This is an optimization exercise on Yosys and OpenROAD, whose aim is small area, not a production implementation.
The RTL was checked by simulation tests, not by an equivalence proof against the original design.
Not every run is shown, and edits may drop behaviour that the tests do not exercise.

**flow/config.mk**
```make
export PLATFORM = sky130hd
export DESIGN_NAME = cfar_detector
export DESIGN_NICKNAME = cfar_detector
export VERILOG_FILES = /design/flow/design.v
export SDC_FILE = /design/flow/constraint.sdc
export NUM_CORES = 4
export LEC_CHECK = 0
export CAP_MARGIN = 20
export CORE_MARGIN = 2
export CORE_UTILIZATION = 60
export SLEW_MARGIN = 20
```
**flow/constraint.sdc**
```tcl
create_clock -name core_clock -period 10.0 [get_ports {clk}]
set_input_delay 2.0000 -clock core_clock [delete_from_list [all_inputs] [get_ports {clk}]]
set_output_delay 2.0000 -clock core_clock [all_outputs]
set_load 0.01 [all_outputs]
```
**flow/design.v**
```verilog
module cfar_detector #(
    parameter DATA_WIDTH = 16,
    parameter GUARD_CELLS = 4,
    parameter REFERENCE_CELLS = 16
)(
    input wire clk,
    input wire rst_n,
    input wire enable,
    input wire [DATA_WIDTH-1:0] data_in,
    input wire data_valid,
    input wire [15:0] threshold_scale,
    output reg [15:0] detected_range,
    output reg [15:0] detected_velocity,
    output reg target_detected
);
wire acc = enable & data_valid;
reg [15:0] dly [1:41];           
reg [20:0] rsum;                 
reg [15:0] cnt;                  
reg        warm;                 
reg        p1, p2;               
integer i;
always @(posedge clk) begin
    if (acc) begin
        dly[1] <= data_in;
        for (i = 2; i <= 41; i = i + 1)
            dly[i] <= dly[i-1];
    end
end
wire [5:0] c6 = cnt[5:0];
wire v16 = warm | (c6 >= 6'd16);
wire v21 = warm | (c6 >= 6'd21);
wire v25 = warm | (c6 >= 6'd25);
wire v41 = warm | (c6 >= 6'd41);
wire [15:0] t16 = dly[16] & {16{v16}};
wire [15:0] t25 = dly[25] & {16{v25}};
wire [15:0] t41 = dly[41] & {16{v41}};
wire [20:0] rsum_next = rsum + data_in - t16 + t25 - t41;
wire [15:0] mean = rsum[20:5];
wire [15:0] scale = threshold_scale;
wire [15:0] cut_n = ~dly[21];
reg hi;
always @(*) begin
    hi = 1'b0;
    for (i = 1; i < 16; i = i + 1)
        hi = hi | (scale[i] & (|(mean >> (16 - i))));
end
wire [15:0] pp [0:15];
genvar gi;
generate
    for (gi = 0; gi < 16; gi = gi + 1) begin : g_pp
        assign pp[gi] = scale & {16{mean[gi]}};
    end
endgenerate
wire ms1 = pp[0][0] ^ cut_n[0] ^ 1'b1;
wire mc2 = (pp[0][0] & cut_n[0]) | (pp[0][0] & 1'b1) | (cut_n[0] & 1'b1);
wire ms3 = pp[0][1] ^ pp[1][0] ^ cut_n[1];
wire mc4 = (pp[0][1] & pp[1][0]) | (pp[0][1] & cut_n[1]) | (pp[1][0] & cut_n[1]);
wire ms5 = pp[0][2] ^ pp[1][1] ^ pp[2][0];
wire mc6 = (pp[0][2] & pp[1][1]) | (pp[0][2] & pp[2][0]) | (pp[1][1] & pp[2][0]);
wire ms7 = cut_n[2] ^ mc4 ^ ms5;
wire mc8 = (cut_n[2] & mc4) | (cut_n[2] & ms5) | (mc4 & ms5);
wire ms9 = pp[0][3] ^ pp[1][2] ^ pp[2][1];
wire mc10 = (pp[0][3] & pp[1][2]) | (pp[0][3] & pp[2][1]) | (pp[1][2] & pp[2][1]);
wire ms11 = pp[3][0] ^ cut_n[3] ^ mc6;
wire mc12 = (pp[3][0] & cut_n[3]) | (pp[3][0] & mc6) | (cut_n[3] & mc6);
wire ms13 = ms9 ^ mc8 ^ ms11;
wire mc14 = (ms9 & mc8) | (ms9 & ms11) | (mc8 & ms11);
wire ms15 = pp[0][4] ^ pp[1][3] ^ pp[2][2];
wire mc16 = (pp[0][4] & pp[1][3]) | (pp[0][4] & pp[2][2]) | (pp[1][3] & pp[2][2]);
wire ms17 = pp[3][1] ^ pp[4][0] ^ cut_n[4];
wire mc18 = (pp[3][1] & pp[4][0]) | (pp[3][1] & cut_n[4]) | (pp[4][0] & cut_n[4]);
wire ms19 = mc10 ^ ms15 ^ ms17;
wire mc20 = (mc10 & ms15) | (mc10 & ms17) | (ms15 & ms17);
wire ms21 = mc12 ^ ms19 ^ mc14;
wire mc22 = (mc12 & ms19) | (mc12 & mc14) | (ms19 & mc14);
wire ms23 = pp[0][5] ^ pp[1][4] ^ pp[2][3];
wire mc24 = (pp[0][5] & pp[1][4]) | (pp[0][5] & pp[2][3]) | (pp[1][4] & pp[2][3]);
wire ms25 = pp[3][2] ^ pp[4][1] ^ pp[5][0];
wire mc26 = (pp[3][2] & pp[4][1]) | (pp[3][2] & pp[5][0]) | (pp[4][1] & pp[5][0]);
wire ms27 = cut_n[5] ^ mc16 ^ mc18;
wire mc28 = (cut_n[5] & mc16) | (cut_n[5] & mc18) | (mc16 & mc18);
wire ms29 = ms23 ^ ms25 ^ mc20;
wire mc30 = (ms23 & ms25) | (ms23 & mc20) | (ms25 & mc20);
wire ms31 = ms27 ^ ms29 ^ mc22;
wire mc32 = (ms27 & ms29) | (ms27 & mc22) | (ms29 & mc22);
wire ms33 = pp[0][6] ^ pp[1][5] ^ pp[2][4];
wire mc34 = (pp[0][6] & pp[1][5]) | (pp[0][6] & pp[2][4]) | (pp[1][5] & pp[2][4]);
wire ms35 = pp[3][3] ^ pp[4][2] ^ pp[5][1];
wire mc36 = (pp[3][3] & pp[4][2]) | (pp[3][3] & pp[5][1]) | (pp[4][2] & pp[5][1]);
wire ms37 = pp[6][0] ^ cut_n[6] ^ mc24;
wire mc38 = (pp[6][0] & cut_n[6]) | (pp[6][0] & mc24) | (cut_n[6] & mc24);
wire ms39 = mc26 ^ ms33 ^ ms35;
wire mc40 = (mc26 & ms33) | (mc26 & ms35) | (ms33 & ms35);
wire ms41 = mc28 ^ ms37 ^ ms39;
wire mc42 = (mc28 & ms37) | (mc28 & ms39) | (ms37 & ms39);
wire ms43 = mc30 ^ ms41 ^ mc32;
wire mc44 = (mc30 & ms41) | (mc30 & mc32) | (ms41 & mc32);
wire ms45 = pp[0][7] ^ pp[1][6] ^ pp[2][5];
wire mc46 = (pp[0][7] & pp[1][6]) | (pp[0][7] & pp[2][5]) | (pp[1][6] & pp[2][5]);
wire ms47 = pp[3][4] ^ pp[4][3] ^ pp[5][2];
wire mc48 = (pp[3][4] & pp[4][3]) | (pp[3][4] & pp[5][2]) | (pp[4][3] & pp[5][2]);
wire ms49 = pp[6][1] ^ pp[7][0] ^ cut_n[7];
wire mc50 = (pp[6][1] & pp[7][0]) | (pp[6][1] & cut_n[7]) | (pp[7][0] & cut_n[7]);
wire ms51 = mc34 ^ mc36 ^ ms45;
wire mc52 = (mc34 & mc36) | (mc34 & ms45) | (mc36 & ms45);
wire ms53 = ms47 ^ ms49 ^ mc38;
wire mc54 = (ms47 & ms49) | (ms47 & mc38) | (ms49 & mc38);
wire ms55 = mc40 ^ ms51 ^ mc42;
wire mc56 = (mc40 & ms51) | (mc40 & mc42) | (ms51 & mc42);
wire ms57 = ms53 ^ ms55 ^ mc44;
wire mc58 = (ms53 & ms55) | (ms53 & mc44) | (ms55 & mc44);
wire ms59 = pp[0][8] ^ pp[1][7] ^ pp[2][6];
wire mc60 = (pp[0][8] & pp[1][7]) | (pp[0][8] & pp[2][6]) | (pp[1][7] & pp[2][6]);
wire ms61 = pp[3][5] ^ pp[4][4] ^ pp[5][3];
wire mc62 = (pp[3][5] & pp[4][4]) | (pp[3][5] & pp[5][3]) | (pp[4][4] & pp[5][3]);
wire ms63 = pp[6][2] ^ pp[7][1] ^ pp[8][0];
wire mc64 = (pp[6][2] & pp[7][1]) | (pp[6][2] & pp[8][0]) | (pp[7][1] & pp[8][0]);
wire ms65 = cut_n[8] ^ mc46 ^ mc48;
wire mc66 = (cut_n[8] & mc46) | (cut_n[8] & mc48) | (mc46 & mc48);
wire ms67 = mc50 ^ ms59 ^ ms61;
wire mc68 = (mc50 & ms59) | (mc50 & ms61) | (ms59 & ms61);
wire ms69 = ms63 ^ mc52 ^ ms65;
wire mc70 = (ms63 & mc52) | (ms63 & ms65) | (mc52 & ms65);
wire ms71 = ms67 ^ mc54 ^ ms69;
wire mc72 = (ms67 & mc54) | (ms67 & ms69) | (mc54 & ms69);
wire ms73 = mc56 ^ ms71 ^ mc58;
wire mc74 = (mc56 & ms71) | (mc56 & mc58) | (ms71 & mc58);
wire ms75 = pp[0][9] ^ pp[1][8] ^ pp[2][7];
wire mc76 = (pp[0][9] & pp[1][8]) | (pp[0][9] & pp[2][7]) | (pp[1][8] & pp[2][7]);
wire ms77 = pp[3][6] ^ pp[4][5] ^ pp[5][4];
wire mc78 = (pp[3][6] & pp[4][5]) | (pp[3][6] & pp[5][4]) | (pp[4][5] & pp[5][4]);
wire ms79 = pp[6][3] ^ pp[7][2] ^ pp[8][1];
wire mc80 = (pp[6][3] & pp[7][2]) | (pp[6][3] & pp[8][1]) | (pp[7][2] & pp[8][1]);
wire ms81 = pp[9][0] ^ cut_n[9] ^ mc60;
wire mc82 = (pp[9][0] & cut_n[9]) | (pp[9][0] & mc60) | (cut_n[9] & mc60);
wire ms83 = mc62 ^ mc64 ^ ms75;
wire mc84 = (mc62 & mc64) | (mc62 & ms75) | (mc64 & ms75);
wire ms85 = ms77 ^ ms79 ^ mc66;
wire mc86 = (ms77 & ms79) | (ms77 & mc66) | (ms79 & mc66);
wire ms87 = mc68 ^ ms81 ^ ms83;
wire mc88 = (mc68 & ms81) | (mc68 & ms83) | (ms81 & ms83);
wire ms89 = mc70 ^ ms85 ^ ms87;
wire mc90 = (mc70 & ms85) | (mc70 & ms87) | (ms85 & ms87);
wire ms91 = mc72 ^ ms89 ^ mc74;
wire mc92 = (mc72 & ms89) | (mc72 & mc74) | (ms89 & mc74);
wire ms93 = pp[0][10] ^ pp[1][9] ^ pp[2][8];
wire mc94 = (pp[0][10] & pp[1][9]) | (pp[0][10] & pp[2][8]) | (pp[1][9] & pp[2][8]);
wire ms95 = pp[3][7] ^ pp[4][6] ^ pp[5][5];
wire mc96 = (pp[3][7] & pp[4][6]) | (pp[3][7] & pp[5][5]) | (pp[4][6] & pp[5][5]);
wire ms97 = pp[6][4] ^ pp[7][3] ^ pp[8][2];
wire mc98 = (pp[6][4] & pp[7][3]) | (pp[6][4] & pp[8][2]) | (pp[7][3] & pp[8][2]);
wire ms99 = pp[9][1] ^ pp[10][0] ^ cut_n[10];
wire mc100 = (pp[9][1] & pp[10][0]) | (pp[9][1] & cut_n[10]) | (pp[10][0] & cut_n[10]);
wire ms101 = mc76 ^ mc78 ^ mc80;
wire mc102 = (mc76 & mc78) | (mc76 & mc80) | (mc78 & mc80);
wire ms103 = ms93 ^ ms95 ^ ms97;
wire mc104 = (ms93 & ms95) | (ms93 & ms97) | (ms95 & ms97);
wire ms105 = ms99 ^ mc82 ^ mc84;
wire mc106 = (ms99 & mc82) | (ms99 & mc84) | (mc82 & mc84);
wire ms107 = ms101 ^ ms103 ^ mc86;
wire mc108 = (ms101 & ms103) | (ms101 & mc86) | (ms103 & mc86);
wire ms109 = mc88 ^ ms105 ^ mc90;
wire mc110 = (mc88 & ms105) | (mc88 & mc90) | (ms105 & mc90);
wire ms111 = ms107 ^ ms109 ^ mc92;
wire mc112 = (ms107 & ms109) | (ms107 & mc92) | (ms109 & mc92);
wire ms113 = pp[0][11] ^ pp[1][10] ^ pp[2][9];
wire mc114 = (pp[0][11] & pp[1][10]) | (pp[0][11] & pp[2][9]) | (pp[1][10] & pp[2][9]);
wire ms115 = pp[3][8] ^ pp[4][7] ^ pp[5][6];
wire mc116 = (pp[3][8] & pp[4][7]) | (pp[3][8] & pp[5][6]) | (pp[4][7] & pp[5][6]);
wire ms117 = pp[6][5] ^ pp[7][4] ^ pp[8][3];
wire mc118 = (pp[6][5] & pp[7][4]) | (pp[6][5] & pp[8][3]) | (pp[7][4] & pp[8][3]);
wire ms119 = pp[9][2] ^ pp[10][1] ^ pp[11][0];
wire mc120 = (pp[9][2] & pp[10][1]) | (pp[9][2] & pp[11][0]) | (pp[10][1] & pp[11][0]);
wire ms121 = cut_n[11] ^ mc94 ^ mc96;
wire mc122 = (cut_n[11] & mc94) | (cut_n[11] & mc96) | (mc94 & mc96);
wire ms123 = mc98 ^ mc100 ^ ms113;
wire mc124 = (mc98 & mc100) | (mc98 & ms113) | (mc100 & ms113);
wire ms125 = ms115 ^ ms117 ^ ms119;
wire mc126 = (ms115 & ms117) | (ms115 & ms119) | (ms117 & ms119);
wire ms127 = mc102 ^ mc104 ^ ms121;
wire mc128 = (mc102 & mc104) | (mc102 & ms121) | (mc104 & ms121);
wire ms129 = ms123 ^ ms125 ^ mc106;
wire mc130 = (ms123 & ms125) | (ms123 & mc106) | (ms125 & mc106);
wire ms131 = ms127 ^ mc108 ^ ms129;
wire mc132 = (ms127 & mc108) | (ms127 & ms129) | (mc108 & ms129);
wire ms133 = mc110 ^ ms131 ^ mc112;
wire mc134 = (mc110 & ms131) | (mc110 & mc112) | (ms131 & mc112);
wire ms135 = pp[0][12] ^ pp[1][11] ^ pp[2][10];
wire mc136 = (pp[0][12] & pp[1][11]) | (pp[0][12] & pp[2][10]) | (pp[1][11] & pp[2][10]);
wire ms137 = pp[3][9] ^ pp[4][8] ^ pp[5][7];
wire mc138 = (pp[3][9] & pp[4][8]) | (pp[3][9] & pp[5][7]) | (pp[4][8] & pp[5][7]);
wire ms139 = pp[6][6] ^ pp[7][5] ^ pp[8][4];
wire mc140 = (pp[6][6] & pp[7][5]) | (pp[6][6] & pp[8][4]) | (pp[7][5] & pp[8][4]);
wire ms141 = pp[9][3] ^ pp[10][2] ^ pp[11][1];
wire mc142 = (pp[9][3] & pp[10][2]) | (pp[9][3] & pp[11][1]) | (pp[10][2] & pp[11][1]);
wire ms143 = pp[12][0] ^ cut_n[12] ^ mc114;
wire mc144 = (pp[12][0] & cut_n[12]) | (pp[12][0] & mc114) | (cut_n[12] & mc114);
wire ms145 = mc116 ^ mc118 ^ mc120;
wire mc146 = (mc116 & mc118) | (mc116 & mc120) | (mc118 & mc120);
wire ms147 = ms135 ^ ms137 ^ ms139;
wire mc148 = (ms135 & ms137) | (ms135 & ms139) | (ms137 & ms139);
wire ms149 = ms141 ^ mc122 ^ mc124;
wire mc150 = (ms141 & mc122) | (ms141 & mc124) | (mc122 & mc124);
wire ms151 = mc126 ^ ms143 ^ ms145;
wire mc152 = (mc126 & ms143) | (mc126 & ms145) | (ms143 & ms145);
wire ms153 = ms147 ^ mc128 ^ ms149;
wire mc154 = (ms147 & mc128) | (ms147 & ms149) | (mc128 & ms149);
wire ms155 = ms151 ^ mc130 ^ ms153;
wire mc156 = (ms151 & mc130) | (ms151 & ms153) | (mc130 & ms153);
wire ms157 = mc132 ^ ms155 ^ mc134;
wire mc158 = (mc132 & ms155) | (mc132 & mc134) | (ms155 & mc134);
wire ms159 = pp[0][13] ^ pp[1][12] ^ pp[2][11];
wire mc160 = (pp[0][13] & pp[1][12]) | (pp[0][13] & pp[2][11]) | (pp[1][12] & pp[2][11]);
wire ms161 = pp[3][10] ^ pp[4][9] ^ pp[5][8];
wire mc162 = (pp[3][10] & pp[4][9]) | (pp[3][10] & pp[5][8]) | (pp[4][9] & pp[5][8]);
wire ms163 = pp[6][7] ^ pp[7][6] ^ pp[8][5];
wire mc164 = (pp[6][7] & pp[7][6]) | (pp[6][7] & pp[8][5]) | (pp[7][6] & pp[8][5]);
wire ms165 = pp[9][4] ^ pp[10][3] ^ pp[11][2];
wire mc166 = (pp[9][4] & pp[10][3]) | (pp[9][4] & pp[11][2]) | (pp[10][3] & pp[11][2]);
wire ms167 = pp[12][1] ^ pp[13][0] ^ cut_n[13];
wire mc168 = (pp[12][1] & pp[13][0]) | (pp[12][1] & cut_n[13]) | (pp[13][0] & cut_n[13]);
wire ms169 = mc136 ^ mc138 ^ mc140;
wire mc170 = (mc136 & mc138) | (mc136 & mc140) | (mc138 & mc140);
wire ms171 = mc142 ^ ms159 ^ ms161;
wire mc172 = (mc142 & ms159) | (mc142 & ms161) | (ms159 & ms161);
wire ms173 = ms163 ^ ms165 ^ ms167;
wire mc174 = (ms163 & ms165) | (ms163 & ms167) | (ms165 & ms167);
wire ms175 = mc144 ^ mc146 ^ mc148;
wire mc176 = (mc144 & mc146) | (mc144 & mc148) | (mc146 & mc148);
wire ms177 = ms169 ^ ms171 ^ ms173;
wire mc178 = (ms169 & ms171) | (ms169 & ms173) | (ms171 & ms173);
wire ms179 = mc150 ^ mc152 ^ ms175;
wire mc180 = (mc150 & mc152) | (mc150 & ms175) | (mc152 & ms175);
wire ms181 = ms177 ^ mc154 ^ ms179;
wire mc182 = (ms177 & mc154) | (ms177 & ms179) | (mc154 & ms179);
wire ms183 = mc156 ^ ms181 ^ mc158;
wire mc184 = (mc156 & ms181) | (mc156 & mc158) | (ms181 & mc158);
wire ms185 = pp[0][14] ^ pp[1][13] ^ pp[2][12];
wire mc186 = (pp[0][14] & pp[1][13]) | (pp[0][14] & pp[2][12]) | (pp[1][13] & pp[2][12]);
wire ms187 = pp[3][11] ^ pp[4][10] ^ pp[5][9];
wire mc188 = (pp[3][11] & pp[4][10]) | (pp[3][11] & pp[5][9]) | (pp[4][10] & pp[5][9]);
wire ms189 = pp[6][8] ^ pp[7][7] ^ pp[8][6];
wire mc190 = (pp[6][8] & pp[7][7]) | (pp[6][8] & pp[8][6]) | (pp[7][7] & pp[8][6]);
wire ms191 = pp[9][5] ^ pp[10][4] ^ pp[11][3];
wire mc192 = (pp[9][5] & pp[10][4]) | (pp[9][5] & pp[11][3]) | (pp[10][4] & pp[11][3]);
wire ms193 = pp[12][2] ^ pp[13][1] ^ pp[14][0];
wire mc194 = (pp[12][2] & pp[13][1]) | (pp[12][2] & pp[14][0]) | (pp[13][1] & pp[14][0]);
wire ms195 = cut_n[14] ^ mc160 ^ mc162;
wire mc196 = (cut_n[14] & mc160) | (cut_n[14] & mc162) | (mc160 & mc162);
wire ms197 = mc164 ^ mc166 ^ mc168;
wire mc198 = (mc164 & mc166) | (mc164 & mc168) | (mc166 & mc168);
wire ms199 = ms185 ^ ms187 ^ ms189;
wire mc200 = (ms185 & ms187) | (ms185 & ms189) | (ms187 & ms189);
wire ms201 = ms191 ^ ms193 ^ mc170;
wire mc202 = (ms191 & ms193) | (ms191 & mc170) | (ms193 & mc170);
wire ms203 = mc172 ^ mc174 ^ ms195;
wire mc204 = (mc172 & mc174) | (mc172 & ms195) | (mc174 & ms195);
wire ms205 = ms197 ^ ms199 ^ mc176;
wire mc206 = (ms197 & ms199) | (ms197 & mc176) | (ms199 & mc176);
wire ms207 = mc178 ^ ms201 ^ ms203;
wire mc208 = (mc178 & ms201) | (mc178 & ms203) | (ms201 & ms203);
wire ms209 = mc180 ^ ms205 ^ ms207;
wire mc210 = (mc180 & ms205) | (mc180 & ms207) | (ms205 & ms207);
wire ms211 = mc182 ^ ms209 ^ mc184;
wire mc212 = (mc182 & ms209) | (mc182 & mc184) | (ms209 & mc184);
wire ms213 = pp[0][15] ^ pp[1][14] ^ pp[2][13];
wire mc214 = (pp[0][15] & pp[1][14]) | (pp[0][15] & pp[2][13]) | (pp[1][14] & pp[2][13]);
wire ms215 = pp[3][12] ^ pp[4][11] ^ pp[5][10];
wire mc216 = (pp[3][12] & pp[4][11]) | (pp[3][12] & pp[5][10]) | (pp[4][11] & pp[5][10]);
wire ms217 = pp[6][9] ^ pp[7][8] ^ pp[8][7];
wire mc218 = (pp[6][9] & pp[7][8]) | (pp[6][9] & pp[8][7]) | (pp[7][8] & pp[8][7]);
wire ms219 = pp[9][6] ^ pp[10][5] ^ pp[11][4];
wire mc220 = (pp[9][6] & pp[10][5]) | (pp[9][6] & pp[11][4]) | (pp[10][5] & pp[11][4]);
wire ms221 = pp[12][3] ^ pp[13][2] ^ pp[14][1];
wire mc222 = (pp[12][3] & pp[13][2]) | (pp[12][3] & pp[14][1]) | (pp[13][2] & pp[14][1]);
wire ms223 = pp[15][0] ^ cut_n[15] ^ mc186;
wire mc224 = (pp[15][0] & cut_n[15]) | (pp[15][0] & mc186) | (cut_n[15] & mc186);
wire ms225 = mc188 ^ mc190 ^ mc192;
wire mc226 = (mc188 & mc190) | (mc188 & mc192) | (mc190 & mc192);
wire ms227 = mc194 ^ ms213 ^ ms215;
wire mc228 = (mc194 & ms213) | (mc194 & ms215) | (ms213 & ms215);
wire ms229 = ms217 ^ ms219 ^ ms221;
wire mc230 = (ms217 & ms219) | (ms217 & ms221) | (ms219 & ms221);
wire ms231 = mc196 ^ mc198 ^ mc200;
wire mc232 = (mc196 & mc198) | (mc196 & mc200) | (mc198 & mc200);
wire ms233 = ms223 ^ ms225 ^ ms227;
wire mc234 = (ms223 & ms225) | (ms223 & ms227) | (ms225 & ms227);
wire ms235 = ms229 ^ mc202 ^ mc204;
wire mc236 = (ms229 & mc202) | (ms229 & mc204) | (mc202 & mc204);
wire ms237 = ms231 ^ ms233 ^ mc206;
wire mc238 = (ms231 & ms233) | (ms231 & mc206) | (ms233 & mc206);
wire ms239 = mc208 ^ ms235 ^ mc210;
wire mc240 = (mc208 & ms235) | (mc208 & mc210) | (ms235 & mc210);
wire ms241 = ms237 ^ ms239 ^ mc212;
wire mc242 = (ms237 & ms239) | (ms237 & mc212) | (ms239 & mc212);
wire ms243 = mc214 ^ mc216 ^ mc218;
wire mc244 = (mc214 & mc216) | (mc214 & mc218) | (mc216 & mc218);
wire ms245 = mc220 ^ mc222 ^ mc224;
wire mc246 = (mc220 & mc222) | (mc220 & mc224) | (mc222 & mc224);
wire ms247 = mc226 ^ mc228 ^ mc230;
wire mc248 = (mc226 & mc228) | (mc226 & mc230) | (mc228 & mc230);
wire ms249 = ms243 ^ mc232 ^ mc234;
wire mc250 = (ms243 & mc232) | (ms243 & mc234) | (mc232 & mc234);
wire ms251 = ms245 ^ ms247 ^ mc236;
wire mc252 = (ms245 & ms247) | (ms245 & mc236) | (ms247 & mc236);
wire ms253 = ms249 ^ mc238 ^ ms251;
wire mc254 = (ms249 & mc238) | (ms249 & ms251) | (mc238 & ms251);
wire ms255 = mc240 ^ ms253 ^ mc242;
wire mc256 = (mc240 & ms253) | (mc240 & mc242) | (ms253 & mc242);
wire ms257 = mc244 ^ mc246 ^ mc248;
wire ms258 = mc250 ^ ms257 ^ mc252;
wire ms259 = mc254 ^ ms258 ^ mc256;
wire [17:0] mra = {ms259, ms255, ms241, ms211, ms183, ms157, ms133, ms111, ms91, ms73, ms57, ms43, ms31, ms21, ms13, ms7, mc2, ms1};
wire [17:0] mrb = {1'b0, 1'b0, 1'b0, 1'b0, 1'b0, 1'b0, 1'b0, 1'b0, 1'b0, 1'b0, 1'b0, 1'b0, 1'b0, 1'b0, 1'b0, 1'b0, ms3, 1'b0};
wire [17:0] w = mra + mrb;
wire det_next = v21 & ~hi & ~w[17] & ~w[16];
always @(posedge clk or negedge rst_n) begin
    if (!rst_n) begin
        rsum <= 0;
        cnt <= 0;
        warm <= 0;
        p1 <= 0;
        p2 <= 0;
        target_detected <= 0;
        detected_range <= 0;
        detected_velocity <= 0;
    end else if (acc) begin
        rsum <= rsum_next;
        cnt <= cnt + 1'b1;
        if (&c6)
            warm <= 1'b1;
        p1 <= det_next;
        p2 <= p1;
        target_detected <= p2;
        if (p2) begin
            detected_range <= {6'd0, cnt[9:0]};
            detected_velocity <= {10'd0, cnt[15:10]};
        end
    end
end
endmodule
```
**flow/flow/run.sh**
```bash
#!/bin/bash
# Standard ORFS layout with these changes:
#  - after the standard synthesis, flow/fapol.py chooses the polarity of each full
#    adder (a full adder is self-dual) and of simple gates so that fewer inverters
#    are needed; registers and ports are left as the synthesis made them;
#  - input/output port buffers use the smallest buffer cell;
#  - one tie cell drives all constant-0 outputs;
#  - clock tree synthesis uses clkbuf_8 without dummy loads.
set -euo pipefail
export SKIP_REPAIR_TIE_FANOUT=1
export BUFFER_PORTS_ARGS="-buffer_cell sky130_fd_sc_hd__buf_1"
export CTS_ARGS="-sink_clustering_enable -repair_clock_nets -dont_use_dummy_load -buf_list sky130_fd_sc_hd__clkbuf_8 -sink_clustering_size 18 -sink_clustering_max_diameter 60"
R=orfs/results/${FLOW_PLATFORM}/cfar_detector/base
LIB=${FLOW_HOME}/platforms/${FLOW_PLATFORM}/lib/sky130_fd_sc_hd__tt_025C_1v80.lib
bash standard.sh synth > synth_make.log 2>&1
cp $R/1_2_yosys.v $R/1_2_yosys_standard.v
python3 flow/fapol.py $R/1_2_yosys_standard.v $R/1_2_yosys.v $LIB > fapol.log 2>&1
rm -f $R/1_synth.odb $R/1_synth.sdc
bash standard.sh finish > standard_make.log 2>&1
```
**flow/flow/fapol.py**
```python
#!/usr/bin/env python3
"""Full-adder polarity optimisation of a mapped sky130hd netlist.

A full adder is self-dual: FA(~a, ~b, ~c) = ~FA(a, b, c) on both outputs. Yosys's
full-adder extraction leaves many inverters between full adders. This pass picks, for
every fa cell, whether it computes its function on complemented signals, and for
simple gates (and2/nand2, ...) which polarity they drive, so that as few inverters as
possible remain. All inverters it may touch are taken out first and put back where a
load needs the complement of what its net carries.

Flip-flops, ports and every other cell keep their names and connections.

usage: fapol.py IN.v OUT.v LIB
"""
import re
import sys
import collections

inp, outp, libf = sys.argv[1:4]
P = 'sky130_fd_sc_hd__'

area = {}
lib = open(libf).read()
for m in re.finditer(r'cell\s*\(\s*"?(\w+)"?\s*\)\s*\{', lib):
    a = re.search(r'area\s*:\s*([\d.]+)', lib[m.end():m.end() + 5000])
    area[m.group(1)] = float(a.group(1)) if a else 0.0

OUTPINS = {'X', 'Y', 'Q', 'Q_N', 'SUM', 'COUT', 'HI', 'LO'}
INV_AREA = area[P + 'inv_1']

# gate pairs with identical inputs and complementary outputs: base -> (complement, out pin)
PAIRS = {}
for a, b in [('and2', 'nand2'), ('or2', 'nor2'), ('xor2', 'xnor2'), ('and3', 'nand3'),
             ('or3', 'nor3'), ('and4', 'nand4'), ('or4', 'nor4'), ('a21o', 'a21oi'),
             ('o21a', 'o21ai'), ('a22o', 'a22oi'), ('o22a', 'o22ai'), ('a211o', 'a211oi'),
             ('o211a', 'o211ai'), ('a31o', 'a31oi'), ('o31a', 'o31ai')]:
    PAIRS[a] = b
    PAIRS[b] = a


def outpin(base):
    # sky130hd: inverting gates drive Y, non-inverting X
    if base in ('nand2', 'nor2', 'xnor2', 'nand3', 'nor3', 'nand4', 'nor4') or base.endswith(('oi', 'ai')):
        return 'Y'
    return 'X'


def split_type(t):
    m = re.match(P + r'(\w+?)_(\d+)$', t)
    return (m.group(1), m.group(2)) if m else (None, None)


src = open(inp).read()
mod_start = src.index('module ')
body_end = src.rindex('endmodule')
cell_re = re.compile(r'^\s*(' + P + r'\w+)\s+(\S+)\s*\((.*?)\);\s*$', re.S | re.M)
matches = list(cell_re.finditer(src, mod_start, body_end))
first = matches[0].start()
header = src[:first]
assert 'assign' not in src[first:body_end] or True
cells = []
for m in matches:
    pins = collections.OrderedDict((p, v.strip()) for p, v in re.findall(r'\.(\w+)\(([^()]*)\)', m.group(3)))
    cells.append({'type': m.group(1), 'name': m.group(2), 'pins': pins})
# anything between cells other than whitespace would be lost
rest = cell_re.sub('', src[first:body_end])
assert rest.strip() == '', rest.strip()[:200]

ports_out = set()
for m in re.finditer(r'^\s*output\s+(\[(\d+):(\d+)\]\s+)?(\S+);', header, re.M):
    if m.group(1):
        for i in range(int(m.group(3)), int(m.group(2)) + 1):
            ports_out.add(f'{m.group(4)}[{i}]')
    else:
        ports_out.add(m.group(4))

drv = {}
for c in cells:
    for p, v in c['pins'].items():
        if p in OUTPINS:
            drv[v] = (c, p)


def is_inv(c):
    b, _ = split_type(c['type'])
    return b in ('inv', 'clkinv')


# inverters that may be removed: output is not a port
removable = set()
for c in cells:
    if is_inv(c) and c['pins']['Y'] not in ports_out:
        removable.add(c['name'])


def root(net):
    par = 0
    while net in drv and drv[net][0]['name'] in removable:
        net = drv[net][0]['pins']['A']
        par ^= 1
    return net, par


fas = [c for c in cells if split_type(c['type'])[0] == 'fa']
fa_names = {c['name'] for c in fas}
flip = {c['name']: 0 for c in fas}

# uses: every input pin of every kept cell, plus output ports driven through removed inverters
uses = []  # [cell or None, pin, root, parity]
for c in cells:
    if c['name'] in removable:
        continue
    for p, v in c['pins'].items():
        if p in OUTPINS:
            continue
        r, par = root(v)
        uses.append([c, p, r, par])

uses_of_root = collections.defaultdict(list)
for u in uses:
    uses_of_root[u[2]].append(u)

# driver kind of each root
gate_pol = {}  # root -> 0/1 for swappable gates


def driver_info(r):
    if r in drv and r not in ports_out:
        c, p = drv[r]
        if c['name'] in fa_names:
            return ('fa', c)
        b, _ = split_type(c['type'])
        if b in PAIRS and p == outpin(b):
            return ('gate', c)
    return ('fixed', None)


dinfo = {r: driver_info(r) for r in uses_of_root}
for r, (k, c) in dinfo.items():
    if k == 'gate':
        gate_pol[r] = 0


def gate_delta(c):
    b, s = split_type(c['type'])
    comp = PAIRS[b]
    t2 = P + comp + '_' + s
    if t2 not in area:
        t2 = P + comp + '_1'
    return area.get(t2, 1e9) - area[c['type']], t2


def root_cost(r):
    need = set()
    for c, p, rr, par in uses_of_root[r]:
        f = flip.get(c['name'], 0) if c is not None else 0
        need.add(par ^ f)
    if r.startswith("1'"):
        return 0.0, 0
    k, c = dinfo.get(r, ('fixed', None))
    if k == 'fa':
        d = flip[c['name']]
        return (INV_AREA if (1 - d) in need else 0.0), d
    if k == 'gate':
        best = None
        for d in (0, 1):
            cost = (gate_delta(c)[0] if d else 0.0) + (INV_AREA if (1 - d) in need else 0.0)
            if best is None or cost < best[0] - 1e-9:
                best = (cost, d)
        return best
    return (INV_AREA if 1 in need else 0.0), 0


def roots_of_fa(c):
    rs = set()
    for p, v in c['pins'].items():
        if p in OUTPINS:
            rs.add(v)
        else:
            rs.add(root(v)[0])
    return rs


total = sum(root_cost(r)[0] for r in uses_of_root)
start = total
improved = True
while improved:
    improved = False
    for c in fas:
        if any(v in ports_out for p, v in c['pins'].items() if p in OUTPINS):
            continue
        rs = [r for r in roots_of_fa(c) if r in uses_of_root or r in dinfo]
        before = sum(root_cost(r)[0] for r in rs if r in uses_of_root)
        flip[c['name']] ^= 1
        after = sum(root_cost(r)[0] for r in rs if r in uses_of_root)
        if after < before - 1e-9:
            improved = True
            total += after - before
        else:
            flip[c['name']] ^= 1

removed_area = sum(area[c['type']] for c in cells if c['name'] in removable)
print(f'fapol: {sum(flip.values())} of {len(fas)} full adders flipped; '
      f'inverter/gate cost {start:.1f} -> {total:.1f}; removed inverters {len(removable)} '
      f'({removed_area:.1f} um2)', file=sys.stderr)

# ---- rewrite ----
phys = {}
for r in uses_of_root:
    phys[r] = root_cost(r)[1]
new_cells = []
new_wires = []
inv_net = {}
n_new = [0]


def inverted(r):
    if r.startswith("1'"):
        return "1'h1" if r.endswith('0') else "1'h0"
    if r not in inv_net:
        n_new[0] += 1
        net = f'fapol_n{n_new[0]}'
        inv_net[r] = net
        new_wires.append(net)
        new_cells.append({'type': P + 'inv_1', 'name': f'fapol_i{n_new[0]}',
                          'pins': collections.OrderedDict([('A', r), ('Y', net)])})
    return inv_net[r]


for c, p, r, par in uses:
    f = flip.get(c['name'], 0)
    want = par ^ f
    c['pins'][p] = r if want == phys[r] else inverted(r)

out_cells = []
for c in cells:
    if c['name'] in removable:
        continue
    r_out = None
    for p, v in c['pins'].items():
        if p in OUTPINS:
            r_out = v
    k = dinfo.get(r_out, ('fixed', None))[0] if r_out else 'fixed'
    if k == 'gate' and phys.get(r_out, 0) == 1:
        b, _ = split_type(c['type'])
        _, t2 = gate_delta(c)
        op = outpin(b)
        pins = collections.OrderedDict()
        for p, v in c['pins'].items():
            pins[outpin(PAIRS[b]) if p == op else p] = v
        c = {'type': t2, 'name': c['name'], 'pins': pins}
    out_cells.append(c)
out_cells.extend(new_cells)

# output ports that were driven by removed inverters need their driver back
driven = set()
for c in out_cells:
    for p, v in c['pins'].items():
        if p in OUTPINS:
            driven.add(v)
for c in cells:
    if c['name'] in removable and c['pins']['Y'] not in driven:
        # the net still has loads that were rerouted; it is no longer used
        pass

hdr = header.rstrip() + '\n' + ''.join(f'  wire {w};\n' for w in new_wires)
body = []
for c in out_cells:
    pins = ',\n'.join(f'    .{p}({v} )' if v.startswith('\\') else f'    .{p}({v})' for p, v in c['pins'].items())
    body.append(f"  {c['type']} {c['name']} (\n{pins}\n  );\n")
open(outp, 'w').write(hdr + ''.join(body) + src[body_end:])
```
**flow/standard.sh**
```bash
#!/bin/bash
# synth_recipe.tcl (not shown) runs the flow's synth.tcl, then flattens the netlist and writes it again
# the make line also repeats each setting of config.mk as NAME=value (left out here)
make -C /OpenROAD-flow-scripts/flow DESIGN_CONFIG=/design/flow/config.mk WORK_HOME=/design/flow/orfs CLKGATE_MAP_FILE= SYNTH_SCRIPT=/design/flow/synth_recipe.tcl "${@:-finish}"
```
run_1/m1.png
Scale bar: 50 microns. Supply wires on this layer in grey.
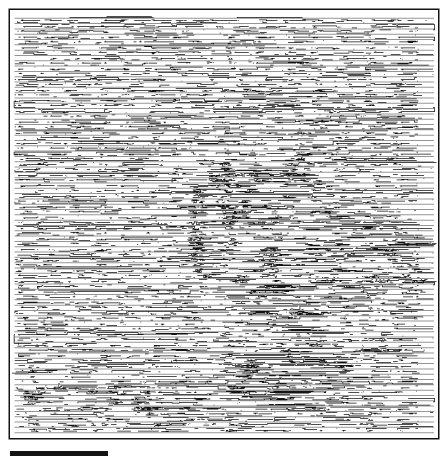
nets with wire on the layer: 1626
longest straight run: 103 microns
main direction: horizontal
wire length on this layer: 21.3 mm
met1 usage: 0.301
via count: 11800

run_1/m2.png
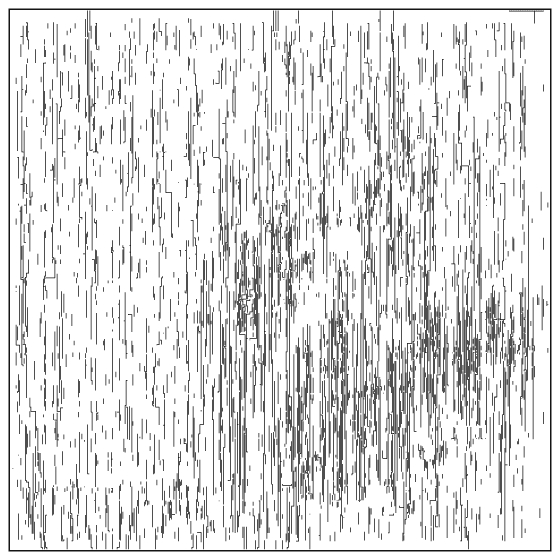
longest straight run: 78.5 microns
wire length on this layer: 20.6 mm
GR Util met2: 0.293
WL final: 44600 microns

==> results.yml, run 1 <==
drt:
  avgViaCountPerCell: 5.55
  drtIter0Drc: 1021
  top_layer: "met4"
  met2_length_microns: 20600
  wl_met1_microns: 21300
  ant_nets: 0
  dr.pass1.iters: 6
  wl_per_cell_microns: 20.9
  wl_met3_microns: 1630
cells_and_area:
  nNetsFinal: 1770
  synthToLayoutAreaGrowth_pct: 5.80
  fillers: 3120
  final_cell_mix: "edfxtp_1, nand2_1, fa_1"
  multi_input_area_sq_mm: 0.00628
  fin_cells: 2128
clocking:
  insertion_delay_ns: 0.65
  cts_inserted_buffers: 50
  cts_setup_buffers: 0
  ctsHoldBuffers: 0
  clock-root-buffer: "clkbuf_8"
  ctsResizeCount: 0
timing:
  fin_skew_ns: 0.0816
  tightest_slew_ns: 1.05
  max_freq_ghz: 0.110
  layout_worst_path_cycle_share: 0.905
  slew_headroom: 0.299
  setup_tns_ns: 0
setup_path:
  crit_family: "adder cells"
  reg2reg_depth: 24
  cp-startpoint: "threshold_scale[2]"
  critPathCapture: "p1$_DFFE_PN0P_"
  cp_max_fo: 2
  max_stage_delay_ns: 0.52
  crit_type: "in -> reg"
  cp.arrival_ns: 9.54
  cp_slowest_cell: "fa_1"
  critical_path_buf_inv_count: 1
  path_common_cell: "fa_1"
global_routing:
  grt_pass1_wl_microns: 69200
  grt_usage: 0.194
  grt_busiest_layer: "met1"
die:
  dieArea_sq_mm: 0.0480
  die_x_microns: 219
  rows: 78
synth:
  avgSynthCellArea_sq_um: 19.1
  synth_area_sq_mm: 0.0278
  synth_warnings: 2
placed_design:
  io_buffers: 52
  placedCellCount: 2076
status:
  status: "finished clean"
worst_hold_path:
  hold_depth: 0
run_1/m3.png
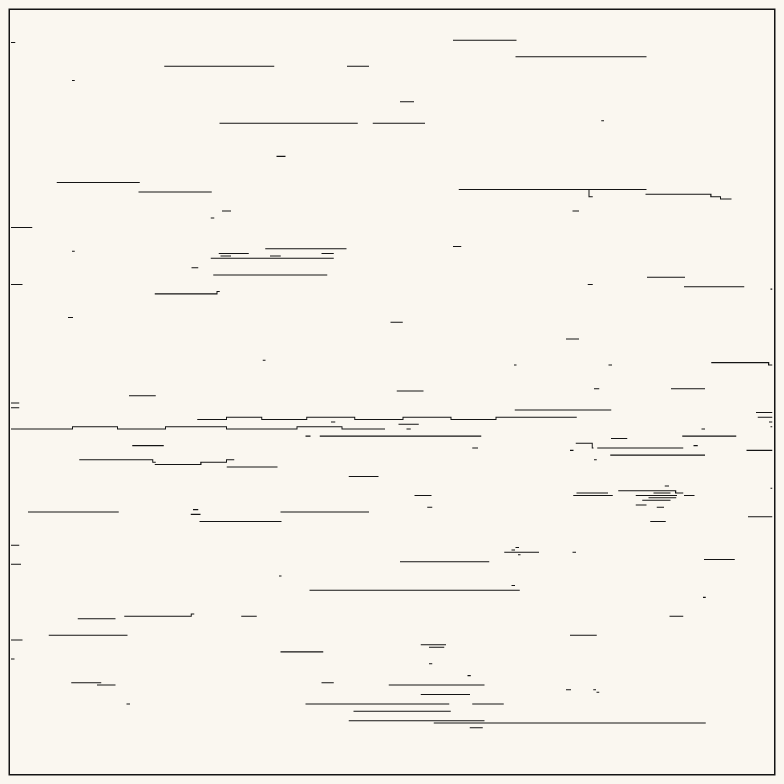
main direction: horizontal
wire length on this layer: 1630 microns
nets with wire on the layer: 81
met3 Use GR: 0.0283

run_1/m4.png
Scale bar: 50 microns. Supply wires on this layer in grey.
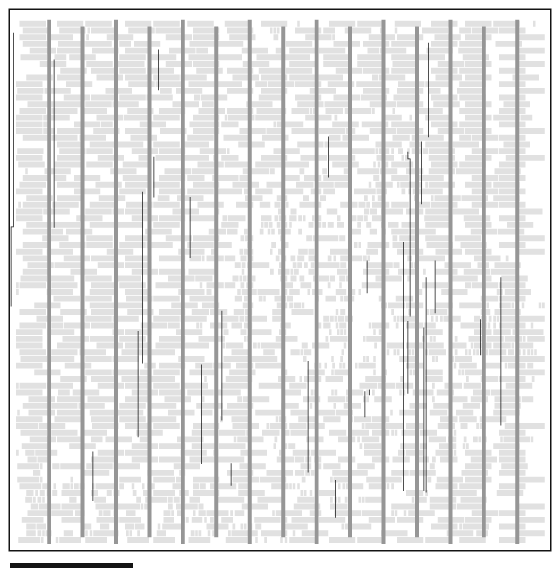
wire length on this layer: 1070 microns
nets with wire on the layer: 17
main direction: vertical

run 1: metrics by stage:
step / worst slack (ns) / instance area [sq um] / hold WS, ns / util
6_report: 0.946 / 29400 / 0.393 / 0.645
4_1_cts: 0.997 / 29400 / 0.394 / 0.644
5_1_grt: 0.688 / 29400 / 0.399 / 0.645
3_5_place_dp: 0.294 / 28700 / 0.405 / 0.629
3_3_place_gp: 0.532 / 28700 / 0.400 / 0.629
2_1_floorplan: 0.514 / 27800 / 0.400 / -
run 1: flip-flops by register name, indices dropped and copies added (netlist names):
register and cells:
detected_range 10, p2 1, p1 1, warm 1, rsum 21, dly 656
cnt 16, detected_velocity 6, target_detected 1
run 1: final cells by class:
type | count | area share
inverters | 31 | 0.00422
well taps | 600 | 0.0256
repair buffers | 78 | 0.0139
diodes | 2 | 0.000170
multi-input cells | 654 | 0.214
clock buffers | 50 | 0.0234
flip-flops and latches | 713 | 0.719
run_1/critical_path.png
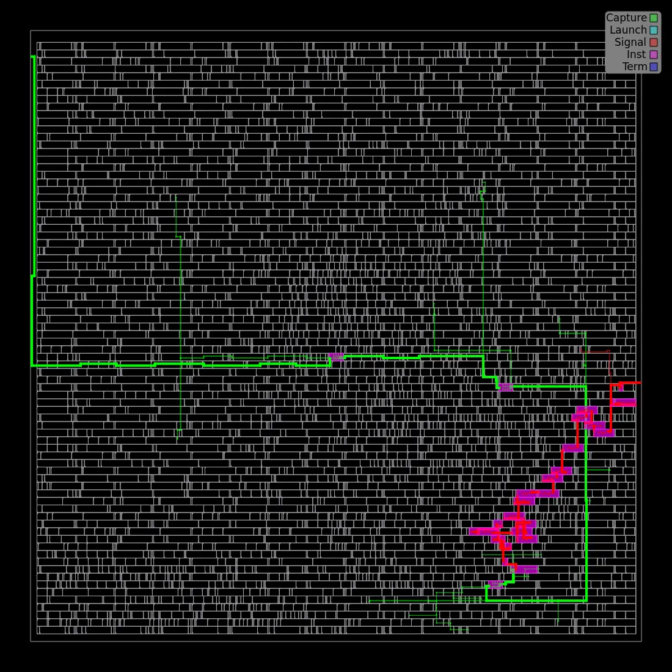

--- run 2 (diff from run 1) ---
--- a/flow/config.mk
+++ b/flow/config.mk
@@ -8,4 +8,4 @@
 export CAP_MARGIN = 20
 export CORE_MARGIN = 2
-export CORE_UTILIZATION = 60
+export CORE_UTILIZATION = 75
 export SLEW_MARGIN = 20
run_2/critical_path.png
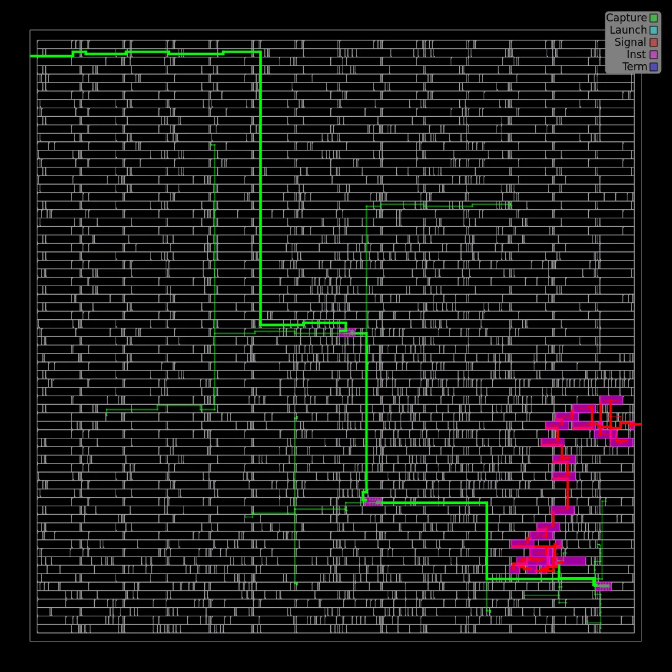
fin util: 0.798
Finished Layout Cells: 1986

==> run 2 against run 1 <==
  * Clock skew fell by 0.0065 ns
  * Area after synthesis did not move
  * Critical path type unchanged
  * Critical endpoint unchanged
==> results.yml, run 2 <==
timing:
  slew_headroom: 0.284
  layout_worst_path_cycle_share: 0.907
  max_freq_ghz: 0.110
  setup_tns_ns: 0
  tightest_slew_ns: 1.07
  fin_skew_ns: 0.0751
  rsz0062_at_grt: "no"
  setup_slack_ns: 0.925
setup_path:
  crit_type: "in -> reg"
  path_common_cell: "fa_1"
  critical_path_buf_inv_count: 1
  max_stage_delay_ns: 0.51
  cp_max_fo: 3
  crit_family: "adder cells"
  cp.arrival_ns: 9.57
  reg2reg_depth: 23
cells_and_area:
  fillers: 1737
  stdcell_area_sq_mm: 0.0291
  final_cell_mix: "edfxtp_1, nand2_1, fa_1"
  regMostFlops: "dly"
  top_regs: "dly: 656 flops, rsum: 21 flops, cnt: 16 flops"
  nNetsFinal: 1762
clocking:
  clock-root-buffer: "clkbuf_8"
  ctsHoldBuffers: 0
  insertion_delay_ns: 0.67
  cts_inserted_buffers: 47
  ctsResizeCount: 0
  cts_setup_buffers: 0
global_routing:
  grt_usage: 0.257
  grt_pass1_wl_microns: 71700
die:
  rows: 70
  die_x_microns: 196
  core_sq_mm: 0.0365
  dieArea_sq_mm: 0.0386
synth:
  avgSynthCellArea_sq_um: 19.1
  synth_warnings: 2
  synth_area_sq_mm: 0.0278
status:
  status: "finished clean"
drt:
  dr.pass1.iters: 5
  ant_nets: 0
  drtIter0Drc: 968
  avgViaCountPerCell: 6.05
  totalWireLength_microns: 46700
  drc_errors: 0
worst_hold_path:
  hold_depth: 0
run_2/m3.png
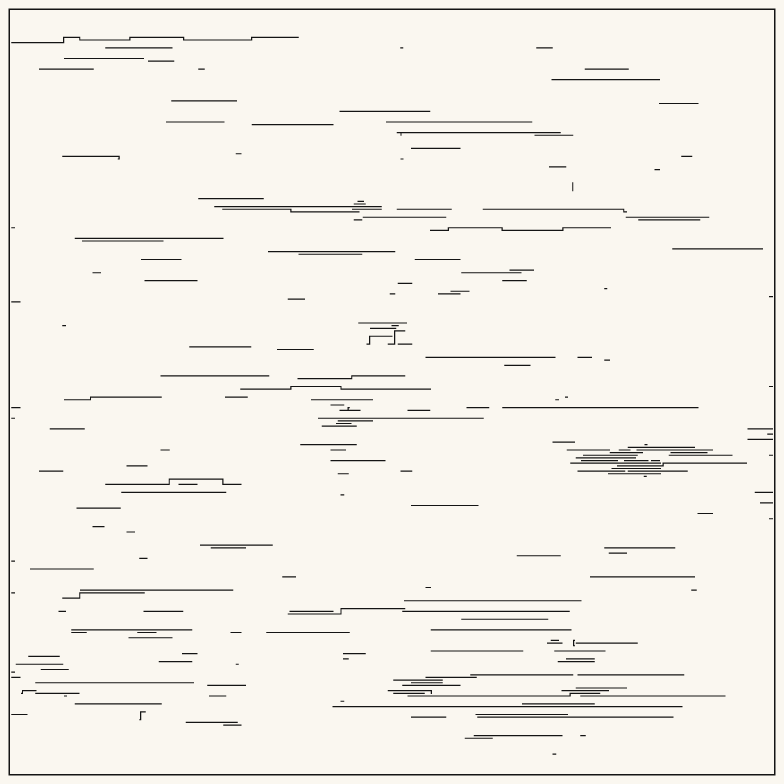
share of all routed wire: 6.1%
nets with wire on the layer: 121
wire length on this layer: 2850 microns
main direction: horizontal
via count: 12000
met3 Use GR: 0.0390

==> run 2: area by class of cell <==
| type | count | area, sq um | area share |
|---|---|---|---|
| Clock buffer | 47 | 647 | 0.0222 |
| Timing Repair Buffer | 73 | 383 | 0.0131 |
| Inverter | 31 | 124 | 0.00425 |
| Tap cell | 468 | 586 | 0.0201 |
| Multi-Input combinational cell | 654 | 6270 | 0.215 |
| Sequential cell | 713 | 21100 | 0.725 |
==> run 2: how the worst max path moves through the flow <==
stage,from,to,slack (ns),cells past startpoint
2_1_floorplan,threshold_scale[1],p1$_DFFE_PN0P_,0.51,24
3_3_place_gp,threshold_scale[1],p1$_DFFE_PN0P_,0.46,24
3_5_place_dp,threshold_scale[1],p1$_DFFE_PN0P_,0.29,24
4_1_cts,threshold_scale[1],p1$_DFFE_PN0P_,0.94,24
5_1_grt,threshold_scale[0],p1$_DFFE_PN0P_,0.61,24
6_report,threshold_scale[1],p1$_DFFE_PN0P_,0.93,24
==> run 2: per-layer routing <==
metal,track usage,wire length [microns]
met2,0.409,23000
met5,0,0
met4,0.0797,1090
met1,0.384,19800
met3,0.0390,2850
run_2/m4.png
Scale bar: 50 microns. Supply wires on this layer in grey.
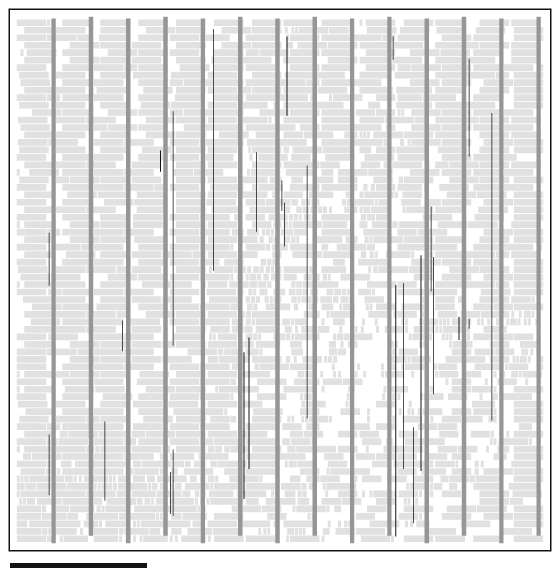

--- run 3 (diff from run 2) ---
--- a/flow/config.mk
+++ b/flow/config.mk
@@ -8,4 +8,4 @@
 export CAP_MARGIN = 20
 export CORE_MARGIN = 2
-export CORE_UTILIZATION = 75
+export CORE_UTILIZATION = 70
 export SLEW_MARGIN = 20
run_3/m4.png
Scale bar: 50 microns. Supply wires on this layer in grey.
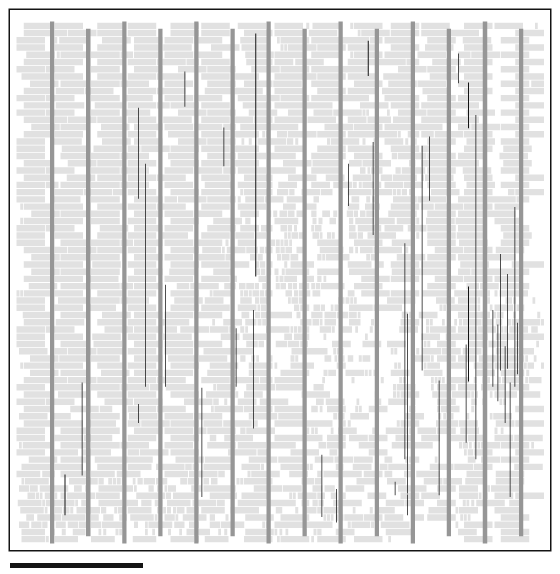
main direction: vertical
share of all routed wire: 3.1%
WL final: 44800 microns
via count: 11900

==> run 3 against run 2 <==
  * Still clean
  * Utilization fell by 4.7 points
  * Cell count rose by 2.6%
  * Flip-flop and latch count did not move
  * Largest cell class unchanged
  * Highest routed layer unchanged
==> results.yml, run 3 <==
setup_path:
  crit_type: "in -> reg"
  critPathCapture: "p1$_DFFE_PN0P_"
  cp-startpoint: "threshold_scale[1]"
  cp.arrival_ns: 9.65
  crit_family: "adder cells"
  path_common_cell: "fa_1"
  max_stage_delay_ns: 0.53
cells_and_area:
  fin_cells: 2037
  finalCoreUtilization: 0.751
  area.sequential_sq_mm: 0.0211
  final_cell_mix: "edfxtp_1, nand2_1, fa_1"
  multi_input_area_sq_mm: 0.00627
synth:
  synth_area_sq_mm: 0.0278
timing:
  fin_skew_ns: 0.0818
  layout_worst_path_cycle_share: 0.914
  slew_headroom: 0.266
  setup_slack_ns: 0.857
  max_freq_ghz: 0.109
drt:
  top_layer: "met4"
  avgViaCountPerCell: 5.86
  ant_nets: 0
  met2_length_microns: 21300
  drc_errors: 0
status:
  status: "finished clean"
clocking:
  ctsHoldBuffers: 0
  ctsResizeCount: 0
  clock-root-buffer: "clkbuf_8"
die:
  die_x_microns: 203
  dieArea_sq_mm: 0.0413
global_routing:
  grt_busiest_layer: "met2"
  grt_pass1_wl_microns: 68600
  grt_util_met2: 0.346
run_3/m1.png
Scale bar: 50 microns. Supply wires on this layer in grey.
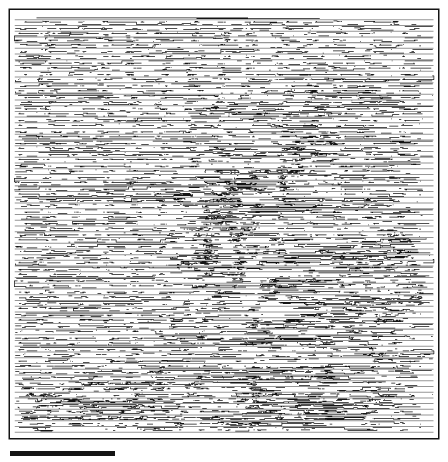
main direction: horizontal
longest straight run: 100 microns
met1 usage: 0.344

-- run 3: cell type report --
type	instances	area share
clock buffers	48	0.0226
inverters	31	0.00424
flip-flops and latches	713	0.723
multi-input cells	654	0.215
well taps	518	0.0222
repair buffers	73	0.0137
-- run 3: worst min path at each step --
stage / startpoint / to / slack, ns
2_1_floorplan: dly[9][0]$_DFFE_PP_ / dly[10][0]$_DFFE_PP_ / 0.40
3_3_place_gp: dly[5][1]$_DFFE_PP_ / dly[6][1]$_DFFE_PP_ / 0.40
3_5_place_dp: dly[9][12]$_DFFE_PP_ / dly[10][12]$_DFFE_PP_ / 0.40
4_1_cts: dly[18][9]$_DFFE_PP_ / dly[19][9]$_DFFE_PP_ / 0.39
5_1_grt: dly[18][9]$_DFFE_PP_ / dly[19][9]$_DFFE_PP_ / 0.40
6_report: dly[18][9]$_DFFE_PP_ / dly[19][9]$_DFFE_PP_ / 0.40
run_3/m3.png
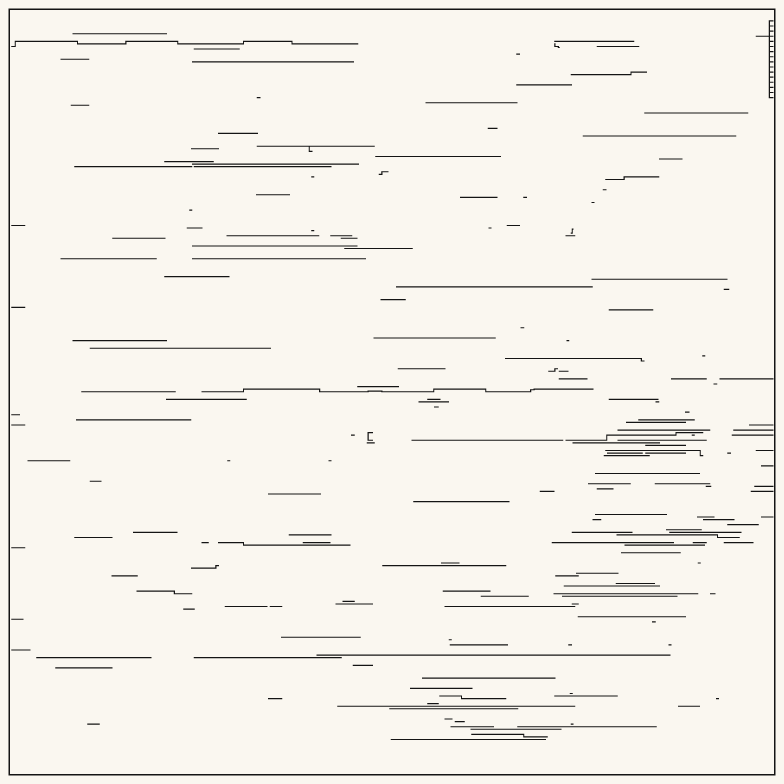

--- run 4 (diff from run 3) ---
--- a/flow/flow/run.sh
+++ b/flow/flow/run.sh
@@ -5,8 +5,6 @@
 #    are needed; registers and ports are left as the synthesis made them;
 #  - input/output port buffers use the smallest buffer cell;
-#  - one tie cell drives all constant-0 outputs;
 #  - clock tree synthesis uses clkbuf_8 without dummy loads.
 set -euo pipefail
-export SKIP_REPAIR_TIE_FANOUT=1
 export BUFFER_PORTS_ARGS="-buffer_cell sky130_fd_sc_hd__buf_1"
 export CTS_ARGS="-sink_clustering_enable -repair_clock_nets -dont_use_dummy_load -buf_list sky130_fd_sc_hd__clkbuf_8 -sink_clustering_size 18 -sink_clustering_max_diameter 60"
run_4/m3.png
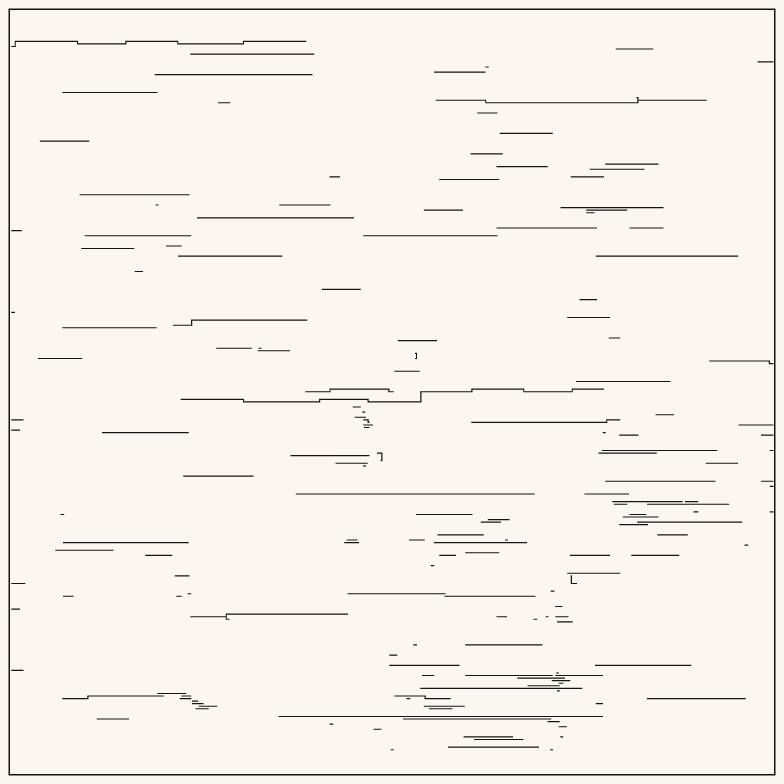
nets with wire on the layer: 105
main direction: horizontal
wire length on this layer: 2240 microns
share of all routed wire: 5.1%
via count: 11800
met3 Use GR: 0.0350
WL final: 44100 microns

==> run 4 against run 3 <==
  * First-iteration DRC count is 6.5% higher
  * Hold slack better by 0.017 ns
  * Global-route usage is 0.50 points lower
  * Sequential share of layout area hardly changed
  * Clock-buffer cell count is 1 lower
  * Die area stayed put
  * Cell count is 0.59% higher
  * Maximum frequency is 0.35% higher
  * Routed wire length is 1.5% lower
  * Clock skew is 0.018 ns higher
==> results.yml, run 4 <==
status:
  status: "finished clean"
clocking:
  ctsResizeCount: 0
  ctsHoldBuffers: 0
  clock-root-buffer: "clkbuf_8"
placed_design:
  placedCellCount: 2002
  dpl-instance-area_sq_mm: 0.0286
setup_path:
  cp.arrival_ns: 9.58
  crit_family: "adder cells"
  critPathRequiredTime_ns: 10.47
  crit_type: "in -> reg"
  path_common_cell: "fa_1"
  worstPathCellList: "buf_1 > nand2_1 > fa_1 > fa_1 > fa_1 > fa_1 > fa_1 > fa_1 > fa_1 > fa_1 > fa_1 > fa_1 > fa_1 > fa_1 > fa_1 > fa_1 > fa_1 > fa_1 > xnor2_1 > xnor2_1 > xnor2_1 > and3_1 > o21ai_0 > o21ai_1"
  max_stage_delay_ns: 0.54
drt:
  dr.pass1.iters: 5
  top_layer: "met4"
  met2_length_microns: 21300
  avgViaCountPerCell: 5.78
  drc_errors: 0
  ant_nets: 0
cells_and_area:
  final_cell_mix: "edfxtp_1, nand2_1, fa_1"
  finalCoreUtilization: 0.751
  insertedDiodeCount: 0
  fin_cells: 2049
timing:
  slew_headroom: 0.263
  setup_slack_ns: 0.889
  max_freq_ghz: 0.110
  slew_viol_final: 0
  fin_skew_ns: 0.0998
  layout_worst_path_cycle_share: 0.911
global_routing:
  grt_antenna_before_repair: 4
  grt_pass1_wl_microns: 67400
  grt_usage: 0.223
die:
  start_util: 0.713
  die_x_microns: 203
  dieArea_sq_mm: 0.0413
synth:
  synth_area_sq_mm: 0.0278
run_4/m1.png
Scale bar: 50 microns. Supply wires on this layer in grey.
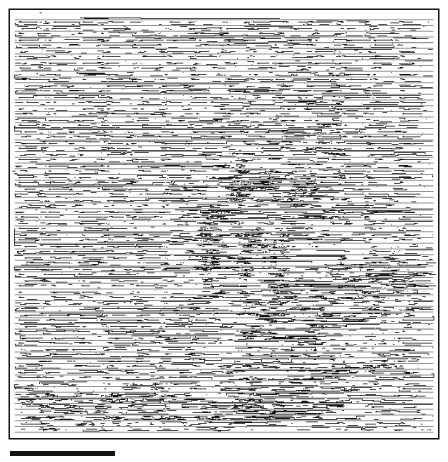
share of all routed wire: 44%
main direction: horizontal
wire length on this layer: 19500 microns
longest straight run: 94.3 microns
met1 usage: 0.337

[run 4: area by class of cell]
type                            count  area, sq um
Sequential cell                   713        21100
Fill cell                        2214         9690
Multi-Input combinational cell    669         6330
Tap cell                          518          648
Clock buffer                       47          647
Timing Repair Buffer               71          355
Inverter                           31          124
[run 4: final timing paths]
check                                     from                                to  slack (ns)  depth (start not counted)
max in group asynchronous                rst_n               rsum[3]$_DFFE_PN0P_        7.90                          2
min in group asynchronous                rst_n  detected_velocity[0]$_DFFE_PN0P_        1.51                          2
min reg2reg                dly[4][3]$_DFFE_PP_               dly[5][3]$_DFFE_PP_        0.41                          0
max                         threshold_scale[1]                    p1$_DFFE_PN0P_        0.89                         24
max reg2reg                rsum[6]$_DFFE_PN0P_                    p1$_DFFE_PN0P_        1.36                         23
min                        dly[4][3]$_DFFE_PP_               dly[5][3]$_DFFE_PP_        0.41                          0
[run 4: layer usage]
layer,track usage,vias to the layer above
met5,0,-
met4,0.0662,0
met3,0.0350,71
met2,0.348,307
met1,0.337,6137
li1,-,5332
run_4/m4.png
Scale bar: 50 microns. Supply wires on this layer in grey.
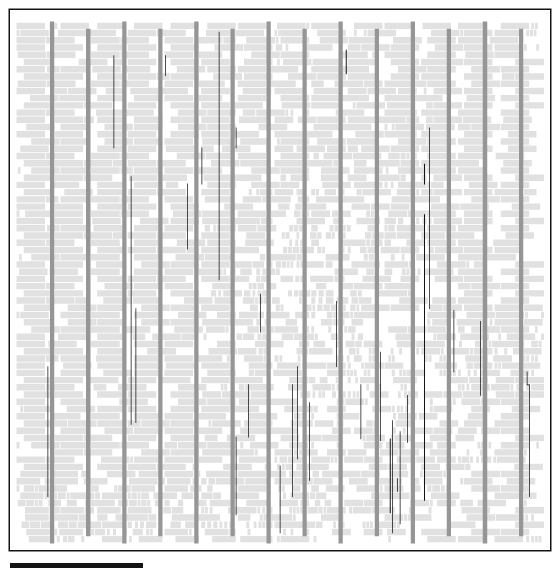

--- run 5 (diff from run 4) ---
--- a/flow/config.mk
+++ b/flow/config.mk
@@ -8,4 +8,4 @@
 export CAP_MARGIN = 20
 export CORE_MARGIN = 2
-export CORE_UTILIZATION = 70
+export CORE_UTILIZATION = 60
 export SLEW_MARGIN = 20
run_5/m4.png
Scale bar: 50 microns. Supply wires on this layer in grey.
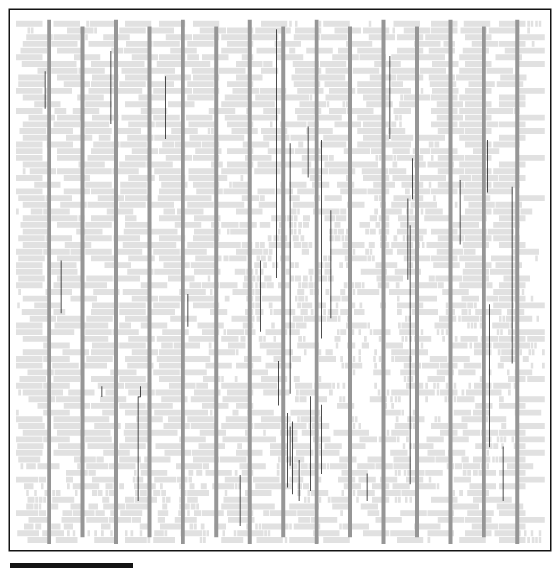
wire length on this layer: 1120 microns
share of all routed wire: 2.5%
main direction: vertical
longest straight run: 105 microns
nets with wire on the layer: 16
WL final: 45600 microns
via count: 12000

run_5/m2.png
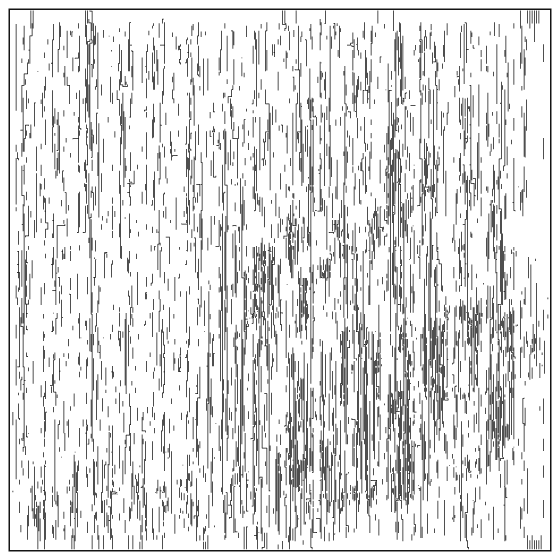
nets with wire on the layer: 1605
longest straight run: 114 microns
wire length on this layer: 21.1 mm
main direction: vertical
GR Util met2: 0.296

==> run 5 against run 4 <==
  * Still clean
  * Area after synthesis is the same
  * Clock-buffer cell count grew 2
  * Maximum frequency grew 1.3%
  * Routed wire length grew 3.2%
  * Clock skew shrank 0.039 ns
  * Flip-flop and latch count is the same
  * Worst setup slack gained 0.11 ns
  * Via count grew 0.92%
  * Non-clock buffer count grew 7
  * Hold slack lost 0.041 ns
  * Critical path type unchanged
  * Critical endpoint unchanged
  * Highest routed layer unchanged
==> results.yml, run 5 <==
timing:
  setup_slack_ns: 1.00
  slew_headroom: 0.413
  fin_skew_ns: 0.0611
  max_freq_ghz: 0.111
clocking:
  ctsResizeCount: 0
  ctsHoldBuffers: 0
  clock-root-buffer: "clkbuf_8"
setup_path:
  timing.rr.end: "p1$_DFFE_PN0P_"
  critPathRequiredTime_ns: 10.53
  ff2ff_setup_slack_ns: 1.94
  cp.arrival_ns: 9.53
  reg2reg_from: "rsum[6]$_DFFE_PN0P_"
  crit_type: "in -> reg"
  reg2reg_depth: 23
  cp-startpoint: "threshold_scale[1]"
synth:
  synth_area_sq_mm: 0.0278
cells_and_area:
  finalCoreUtilization: 0.646
  insertedDiodeCount: 0
  final_cell_mix: "edfxtp_1, nand2_1, fa_1"
  fin_cells: 2140
worst_hold_path:
  hold_path.startpoint: "dly[32][3]$_DFFE_PP_"
  whs_endpoint: "dly[33][3]$_DFFE_PP_"
global_routing:
  grt_usage: 0.199
  grt_pass1_wl_microns: 70500
  grt_antenna_before_repair: 3
die:
  dieArea_sq_mm: 0.0480
  start_util: 0.609
  die_x_microns: 219
placed_design:
  placedCellCount: 2091
  dpl-instance-area_sq_mm: 0.0287
drt:
  drc_errors: 0
  avgViaCountPerCell: 5.59
  ant_nets: 0
status:
  status: "finished clean"
-- run 5: cell count changes in the layout (fill, tap and decap cells not counted), sizes merged --
cell / previous run / this run
buf: 70 / 77
clkbuf: 48 / 50
-- run 5: critical path, stage by stage --
cell	delay, ns
buf_1	0.13
nand2_1	0.09
fa_1	0.49
fa_1	0.40
fa_1	0.42
fa_1	0.39
fa_1	0.39
fa_1	0.39
fa_1	0.39
fa_1	0.41
fa_1	0.41
fa_1	0.39
fa_1	0.39
fa_1	0.40
fa_1	0.39
fa_1	0.38
fa_1	0.39
fa_1	0.39
xnor2_1	0.15
xnor2_1	0.19
xnor2_1	0.11
and3_1	0.18
o21ai_0	0.17
o21ai_1	0.09
-- run 5: area by class of cell --
class / count / area [sq um]
inverter: 31 / 124
multi-input combinational: 669 / 6330
fill: 3133 / 16200
timing repair buffer: 78 / 417
sequential: 713 / 21100
clock buffer: 49 / 674
tap: 600 / 751
-- run 5: layer usage --
metal,vias to the layer above,track usage,wire (microns)
met5,-,0,0
met4,0,0.0586,1120
met3,69,0.0427,2510
met2,244,0.296,21100
met1,6296,0.304,20800
li1,5347,-,-
run_5/m1.png
Scale bar: 50 microns. Supply wires on this layer in grey.
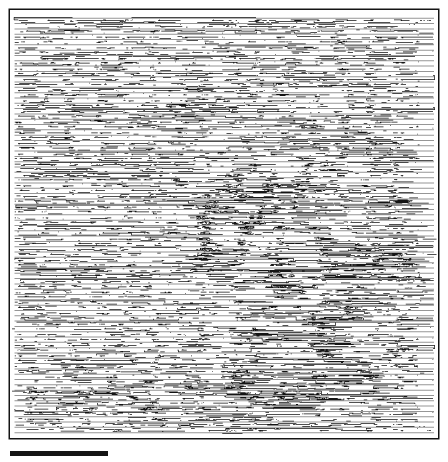

--- run 6 (diff from run 5) ---
--- a/flow/design.v
+++ b/flow/design.v
@@ -33,8 +33,9 @@
 wire v25 = warm | (c6 >= 6'd25);
 wire v41 = warm | (c6 >= 6'd41);
-wire [15:0] t16 = dly[16] & {16{v16}};
-wire [15:0] t25 = dly[25] & {16{v25}};
-wire [15:0] t41 = dly[41] & {16{v41}};
-wire [20:0] rsum_next = rsum + data_in - t16 + t25 - t41;
+wire [15:0] t0  = data_in & {16{acc}};
+wire [15:0] t16 = dly[16] & {16{v16 & acc}};
+wire [15:0] t25 = dly[25] & {16{v25 & acc}};
+wire [15:0] t41 = dly[41] & {16{v41 & acc}};
+wire [20:0] rsum_next = rsum + t0 - t16 + t25 - t41;
 wire [15:0] mean = rsum[20:5];
 wire [15:0] scale = threshold_scale;
@@ -317,6 +318,11 @@
 wire det_next = v21 & ~hi & ~w[17] & ~w[16];
 always @(posedge clk or negedge rst_n) begin
-    if (!rst_n) begin
+    if (!rst_n)
         rsum <= 0;
+    else
+        rsum <= rsum_next;
+end
+always @(posedge clk or negedge rst_n) begin
+    if (!rst_n) begin
         cnt <= 0;
         warm <= 0;
@@ -327,5 +333,4 @@
         detected_velocity <= 0;
     end else if (acc) begin
-        rsum <= rsum_next;
         cnt <= cnt + 1'b1;
         if (&c6)
--- a/flow/flow/run.sh
+++ b/flow/flow/run.sh
@@ -5,6 +5,8 @@
 #    are needed; registers and ports are left as the synthesis made them;
 #  - input/output port buffers use the smallest buffer cell;
+#  - one tie cell drives all constant-0 outputs;
 #  - clock tree synthesis uses clkbuf_8 without dummy loads.
 set -euo pipefail
+export SKIP_REPAIR_TIE_FANOUT=1
 export BUFFER_PORTS_ARGS="-buffer_cell sky130_fd_sc_hd__buf_1"
 export CTS_ARGS="-sink_clustering_enable -repair_clock_nets -dont_use_dummy_load -buf_list sky130_fd_sc_hd__clkbuf_8 -sink_clustering_size 18 -sink_clustering_max_diameter 60"
--- a/flow/config.mk
+++ b/flow/config.mk
@@ -8,4 +8,4 @@
 export CAP_MARGIN = 20
 export CORE_MARGIN = 2
-export CORE_UTILIZATION = 60
+export CORE_UTILIZATION = 70
 export SLEW_MARGIN = 20
run_6/m1.png
Scale bar: 50 microns. Supply wires on this layer in grey.
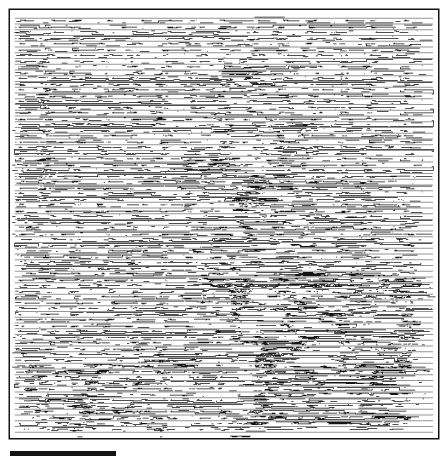
wire length on this layer: 20.1 mm
nets with wire on the layer: 1581
share of all routed wire: 45%
longest straight run: 98.4 microns
met1 usage: 0.361
WL final: 44300 microns

==> run 6 against run 5 <==
  * Register-to-register slack worse by 0.21 ns
  * First-iteration DRC count decreased by 16%
  * Design area fell by 0.94%
  * Non-clock buffer count shrank 5
  * Sequential share of layout area rose by 0.68 points
  * Flip-flop and latch count stayed put
  * Via count decreased by 2.9%
  * Critical path type unchanged
  * Highest routed layer unchanged
==> results.yml, run 6 <==
drt:
  drc_errors: 0
  ant_nets: 0
  avgViaCountPerCell: 5.81
  met2_length_microns: 20500
  top_layer: "met4"
die:
  start_util: 0.712
  taps: 518
  dieArea_sq_mm: 0.0410
  die_x_microns: 202
worst_hold_path:
  hold_path.startpoint: "dly[39][15]$_DFFE_PP_"
global_routing:
  grt_pass1_wl_microns: 68100
  grt_antenna_before_repair: 1
setup_path:
  worstPathCellList: "buf_1 > nand2_1 > fa_1 > fa_1 > fa_1 > fa_1 > fa_1 > fa_1 > fa_1 > fa_1 > fa_1 > fa_1 > fa_1 > fa_1 > fa_1 > fa_1 > fa_1 > fa_1 > xnor2_1 > xnor2_1 > xnor2_1 > a211o_1 > o31ai_1"
  cp.arrival_ns: 9.62
  timing.rr.end: "p1$_DFFE_PN0P_"
  max_stage_delay_ns: 0.47
  crit_family: "adder cells"
  reg2reg_from: "rsum[9]$_DFF_PN0_"
  crit_type: "in -> reg"
  cp_slowest_cell: "fa_1"
cells_and_area:
  nMultiInputCombCells: 620
  multi_input_area_share: 0.214
  clockBufferCount: 47
  clock_area_frac: 0.0222
  area.sequential_sq_mm: 0.0211
  buffers: 73
  multi_input_area_sq_mm: 0.00624
  buf_share: 0.0128
  finalCoreUtilization: 0.752
  seq_share: 0.725
  inv_count: 27
  fin_cells: 2000
  largest_cell_class: "registers"
timing:
  slew_headroom: 0.324
  fin_skew_ns: 0.0969
placed_design:
  dpl-instance-area_sq_mm: 0.0285
clocking:
  ctsHoldBuffers: 0
  clock-root-buffer: "clkbuf_8"
status:
  status: "finished clean"
run_6/critical_path.png
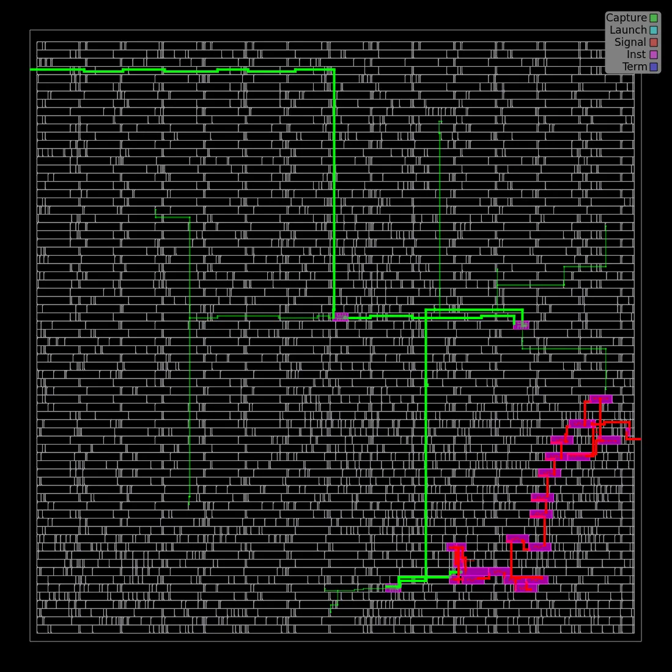
final worst slack: 0.845 ns
setup TNS: 0 ns

[run 6: how the worst max path moves through the flow]
stage,depth (start not counted),start,endpoint
floorplan,14,enable,rsum[11]$_DFF_PN0_
CTS,23,threshold_scale[1],p1$_DFFE_PN0P_
global route,24,threshold_scale[1],p1$_DFFE_PN0P_
detailed placement,23,threshold_scale[1],p1$_DFFE_PN0P_
global placement,24,threshold_scale[1],p1$_DFFE_PN0P_
finish,23,threshold_scale[1],p1$_DFFE_PN0P_
[run 6: worst reg2reg max path: stages, from the launching register on]
cell and delay (ns):
dfrtp_1 0.91, nand2_1 0.17, fa_1 0.54, fa_1 0.44
fa_1 0.42, fa_1 0.39, fa_1 0.39, fa_1 0.39
fa_1 0.39, fa_1 0.40, fa_1 0.39, fa_1 0.41
fa_1 0.39, fa_1 0.39, fa_1 0.38, fa_1 0.39
fa_1 0.38, xnor2_1 0.20, xnor2_1 0.16, xnor2_1 0.11
a211o_1 0.26, o31ai_1 0.23
[run 6: routing by layer]
layer,GRT usage,up-vias
met3,0.0395,62
li1,-,5166
met2,0.334,344
met5,0,-
met1,0.361,6039
met4,0.0709,0
run_6/m2.png
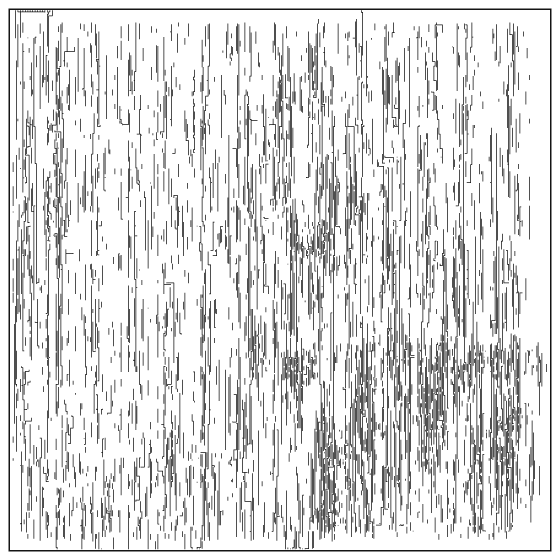

--- run 7 (diff from run 6) ---
--- a/flow/flow/run.sh
+++ b/flow/flow/run.sh
@@ -10,5 +10,5 @@
 export SKIP_REPAIR_TIE_FANOUT=1
 export BUFFER_PORTS_ARGS="-buffer_cell sky130_fd_sc_hd__buf_1"
-export CTS_ARGS="-sink_clustering_enable -repair_clock_nets -dont_use_dummy_load -buf_list sky130_fd_sc_hd__clkbuf_8 -sink_clustering_size 18 -sink_clustering_max_diameter 60"
+export CTS_ARGS="-sink_clustering_enable -repair_clock_nets -dont_use_dummy_load -buf_list sky130_fd_sc_hd__clkbuf_16 -sink_clustering_size 30 -sink_clustering_max_diameter 70"
 R=orfs/results/${FLOW_PLATFORM}/cfar_detector/base
 LIB=${FLOW_HOME}/platforms/${FLOW_PLATFORM}/lib/sky130_fd_sc_hd__tt_025C_1v80.lib
run_7/m2.png
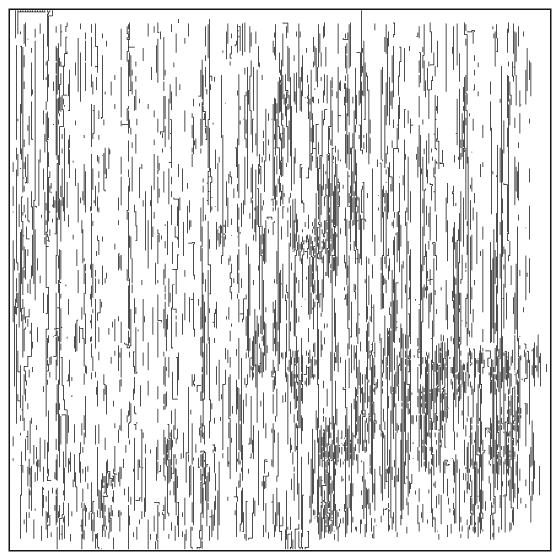
main direction: vertical
nets with wire on the layer: 1538
via count: 11600
WL final: 45300 microns
GR Util met2: 0.350

run_7/m3.png
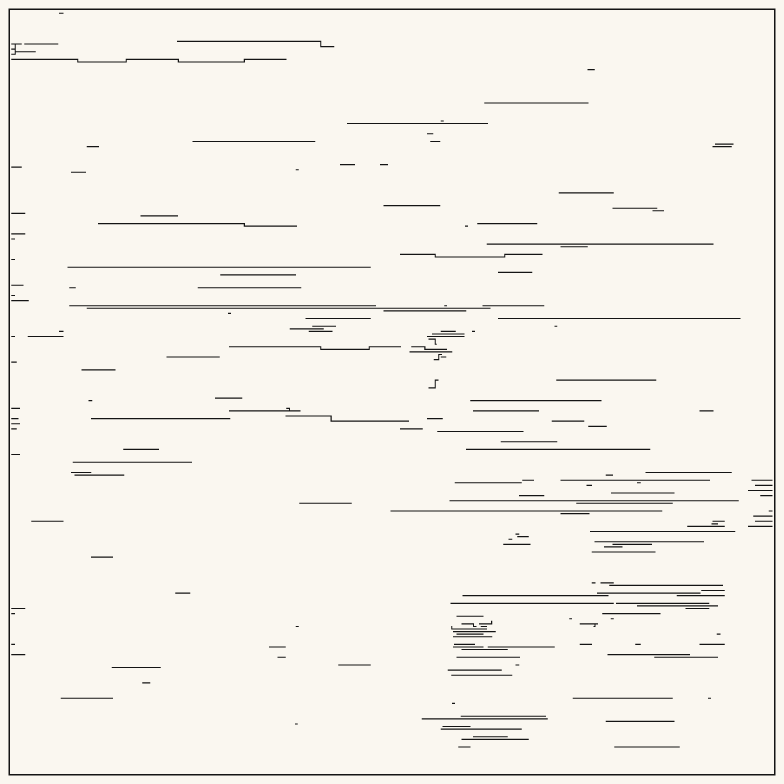
share of all routed wire: 5.7%
main direction: horizontal
met3 Use GR: 0.0409

==> run 7 against run 6 <==
  * Non-clock buffer count unchanged
  * Area after synthesis stayed put
  * Still clean on timing, DRC and antenna
  * Die area stayed put
  * Sequential share of layout area decreased by 0.32 points
  * Hold slack better by 0.013 ns
  * Highest routed layer unchanged
  * Routed wire length is 2.3% higher
  * Clock skew decreased by 0.011 ns
  * Critical endpoint unchanged
==> results.yml, run 7 <==
drt:
  avgViaCountPerCell: 5.84
  drc_errors: 0
  ant_nets: 0
cells_and_area:
  clock_area_frac: 0.0265
  buffers: 73
  buf_share: 0.0128
  seq_share: 0.722
  multi_input_area_sq_mm: 0.00624
  clockBufferCount: 31
  largest_cell_class: "registers"
  multi_input_area_share: 0.213
  nMultiInputCombCells: 620
  inv_count: 27
  area.sequential_sq_mm: 0.0211
setup_path:
  worstPathCellList: "buf_1 > nand2_1 > fa_1 > fa_1 > fa_1 > fa_1 > fa_1 > fa_1 > fa_1 > fa_1 > fa_1 > fa_1 > fa_1 > fa_1 > fa_1 > fa_1 > fa_1 > fa_1 > xnor2_1 > xnor2_1 > xnor2_1 > a211o_1 > o31ai_1"
  cp_slowest_cell: "fa_1"
  max_stage_delay_ns: 0.47
  crit_family: "adder cells"
  cp.arrival_ns: 9.60
  crit_type: "in -> reg"
placed_design:
  dpl-instance-area_sq_mm: 0.0285
status:
  status: "finished clean"
die:
  die_x_microns: 202
  taps: 518
clocking:
  clock-root-buffer: "clkbuf_16"
  ctsHoldBuffers: 0
timing:
  slew_headroom: 0.313
global_routing:
  grt_antenna_before_repair: 1
  grt_pass1_wl_microns: 68700
-- run 7: final timing paths --
check                                           start               endpoint  slack (ns)  cells past startpoint
worst max register to register      rsum[9]$_DFF_PN0_         p1$_DFFE_PN0P_        1.70                     21
worst min-delay path            dly[39][15]$_DFFE_PP_  dly[40][15]$_DFFE_PP_        0.35                      0
worst min register to register  dly[39][15]$_DFFE_PP_  dly[40][15]$_DFFE_PP_        0.35                      0
max in group asynchronous                       rst_n         p1$_DFFE_PN0P_        7.79                      2
min in group asynchronous                       rst_n      rsum[4]$_DFF_PN0_        1.57                      2
worst max-delay path               threshold_scale[1]         p1$_DFFE_PN0P_        0.84                     23
-- run 7: layer usage --
layer | share of wire | vias to the layer above | track usage
met5 | 0 | - | 0
met4 | 0.030 | 0 | 0.0696
met3 | 0.057 | 76 | 0.0409
met2 | 0.47 | 339 | 0.350
met1 | 0.44 | 6041 | 0.351
li1 | - | 5139 | -
-- run 7: metrics by stage --
| step | instances | utilization |
|---|---|---|
| 4_1_cts | 1982 | 0.755 |
| 6_report | 1984 | 0.756 |
| 5_1_grt | 1982 | 0.756 |
| 3_5_place_dp | 1951 | 0.735 |
| 3_3_place_gp | 1951 | 0.735 |
| 2_1_floorplan | 1401 | - |
run_7/critical_path.png
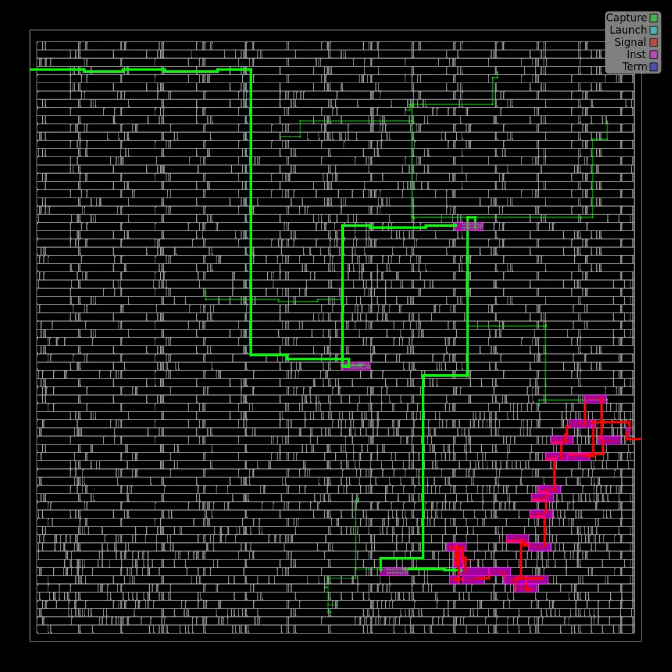

--- run 8 (diff from run 7) ---
--- a/flow/flow/run.sh
+++ b/flow/flow/run.sh
@@ -10,5 +10,5 @@
 export SKIP_REPAIR_TIE_FANOUT=1
 export BUFFER_PORTS_ARGS="-buffer_cell sky130_fd_sc_hd__buf_1"
-export CTS_ARGS="-sink_clustering_enable -repair_clock_nets -dont_use_dummy_load -buf_list sky130_fd_sc_hd__clkbuf_16 -sink_clustering_size 30 -sink_clustering_max_diameter 70"
+export CTS_ARGS="-sink_clustering_enable -repair_clock_nets -dont_use_dummy_load -buf_list {sky130_fd_sc_hd__clkbuf_8 sky130_fd_sc_hd__clkbuf_16} -sink_clustering_size 24 -sink_clustering_max_diameter 70"
 R=orfs/results/${FLOW_PLATFORM}/cfar_detector/base
 LIB=${FLOW_HOME}/platforms/${FLOW_PLATFORM}/lib/sky130_fd_sc_hd__tt_025C_1v80.lib
run_8/critical_path.png
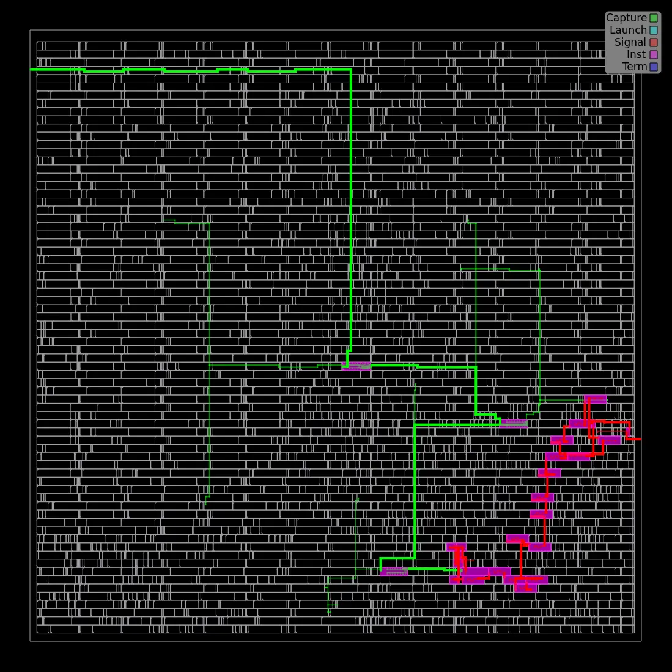
final worst slack: 0.760 ns
Finished Layout Cells: 1989
post-route minimum period: 9.24 ns
fin util: 0.760

run_8/m1.png
Scale bar: 50 microns. Supply wires on this layer in grey.
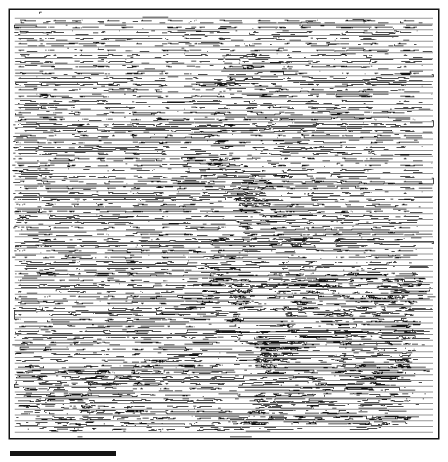
nets with wire on the layer: 1582
wire length on this layer: 20.1 mm
longest straight run: 123 microns
main direction: horizontal
share of all routed wire: 43%
via count: 11700
WL final: 47000 microns
met1 usage: 0.355

==> run 8 against run 7 <==
  * Still clean on timing, DRC and antenna
  * Maximum frequency decreased by 0.91%
  * First-iteration DRC count decreased by 5.6%
  * Flip-flop and latch count unchanged
  * Utilization up 0.38 points
  * Cell count grew 0.25%
  * Global-route usage grew 1.1 points
  * Die area unchanged
  * Register-to-register slack got worse by 0.07 ns
  * Hold slack got worse by 0.0058 ns
  * Critical endpoint unchanged
==> results.yml, run 8 <==
status:
  status: "finished clean"
drt:
  drc_errors: 0
  ant_nets: 0
  avgViaCountPerCell: 5.87
placed_design:
  dpl-instance-area_sq_mm: 0.0285
  gp_congestion: 0.885
  placedCellCount: 1951
cells_and_area:
  largest_cell_class: "registers"
  buffers: 73
  seq_share: 0.718
  area.sequential_sq_mm: 0.0211
  clockBufferCount: 37
  buf_share: 0.0127
  multi_input_area_sq_mm: 0.00624
  nMultiInputCombCells: 620
  multi_input_area_share: 0.212
  inv_count: 27
  seq_cell_count: 713
  clock_area_frac: 0.0315
setup_path:
  worstPathCellList: "buf_1 > nand2_1 > fa_1 > fa_1 > fa_1 > fa_1 > fa_1 > fa_1 > fa_1 > fa_1 > fa_1 > fa_1 > fa_1 > fa_1 > fa_1 > fa_1 > fa_1 > fa_1 > xnor2_1 > xnor2_1 > xnor2_1 > a211o_1 > o31ai_1"
  cp.arrival_ns: 9.64
  cp_slowest_cell: "fa_1"
die:
  core_sq_mm: 0.0387
  taps: 518
  die_x_microns: 202
global_routing:
  grt_pass1_wl_microns: 71200
timing:
  layout_worst_path_cycle_share: 0.924
  setup_viol: 0
  slew_headroom: 0.306
clocking:
  ctsHoldBuffers: 0
  clock-root-buffer: "clkbuf_16"
  cts_tree: "built"
==> run 8: worst paths after layout <==
kind                       slack (ns)                    end  cells past startpoint                  start
max                              0.76         p1$_DFFE_PN0P_                     23     threshold_scale[1]
min                              0.35  dly[40][15]$_DFFE_PP_                      0  dly[39][15]$_DFFE_PP_
max reg2reg                      1.63         p1$_DFFE_PN0P_                     21      rsum[9]$_DFF_PN0_
min reg2reg                      0.35  dly[40][15]$_DFFE_PP_                      0  dly[39][15]$_DFFE_PP_
max in group asynchronous        7.73         p1$_DFFE_PN0P_                      2                  rst_n
min in group asynchronous        1.63      rsum[2]$_DFF_PN0_                      2                  rst_n
==> run 8: critical path, delay by kind of cell <==
kind / cells / cell delay (ns)
xor gates and xnor gates: 3 / 0.47
buffers and inverters: 1 / 0.14
adders and majority gates: 16 / 6.41
and+or+nand+nor: 1 / 0.11
AOI/OAI and AO/OA: 2 / 0.50
==> run 8: layer usage <==
layer	track usage	share of wire
met5	0	0.00028
met4	0.0808	0.030
met3	0.0475	0.063
met2	0.373	0.48
met1	0.355	0.43
run_8/m4.png
Scale bar: 50 microns. Supply wires on this layer in grey.
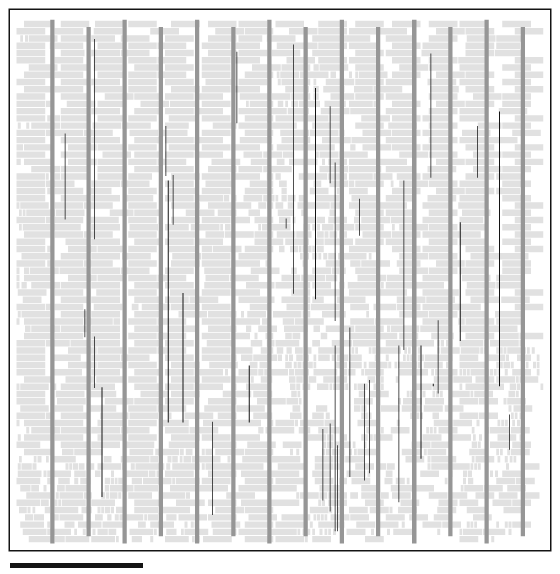

--- run 9 (diff from run 8) ---
--- a/flow/design.v
+++ b/flow/design.v
@@ -37,5 +37,110 @@
 wire [15:0] t25 = dly[25] & {16{v25 & acc}};
 wire [15:0] t41 = dly[41] & {16{v41 & acc}};
-wire [20:0] rsum_next = rsum + t0 - t16 + t25 - t41;
+wire [20:0] rsa = {rs362, rs360, rs358, rs356, rc353, rc347, rc341, rc335, rc329, rc323, rc317, rc311, rc305, rc299, rc293, rc287, rc281, rc275, rs272, rc263, rs262};
+wire [20:0] rsb = {1'b0, 1'b0, 1'b0, 1'b0, rs354, rs352, rs346, rs340, rs334, rs328, rs322, rs316, rs310, rs304, rs298, rs292, rs286, rs280, rs274, rs268, 1'b0};
+wire rs260 = rsum[0] ^ t0[0] ^ t25[0];
+wire rc261 = (rsum[0] & t0[0]) | (rsum[0] & t25[0]) | (t0[0] & t25[0]);
+wire rs262 = ~t16[0] ^ ~t41[0] ^ rs260;
+wire rc263 = (~t16[0] & ~t41[0]) | (~t16[0] & rs260) | (~t41[0] & rs260);
+wire rs264 = rsum[1] ^ t0[1] ^ t25[1];
+wire rc265 = (rsum[1] & t0[1]) | (rsum[1] & t25[1]) | (t0[1] & t25[1]);
+wire rs266 = ~t16[1] ^ ~t41[1] ^ 1'b1;
+wire rc267 = (~t16[1] & ~t41[1]) | (~t16[1] & 1'b1) | (~t41[1] & 1'b1);
+wire rs268 = rc261 ^ rs264 ^ rs266;
+wire rc269 = (rc261 & rs264) | (rc261 & rs266) | (rs264 & rs266);
+wire rs270 = rsum[2] ^ t0[2] ^ t25[2];
+wire rc271 = (rsum[2] & t0[2]) | (rsum[2] & t25[2]) | (t0[2] & t25[2]);
+wire rs272 = ~t16[2] ^ ~t41[2] ^ rc265;
+wire rc273 = (~t16[2] & ~t41[2]) | (~t16[2] & rc265) | (~t41[2] & rc265);
+wire rs274 = rc267 ^ rs270 ^ rc269;
+wire rc275 = (rc267 & rs270) | (rc267 & rc269) | (rs270 & rc269);
+wire rs276 = rsum[3] ^ t0[3] ^ t25[3];
+wire rc277 = (rsum[3] & t0[3]) | (rsum[3] & t25[3]) | (t0[3] & t25[3]);
+wire rs278 = ~t16[3] ^ ~t41[3] ^ rc271;
+wire rc279 = (~t16[3] & ~t41[3]) | (~t16[3] & rc271) | (~t41[3] & rc271);
+wire rs280 = rs276 ^ rc273 ^ rs278;
+wire rc281 = (rs276 & rc273) | (rs276 & rs278) | (rc273 & rs278);
+wire rs282 = rsum[4] ^ t0[4] ^ t25[4];
+wire rc283 = (rsum[4] & t0[4]) | (rsum[4] & t25[4]) | (t0[4] & t25[4]);
+wire rs284 = ~t16[4] ^ ~t41[4] ^ rc277;
+wire rc285 = (~t16[4] & ~t41[4]) | (~t16[4] & rc277) | (~t41[4] & rc277);
+wire rs286 = rs282 ^ rc279 ^ rs284;
+wire rc287 = (rs282 & rc279) | (rs282 & rs284) | (rc279 & rs284);
+wire rs288 = rsum[5] ^ t0[5] ^ t25[5];
+wire rc289 = (rsum[5] & t0[5]) | (rsum[5] & t25[5]) | (t0[5] & t25[5]);
+wire rs290 = ~t16[5] ^ ~t41[5] ^ rc283;
+wire rc291 = (~t16[5] & ~t41[5]) | (~t16[5] & rc283) | (~t41[5] & rc283);
+wire rs292 = rs288 ^ rc285 ^ rs290;
+wire rc293 = (rs288 & rc285) | (rs288 & rs290) | (rc285 & rs290);
+wire rs294 = rsum[6] ^ t0[6] ^ t25[6];
+wire rc295 = (rsum[6] & t0[6]) | (rsum[6] & t25[6]) | (t0[6] & t25[6]);
+wire rs296 = ~t16[6] ^ ~t41[6] ^ rc289;
+wire rc297 = (~t16[6] & ~t41[6]) | (~t16[6] & rc289) | (~t41[6] & rc289);
+wire rs298 = rs294 ^ rc291 ^ rs296;
+wire rc299 = (rs294 & rc291) | (rs294 & rs296) | (rc291 & rs296);
+wire rs300 = rsum[7] ^ t0[7] ^ t25[7];
+wire rc301 = (rsum[7] & t0[7]) | (rsum[7] & t25[7]) | (t0[7] & t25[7]);
+wire rs302 = ~t16[7] ^ ~t41[7] ^ rc295;
+wire rc303 = (~t16[7] & ~t41[7]) | (~t16[7] & rc295) | (~t41[7] & rc295);
+wire rs304 = rs300 ^ rc297 ^ rs302;
+wire rc305 = (rs300 & rc297) | (rs300 & rs302) | (rc297 & rs302);
+wire rs306 = rsum[8] ^ t0[8] ^ t25[8];
+wire rc307 = (rsum[8] & t0[8]) | (rsum[8] & t25[8]) | (t0[8] & t25[8]);
+wire rs308 = ~t16[8] ^ ~t41[8] ^ rc301;
+wire rc309 = (~t16[8] & ~t41[8]) | (~t16[8] & rc301) | (~t41[8] & rc301);
+wire rs310 = rs306 ^ rc303 ^ rs308;
+wire rc311 = (rs306 & rc303) | (rs306 & rs308) | (rc303 & rs308);
+wire rs312 = rsum[9] ^ t0[9] ^ t25[9];
+wire rc313 = (rsum[9] & t0[9]) | (rsum[9] & t25[9]) | (t0[9] & t25[9]);
+wire rs314 = ~t16[9] ^ ~t41[9] ^ rc307;
+wire rc315 = (~t16[9] & ~t41[9]) | (~t16[9] & rc307) | (~t41[9] & rc307);
+wire rs316 = rs312 ^ rc309 ^ rs314;
+wire rc317 = (rs312 & rc309) | (rs312 & rs314) | (rc309 & rs314);
+wire rs318 = rsum[10] ^ t0[10] ^ t25[10];
+wire rc319 = (rsum[10] & t0[10]) | (rsum[10] & t25[10]) | (t0[10] & t25[10]);
+wire rs320 = ~t16[10] ^ ~t41[10] ^ rc313;
+wire rc321 = (~t16[10] & ~t41[10]) | (~t16[10] & rc313) | (~t41[10] & rc313);
+wire rs322 = rs318 ^ rc315 ^ rs320;
+wire rc323 = (rs318 & rc315) | (rs318 & rs320) | (rc315 & rs320);
+wire rs324 = rsum[11] ^ t0[11] ^ t25[11];
+wire rc325 = (rsum[11] & t0[11]) | (rsum[11] & t25[11]) | (t0[11] & t25[11]);
+wire rs326 = ~t16[11] ^ ~t41[11] ^ rc319;
+wire rc327 = (~t16[11] & ~t41[11]) | (~t16[11] & rc319) | (~t41[11] & rc319);
+wire rs328 = rs324 ^ rc321 ^ rs326;
+wire rc329 = (rs324 & rc321) | (rs324 & rs326) | (rc321 & rs326);
+wire rs330 = rsum[12] ^ t0[12] ^ t25[12];
+wire rc331 = (rsum[12] & t0[12]) | (rsum[12] & t25[12]) | (t0[12] & t25[12]);
+wire rs332 = ~t16[12] ^ ~t41[12] ^ rc325;
+wire rc333 = (~t16[12] & ~t41[12]) | (~t16[12] & rc325) | (~t41[12] & rc325);
+wire rs334 = rs330 ^ rc327 ^ rs332;
+wire rc335 = (rs330 & rc327) | (rs330 & rs332) | (rc327 & rs332);
+wire rs336 = rsum[13] ^ t0[13] ^ t25[13];
+wire rc337 = (rsum[13] & t0[13]) | (rsum[13] & t25[13]) | (t0[13] & t25[13]);
+wire rs338 = ~t16[13] ^ ~t41[13] ^ rc331;
+wire rc339 = (~t16[13] & ~t41[13]) | (~t16[13] & rc331) | (~t41[13] & rc331);
+wire rs340 = rs336 ^ rc333 ^ rs338;
+wire rc341 = (rs336 & rc333) | (rs336 & rs338) | (rc333 & rs338);
+wire rs342 = rsum[14] ^ t0[14] ^ t25[14];
+wire rc343 = (rsum[14] & t0[14]) | (rsum[14] & t25[14]) | (t0[14] & t25[14]);
+wire rs344 = ~t16[14] ^ ~t41[14] ^ rc337;
+wire rc345 = (~t16[14] & ~t41[14]) | (~t16[14] & rc337) | (~t41[14] & rc337);
+wire rs346 = rs342 ^ rc339 ^ rs344;
+wire rc347 = (rs342 & rc339) | (rs342 & rs344) | (rc339 & rs344);
+wire rs348 = rsum[15] ^ t0[15] ^ t25[15];
+wire rc349 = (rsum[15] & t0[15]) | (rsum[15] & t25[15]) | (t0[15] & t25[15]);
+wire rs350 = ~t16[15] ^ ~t41[15] ^ rc343;
+wire rc351 = (~t16[15] & ~t41[15]) | (~t16[15] & rc343) | (~t41[15] & rc343);
+wire rs352 = rs348 ^ rc345 ^ rs350;
+wire rc353 = (rs348 & rc345) | (rs348 & rs350) | (rc345 & rs350);
+wire rs354 = rsum[16] ^ rc349 ^ rc351;
+wire rc355 = (rsum[16] & rc349) | (rsum[16] & rc351) | (rc349 & rc351);
+wire rs356 = rsum[17] ^ 1'b1 ^ rc355;
+wire rc357 = (rsum[17] & 1'b1) | (rsum[17] & rc355) | (1'b1 & rc355);
+wire rs358 = rsum[18] ^ 1'b1 ^ rc357;
+wire rc359 = (rsum[18] & 1'b1) | (rsum[18] & rc357) | (1'b1 & rc357);
+wire rs360 = rsum[19] ^ 1'b1 ^ rc359;
+wire rc361 = (rsum[19] & 1'b1) | (rsum[19] & rc359) | (1'b1 & rc359);
+wire rs362 = rsum[20] ^ 1'b1 ^ rc361;
+wire [20:0] rsum_next = rsa + rsb;
 wire [15:0] mean = rsum[20:5];
 wire [15:0] scale = threshold_scale;
--- a/flow/flow/run.sh
+++ b/flow/flow/run.sh
@@ -10,5 +10,5 @@
 export SKIP_REPAIR_TIE_FANOUT=1
 export BUFFER_PORTS_ARGS="-buffer_cell sky130_fd_sc_hd__buf_1"
-export CTS_ARGS="-sink_clustering_enable -repair_clock_nets -dont_use_dummy_load -buf_list {sky130_fd_sc_hd__clkbuf_8 sky130_fd_sc_hd__clkbuf_16} -sink_clustering_size 24 -sink_clustering_max_diameter 70"
+export CTS_ARGS="-sink_clustering_enable -repair_clock_nets -dont_use_dummy_load -buf_list sky130_fd_sc_hd__clkbuf_8 -sink_clustering_size 18 -sink_clustering_max_diameter 60"
 R=orfs/results/${FLOW_PLATFORM}/cfar_detector/base
 LIB=${FLOW_HOME}/platforms/${FLOW_PLATFORM}/lib/sky130_fd_sc_hd__tt_025C_1v80.lib
run_9/m4.png
Scale bar: 50 microns. Supply wires on this layer in grey.
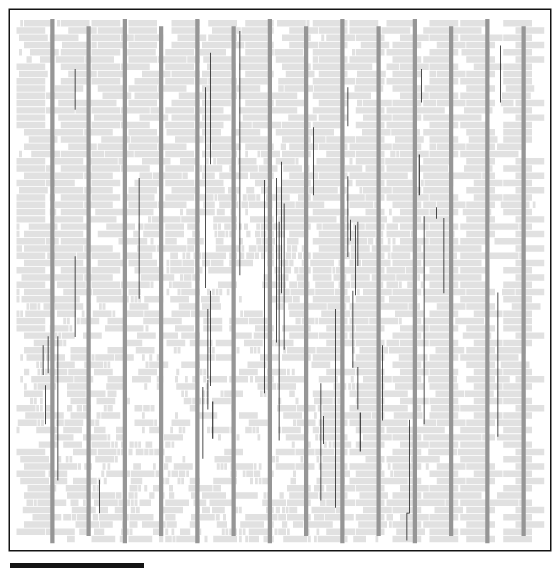
share of all routed wire: 3.1%
nets with wire on the layer: 24
WL final: 45500 microns
via count: 11600

run_9/m3.png
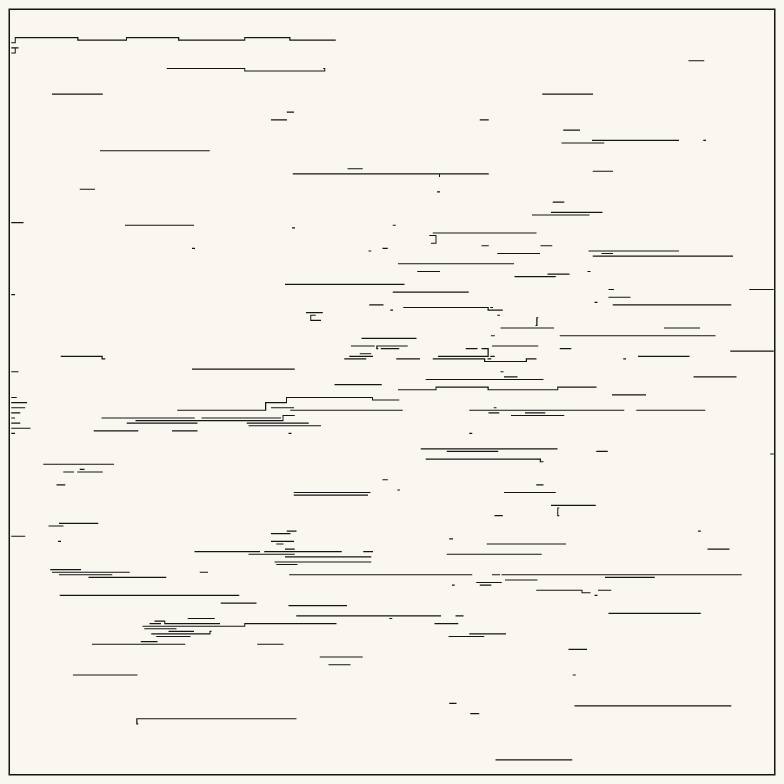
share of all routed wire: 5.4%
nets with wire on the layer: 108
main direction: horizontal
wire length on this layer: 2450 microns
longest straight run: 63.3 microns
met3 Use GR: 0.0392

==> run 9 against run 8 <==
  * Still clean
  * Hold slack better by 0.059 ns
  * Via count is 0.98% lower
  * Clock skew is 0.049 ns lower
==> results.yml, run 9 <==
drt:
  top_layer: "met4"
  wl_met3_microns: 2450
  avgViaCountPerCell: 5.82
  ant_nets: 0
  drc_errors: 0
  met2_length_microns: 21500
  wl_met1_microns: 20100
  dr.pass1.iters: 5
placed_design:
  placedCellCount: 1940
  dpl-instance-area_sq_mm: 0.0283
  gp_congestion: 0.898
  io_buffers: 52
die:
  die_x_microns: 202
  dieArea_sq_mm: 0.0409
  core_sq_mm: 0.0387
  fp.dieH_microns: 202
global_routing:
  met1_usage: 0.358
  grt_pass1_wl_microns: 69600
  grt_pass1_vias: 12000
  grt_busiest_layer: "met1"
  grt_util_met2: 0.358
setup_path:
  critical_path_buf_inv_count: 1
  crit_family: "adder cells"
  worstPathCellList: "buf_1 > nand2_1 > fa_1 > fa_1 > fa_1 > fa_1 > fa_1 > fa_1 > fa_1 > fa_1 > fa_1 > fa_1 > fa_1 > fa_1 > fa_1 > fa_1 > fa_1 > fa_1 > xor2_1 > xnor3_1 > or2_2 > mux2i_1 > o21ai_1 > o31ai_2"
  max_stage_delay_ns: 0.50
  cp_slowest_cell: "fa_1"
  cp.arrival_ns: 10.07
  ff2ff_setup_slack_ns: 1.01
clocking:
  cts_inserted_buffers: 47
  clock-root-buffer: "clkbuf_8"
  cts.sinks: 713
  ctsHoldBuffers: 0
  cts_tree: "built"
  h-tree-depth: 2
timing:
  setup_viol: 0
  period_needed_ns: 9.53
  hold_viol: 0
  setup_slack_ns: 0.465
  layout_worst_path_cycle_share: 0.953
  slew_headroom: 0.381
cells_and_area:
  nNetsFinal: 1705
  mostFrequentLayoutCell: "edfxtp_1"
  fin_cells: 1987
  largest_register_ffs: 656
  top_regs: "dly: 656 flops, rsum: 21 flops, cnt: 16 flops"
  finalCoreUtilization: 0.748
job:
  drv_cap: 0
status:
  status: "finished clean"
run 9: changes by cell type in the layout (fill, tap and decap cells not counted), moves of 6 or more:
cell / before / now
clkbuf_8: 0 / 47
clkbuf_16: 37 / 0
and3_1: 21 / 2
and2_1: 19 / 30
xnor2_1: 32 / 22
a21oi_1: 9 / 17
a21oi_2: 8 / 0
nor2_1: 19 / 11
buf_4: 18 / 25
ha_1: 29 / 23
run 9: final timing paths:
kind                                             from                               end  cells past startpoint
max in group asynchronous                       rst_n                rsum[12]$_DFF_PN0_                      2
worst min register to register  dly[24][12]$_DFFE_PP_             dly[25][12]$_DFFE_PP_                      0
worst max register to register      rsum[5]$_DFF_PN0_                    p1$_DFFE_PN0P_                     23
min in group asynchronous                       rst_n  detected_velocity[4]$_DFFE_PN0P_                      2
worst max-delay path               threshold_scale[1]                    p1$_DFFE_PN0P_                     24
worst min-delay path            dly[24][12]$_DFFE_PP_             dly[25][12]$_DFFE_PP_                      0
run 9: final cells by class:
cell class	instances	area [sq um]
flip-flops and latches	713	21100
multi-input cells	602	6030
fillers	2143	9770
inverters	29	116
well taps	518	648
repair buffers	78	404
clock buffers	47	647
run_9/m1.png
Scale bar: 50 microns. Supply wires on this layer in grey.
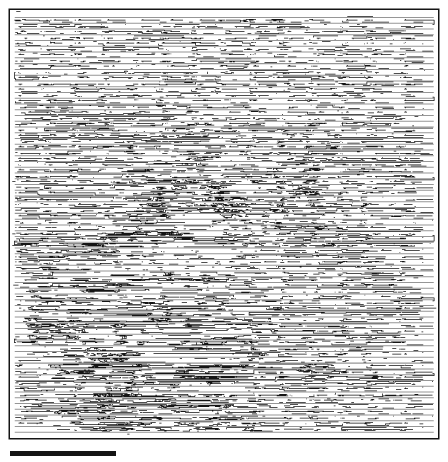

--- run 10 (diff from run 9) ---
--- a/flow/design.v
+++ b/flow/design.v
@@ -429,6 +429,11 @@
 end
 always @(posedge clk or negedge rst_n) begin
-    if (!rst_n) begin
+    if (!rst_n)
         cnt <= 0;
+    else
+        cnt <= cnt + {15'd0, acc};
+end
+always @(posedge clk or negedge rst_n) begin
+    if (!rst_n) begin
         warm <= 0;
         p1 <= 0;
@@ -438,5 +443,4 @@
         detected_velocity <= 0;
     end else if (acc) begin
-        cnt <= cnt + 1'b1;
         if (&c6)
             warm <= 1'b1;
run_10/m1.png
Scale bar: 50 microns. Supply wires on this layer in grey.
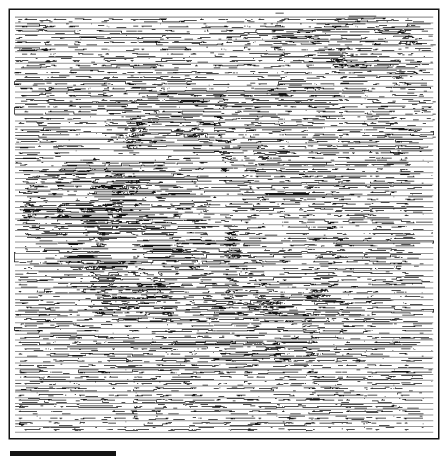
share of all routed wire: 45%
nets with wire on the layer: 1588
longest straight run: 94.3 microns
met1 usage: 0.369
WL final: 44600 microns
via count: 11500

run_10/m4.png
Scale bar: 50 microns. Supply wires on this layer in grey.
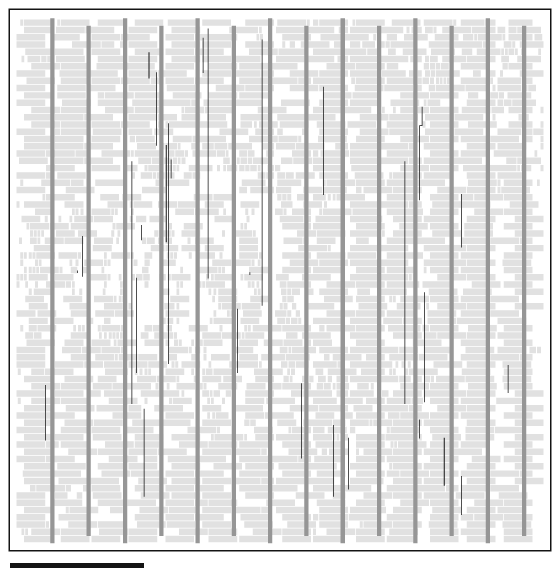
wire length on this layer: 948 microns
nets with wire on the layer: 15
share of all routed wire: 2.1%
longest straight run: 99.3 microns
main direction: vertical

==> run 10 against run 9 <==
  * Clock skew grew 0.054 ns
  * Still clean
  * Synthesized cell count about the same
  * Routed wire length shrank 1.8%
  * Utilization about the same
  * Hold slack worse by 0.044 ns
  * Cell count about the same
  * Highest routed layer is now met5
  * Clock-buffer cell count rose by 1
  * Flip-flop and latch count did not move
==> results.yml, run 10 <==
global_routing:
  grtUsageMet3: 0.0432
  grt_busiest_layer: "met1"
  grt_pass1_vias: 11800
  grt_util_met2: 0.338
setup_path:
  max_stage_delay_ns: 0.49
  worstPathCellList: "buf_1 > nand2_1 > fa_1 > fa_1 > fa_1 > fa_1 > fa_1 > fa_1 > fa_1 > fa_1 > fa_1 > fa_1 > fa_1 > fa_1 > fa_1 > fa_1 > fa_1 > fa_1 > xnor2_1 > xnor2_1 > xnor2_1 > or3_1 > a22oi_1 > a32o_2"
  ff2ff_setup_slack_ns: 1.01
  cp_slowest_cell: "fa_1"
  cp-startpoint: "threshold_scale[1]"
cells_and_area:
  top_regs: "dly: 656 flops, rsum: 21 flops, cnt: 16 flops"
  largest_cell_class: "registers"
  seq_share: 0.731
  seq_cell_count: 713
  nMultiInputCombCells: 592
  area.sequential_sq_mm: 0.0211
  inv_count: 37
  multi_input_area_sq_mm: 0.00593
  finalCoreUtilization: 0.748
  buffers: 78
  fillers: 2109
  largest_register_ffs: 656
  multi_input_area_share: 0.205
  buf_share: 0.0135
  clock_area_frac: 0.0229
  mostFrequentLayoutCell: "edfxtp_1"
drt:
  drc_errors: 0
  wl_met3_microns: 3110
  avgViaCountPerCell: 5.79
  ant_nets: 0
  dr.pass1.iters: 6
  wl_met1_microns: 20100
die:
  taps: 518
timing:
  slew_headroom: 0.360
  layout_worst_path_cycle_share: 0.939
  setup_slack_ns: 0.611
  setup_viol: 0
placed_design:
  io_buffers: 52
  gp_congestion: 0.886
clocking:
  h-tree-depth: 2
  cts_tree: "built"
job:
  drv_cap: 0
worst_hold_path:
  hold_depth: 0
status:
  status: "finished clean"
[run 10: worst max-delay path: cells and delay by family]
| family | cells | cell delay, ns |
|---|---|---|
| fa+ha+maj | 16 | 6.48 |
| simple gates | 2 | 0.46 |
| xor+xnor | 3 | 0.43 |
| compound gates | 2 | 0.37 |
| buf+inv | 1 | 0.14 |
[run 10: metrics by stage]
stage	hold slack, ns	cells	instance area (sq um)
after floorplan	0.400	1385	27400
after global placement	0.400	1938	28200
after detailed placement	0.405	1938	28200
after CTS	0.357	1986	28900
after global routing	0.377	1986	28900
final	0.362	1986	28900
--- run 11 (diff from run 10) ---
--- a/flow/config.mk
+++ b/flow/config.mk
@@ -6,6 +6,6 @@
 export NUM_CORES = 4
 export LEC_CHECK = 0
-export CAP_MARGIN = 20
+export CAP_MARGIN = 5
 export CORE_MARGIN = 2
 export CORE_UTILIZATION = 70
-export SLEW_MARGIN = 20
+export SLEW_MARGIN = 5
run_11/critical_path.png
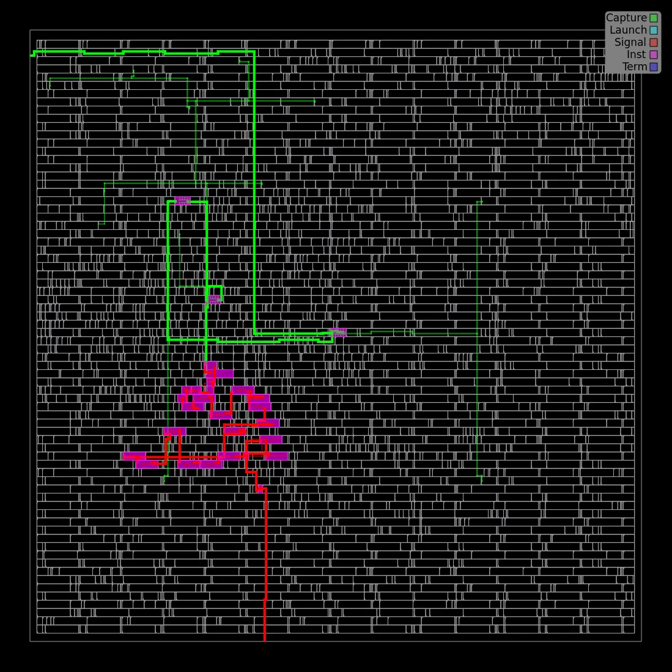
Finished Layout Cells: 1986
post-route minimum period: 9.39 ns
final worst slack: 0.611 ns
fin util: 0.748

run_11/m2.png
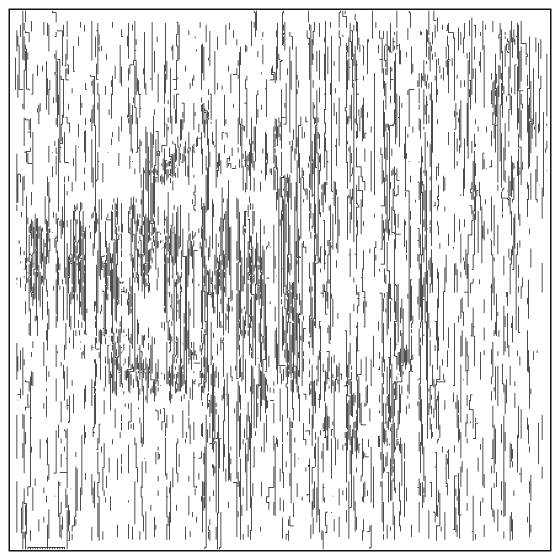
share of all routed wire: 46%
main direction: vertical
nets with wire on the layer: 1512
GR Util met2: 0.338

==> run 11 against run 10 <==
  * Highest routed layer unchanged
  * Still clean on timing, DRC and antenna
  * Register-to-register slack hardly changed
  * Flip-flop and latch count did not move
==> results.yml, run 11 <==
status:
  status: "finished clean"
cells_and_area:
  inv_count: 37
  multi_input_area_share: 0.205
  top_regs: "dly: 656 flops, rsum: 21 flops, cnt: 16 flops"
  fillers: 2109
  clock_area_frac: 0.0229
  seq_share: 0.731
  largest_cell_class: "registers"
  area.sequential_sq_mm: 0.0211
  buf_share: 0.0135
  multi_input_area_sq_mm: 0.00593
  buffers: 78
  mostFrequentLayoutCell: "edfxtp_1"
  nMultiInputCombCells: 592
  seq_cell_count: 713
  synthToLayoutAreaGrowth_pct: 5.41
  largest_register_ffs: 656
drt:
  avgViaCountPerCell: 5.79
  num_vias: 11500
  wl_met1_microns: 20100
  totalWireLength_microns: 44600
  drtIter0Drc: 932
  drc_errors: 0
  ant_nets: 0
  wl_met3_microns: 3110
  dr.pass1.iters: 6
clocking:
  h-tree-depth: 2
  clk_pin_slew_worst_paths_ns: 0.09
  cts_tree: "built"
  ctsResizeCount: 0
timing:
  setup_viol: 0
  layout_worst_path_cycle_share: 0.939
  hold_viol: 0
global_routing:
  grt_busiest_layer: "met1"
  met1_usage: 0.369
  grt_pass1_vias: 11800
  grtUsageMet3: 0.0432
  grt_antenna_before_repair: 2
setup_path:
  worstPathCellList: "buf_1 > nand2_1 > fa_1 > fa_1 > fa_1 > fa_1 > fa_1 > fa_1 > fa_1 > fa_1 > fa_1 > fa_1 > fa_1 > fa_1 > fa_1 > fa_1 > fa_1 > fa_1 > xnor2_1 > xnor2_1 > xnor2_1 > or3_1 > a22oi_1 > a32o_2"
  ff2ff_setup_slack_ns: 1.01
  path_common_cell: "fa_1"
  cp_slowest_cell: "fa_1"
  cp.arrival_ns: 9.90
placed_design:
  gp_congestion: 0.886
  dpl.hpwl_microns: 29200
  io_buffers: 52
synth:
  avgSynthCellArea_sq_um: 19.8
job:
  drv_cap: 0
die:
  taps: 518
run 11: per-stage QoR:
step                hold WS [ns]  cell area (sq um)  instances
floorplan                  0.400              27400       1385
global placement           0.400              28200       1938
detailed placement         0.405              28200       1938
CTS                        0.357              28900       1986
global route               0.377              28900       1986
finish                     0.362              28900       1986
run 11: worst paths after layout:
path | end | startpoint | cells after the start
worst min-delay path | dly[39][7]$_DFFE_PP_ | dly[38][7]$_DFFE_PP_ | 0
max in group asynchronous | rsum[17]$_DFF_PN0_ | rst_n | 2
worst min register to register | dly[39][7]$_DFFE_PP_ | dly[38][7]$_DFFE_PP_ | 0
worst max register to register | p1$_DFFE_PN0P_ | rsum[5]$_DFF_PN0_ | 23
min in group asynchronous | rsum[1]$_DFF_PN0_ | rst_n | 2
worst max-delay path | p1$_DFFE_PN0P_ | threshold_scale[1] | 24
run 11: worst max-delay path, delay by kind of cell:
family          cells  cell delay, ns
compound gates      2            0.37
xor+xnor            3            0.43
buf+inv             1            0.14
simple gates        2            0.46
fa+ha+maj          16            6.48

==> layout pictures side by side <==
Signal wires on met3.
shot_01.png
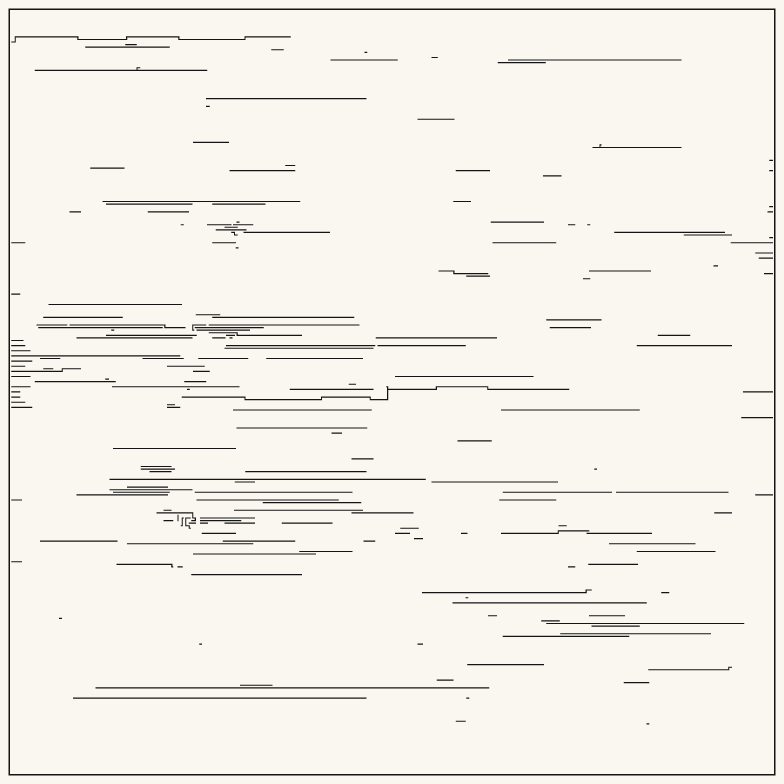
shot_02.png
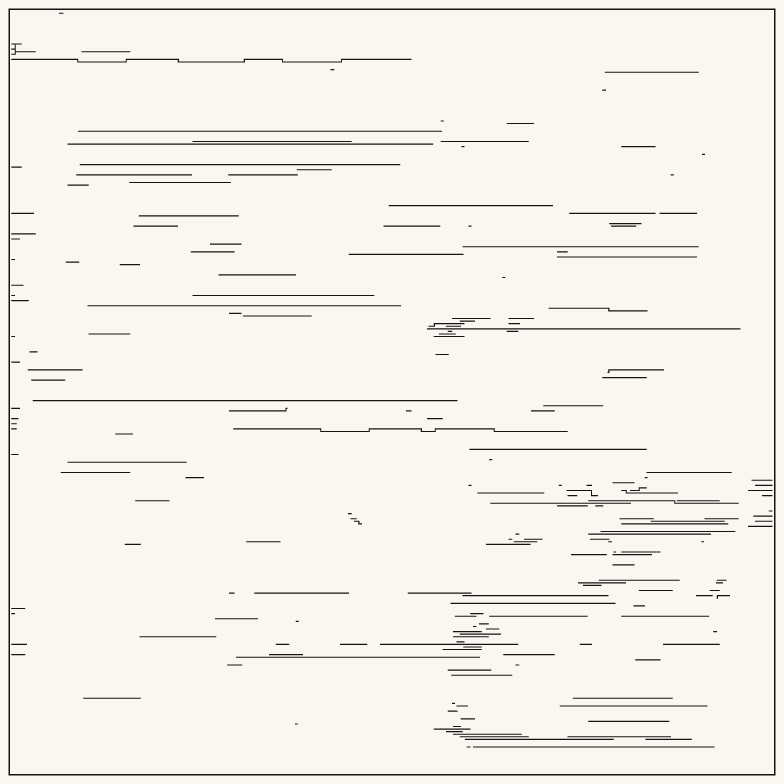
shot_03.png
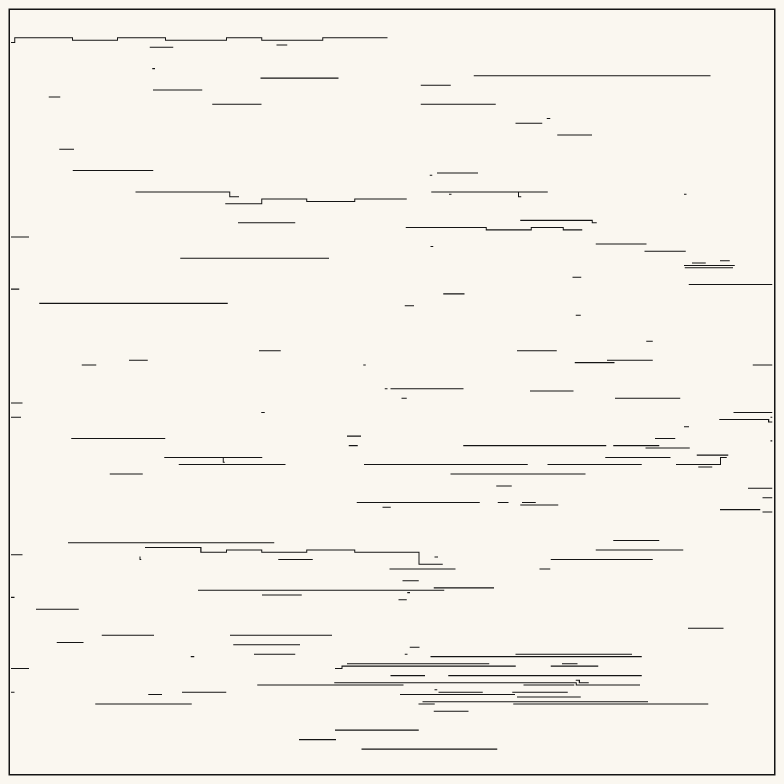
Run 10 is shot_01.png.
Run 5 is shot_03.png.
Run 8 is shot_02.png.

Key to shot_01.png:
main direction: horizontal
wire length on this layer: 3110 microns
share of all routed wire: 7.0%
nets with wire on the layer: 126
longest straight run: 104 microns


==> layout pictures side by side <==
Metal 2.
(a)
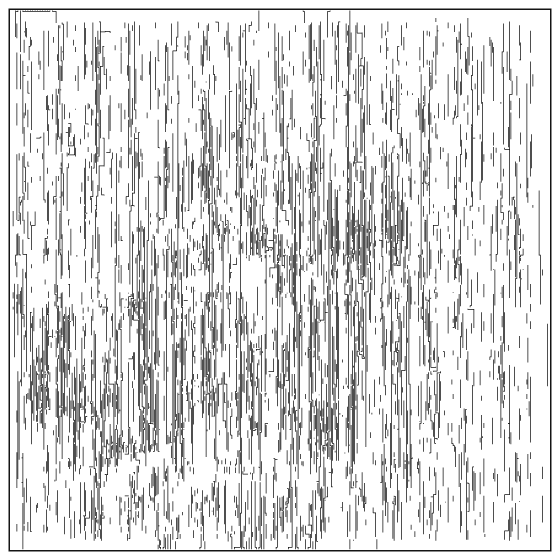
(b)
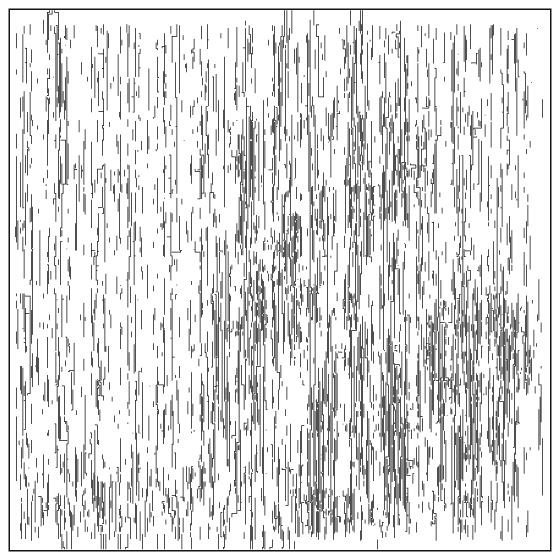
(b) comes from run 3.
(a) comes from run 9.

Key to (a):
nets with wire on the layer: 1543
wire length on this layer: 21.5 mm

-- re-timing with driven ports --
How much do the figures lean on ideal ports? The routed layouts below were timed once more, with nothing changed but the port constraints. Step 1: set_driving_cell puts a clkbuf_16 on clk and a buf_2 on each other input, an assumption about the parent block. Step 2 times the ports against the registers' clock, not the clock port: input delays grow and output delays shrink by t, the midpoint of the rising clock arrivals with the driver on. a / b / c = ideal / step 1 / step 2; a / b = the first two.
run | t (ns) | slack for setup (ns) | slew at the worst register clock pin (ns) | cell pins on the clock port's net
run 1 | 0.658 | 0.946 / 0.972 / 0.314 | 0.11 / 0.11 | 1
run 2 | 0.680 | 0.925 / 0.956 / 0.276 | 0.12 / 0.12 | 1
run 3 | 0.663 | 0.857 / 0.885 / 0.222 | 0.11 / 0.11 | 1
run 4 | 0.652 | 0.889 / 0.916 / 0.264 | 0.11 / 0.11 | 1
run 5 | 0.695 | 1.002 / 1.033 / 0.338 | 0.11 / 0.11 | 1
run 6 | 0.653 | 0.845 / 0.871 / 0.217 | 0.11 / 0.11 | 1
run 7 | 0.637 | 0.844 / 0.876 / 0.239 | 0.11 / 0.11 | 1
run 8 | 0.595 | 0.760 / 0.791 / 0.196 | 0.09 / 0.09 | 1
run 9 | 0.682 | 0.465 / 0.466 / -0.216 | 0.10 / 0.10 | 1
run 10 | 0.663 | 0.611 / 0.607 / -0.056 | 0.11 / 0.11 | 1
run 11 | 0.663 | 0.611 / 0.607 / -0.056 | 0.11 / 0.11 | 1
Met with ideal ports but missed after step 2: setup timing in run 9, run 10 and run 11. For run 9, which loses most, drivers alone change the setup slack by +0.001 ns; drivers and shift together by -0.681 ns.
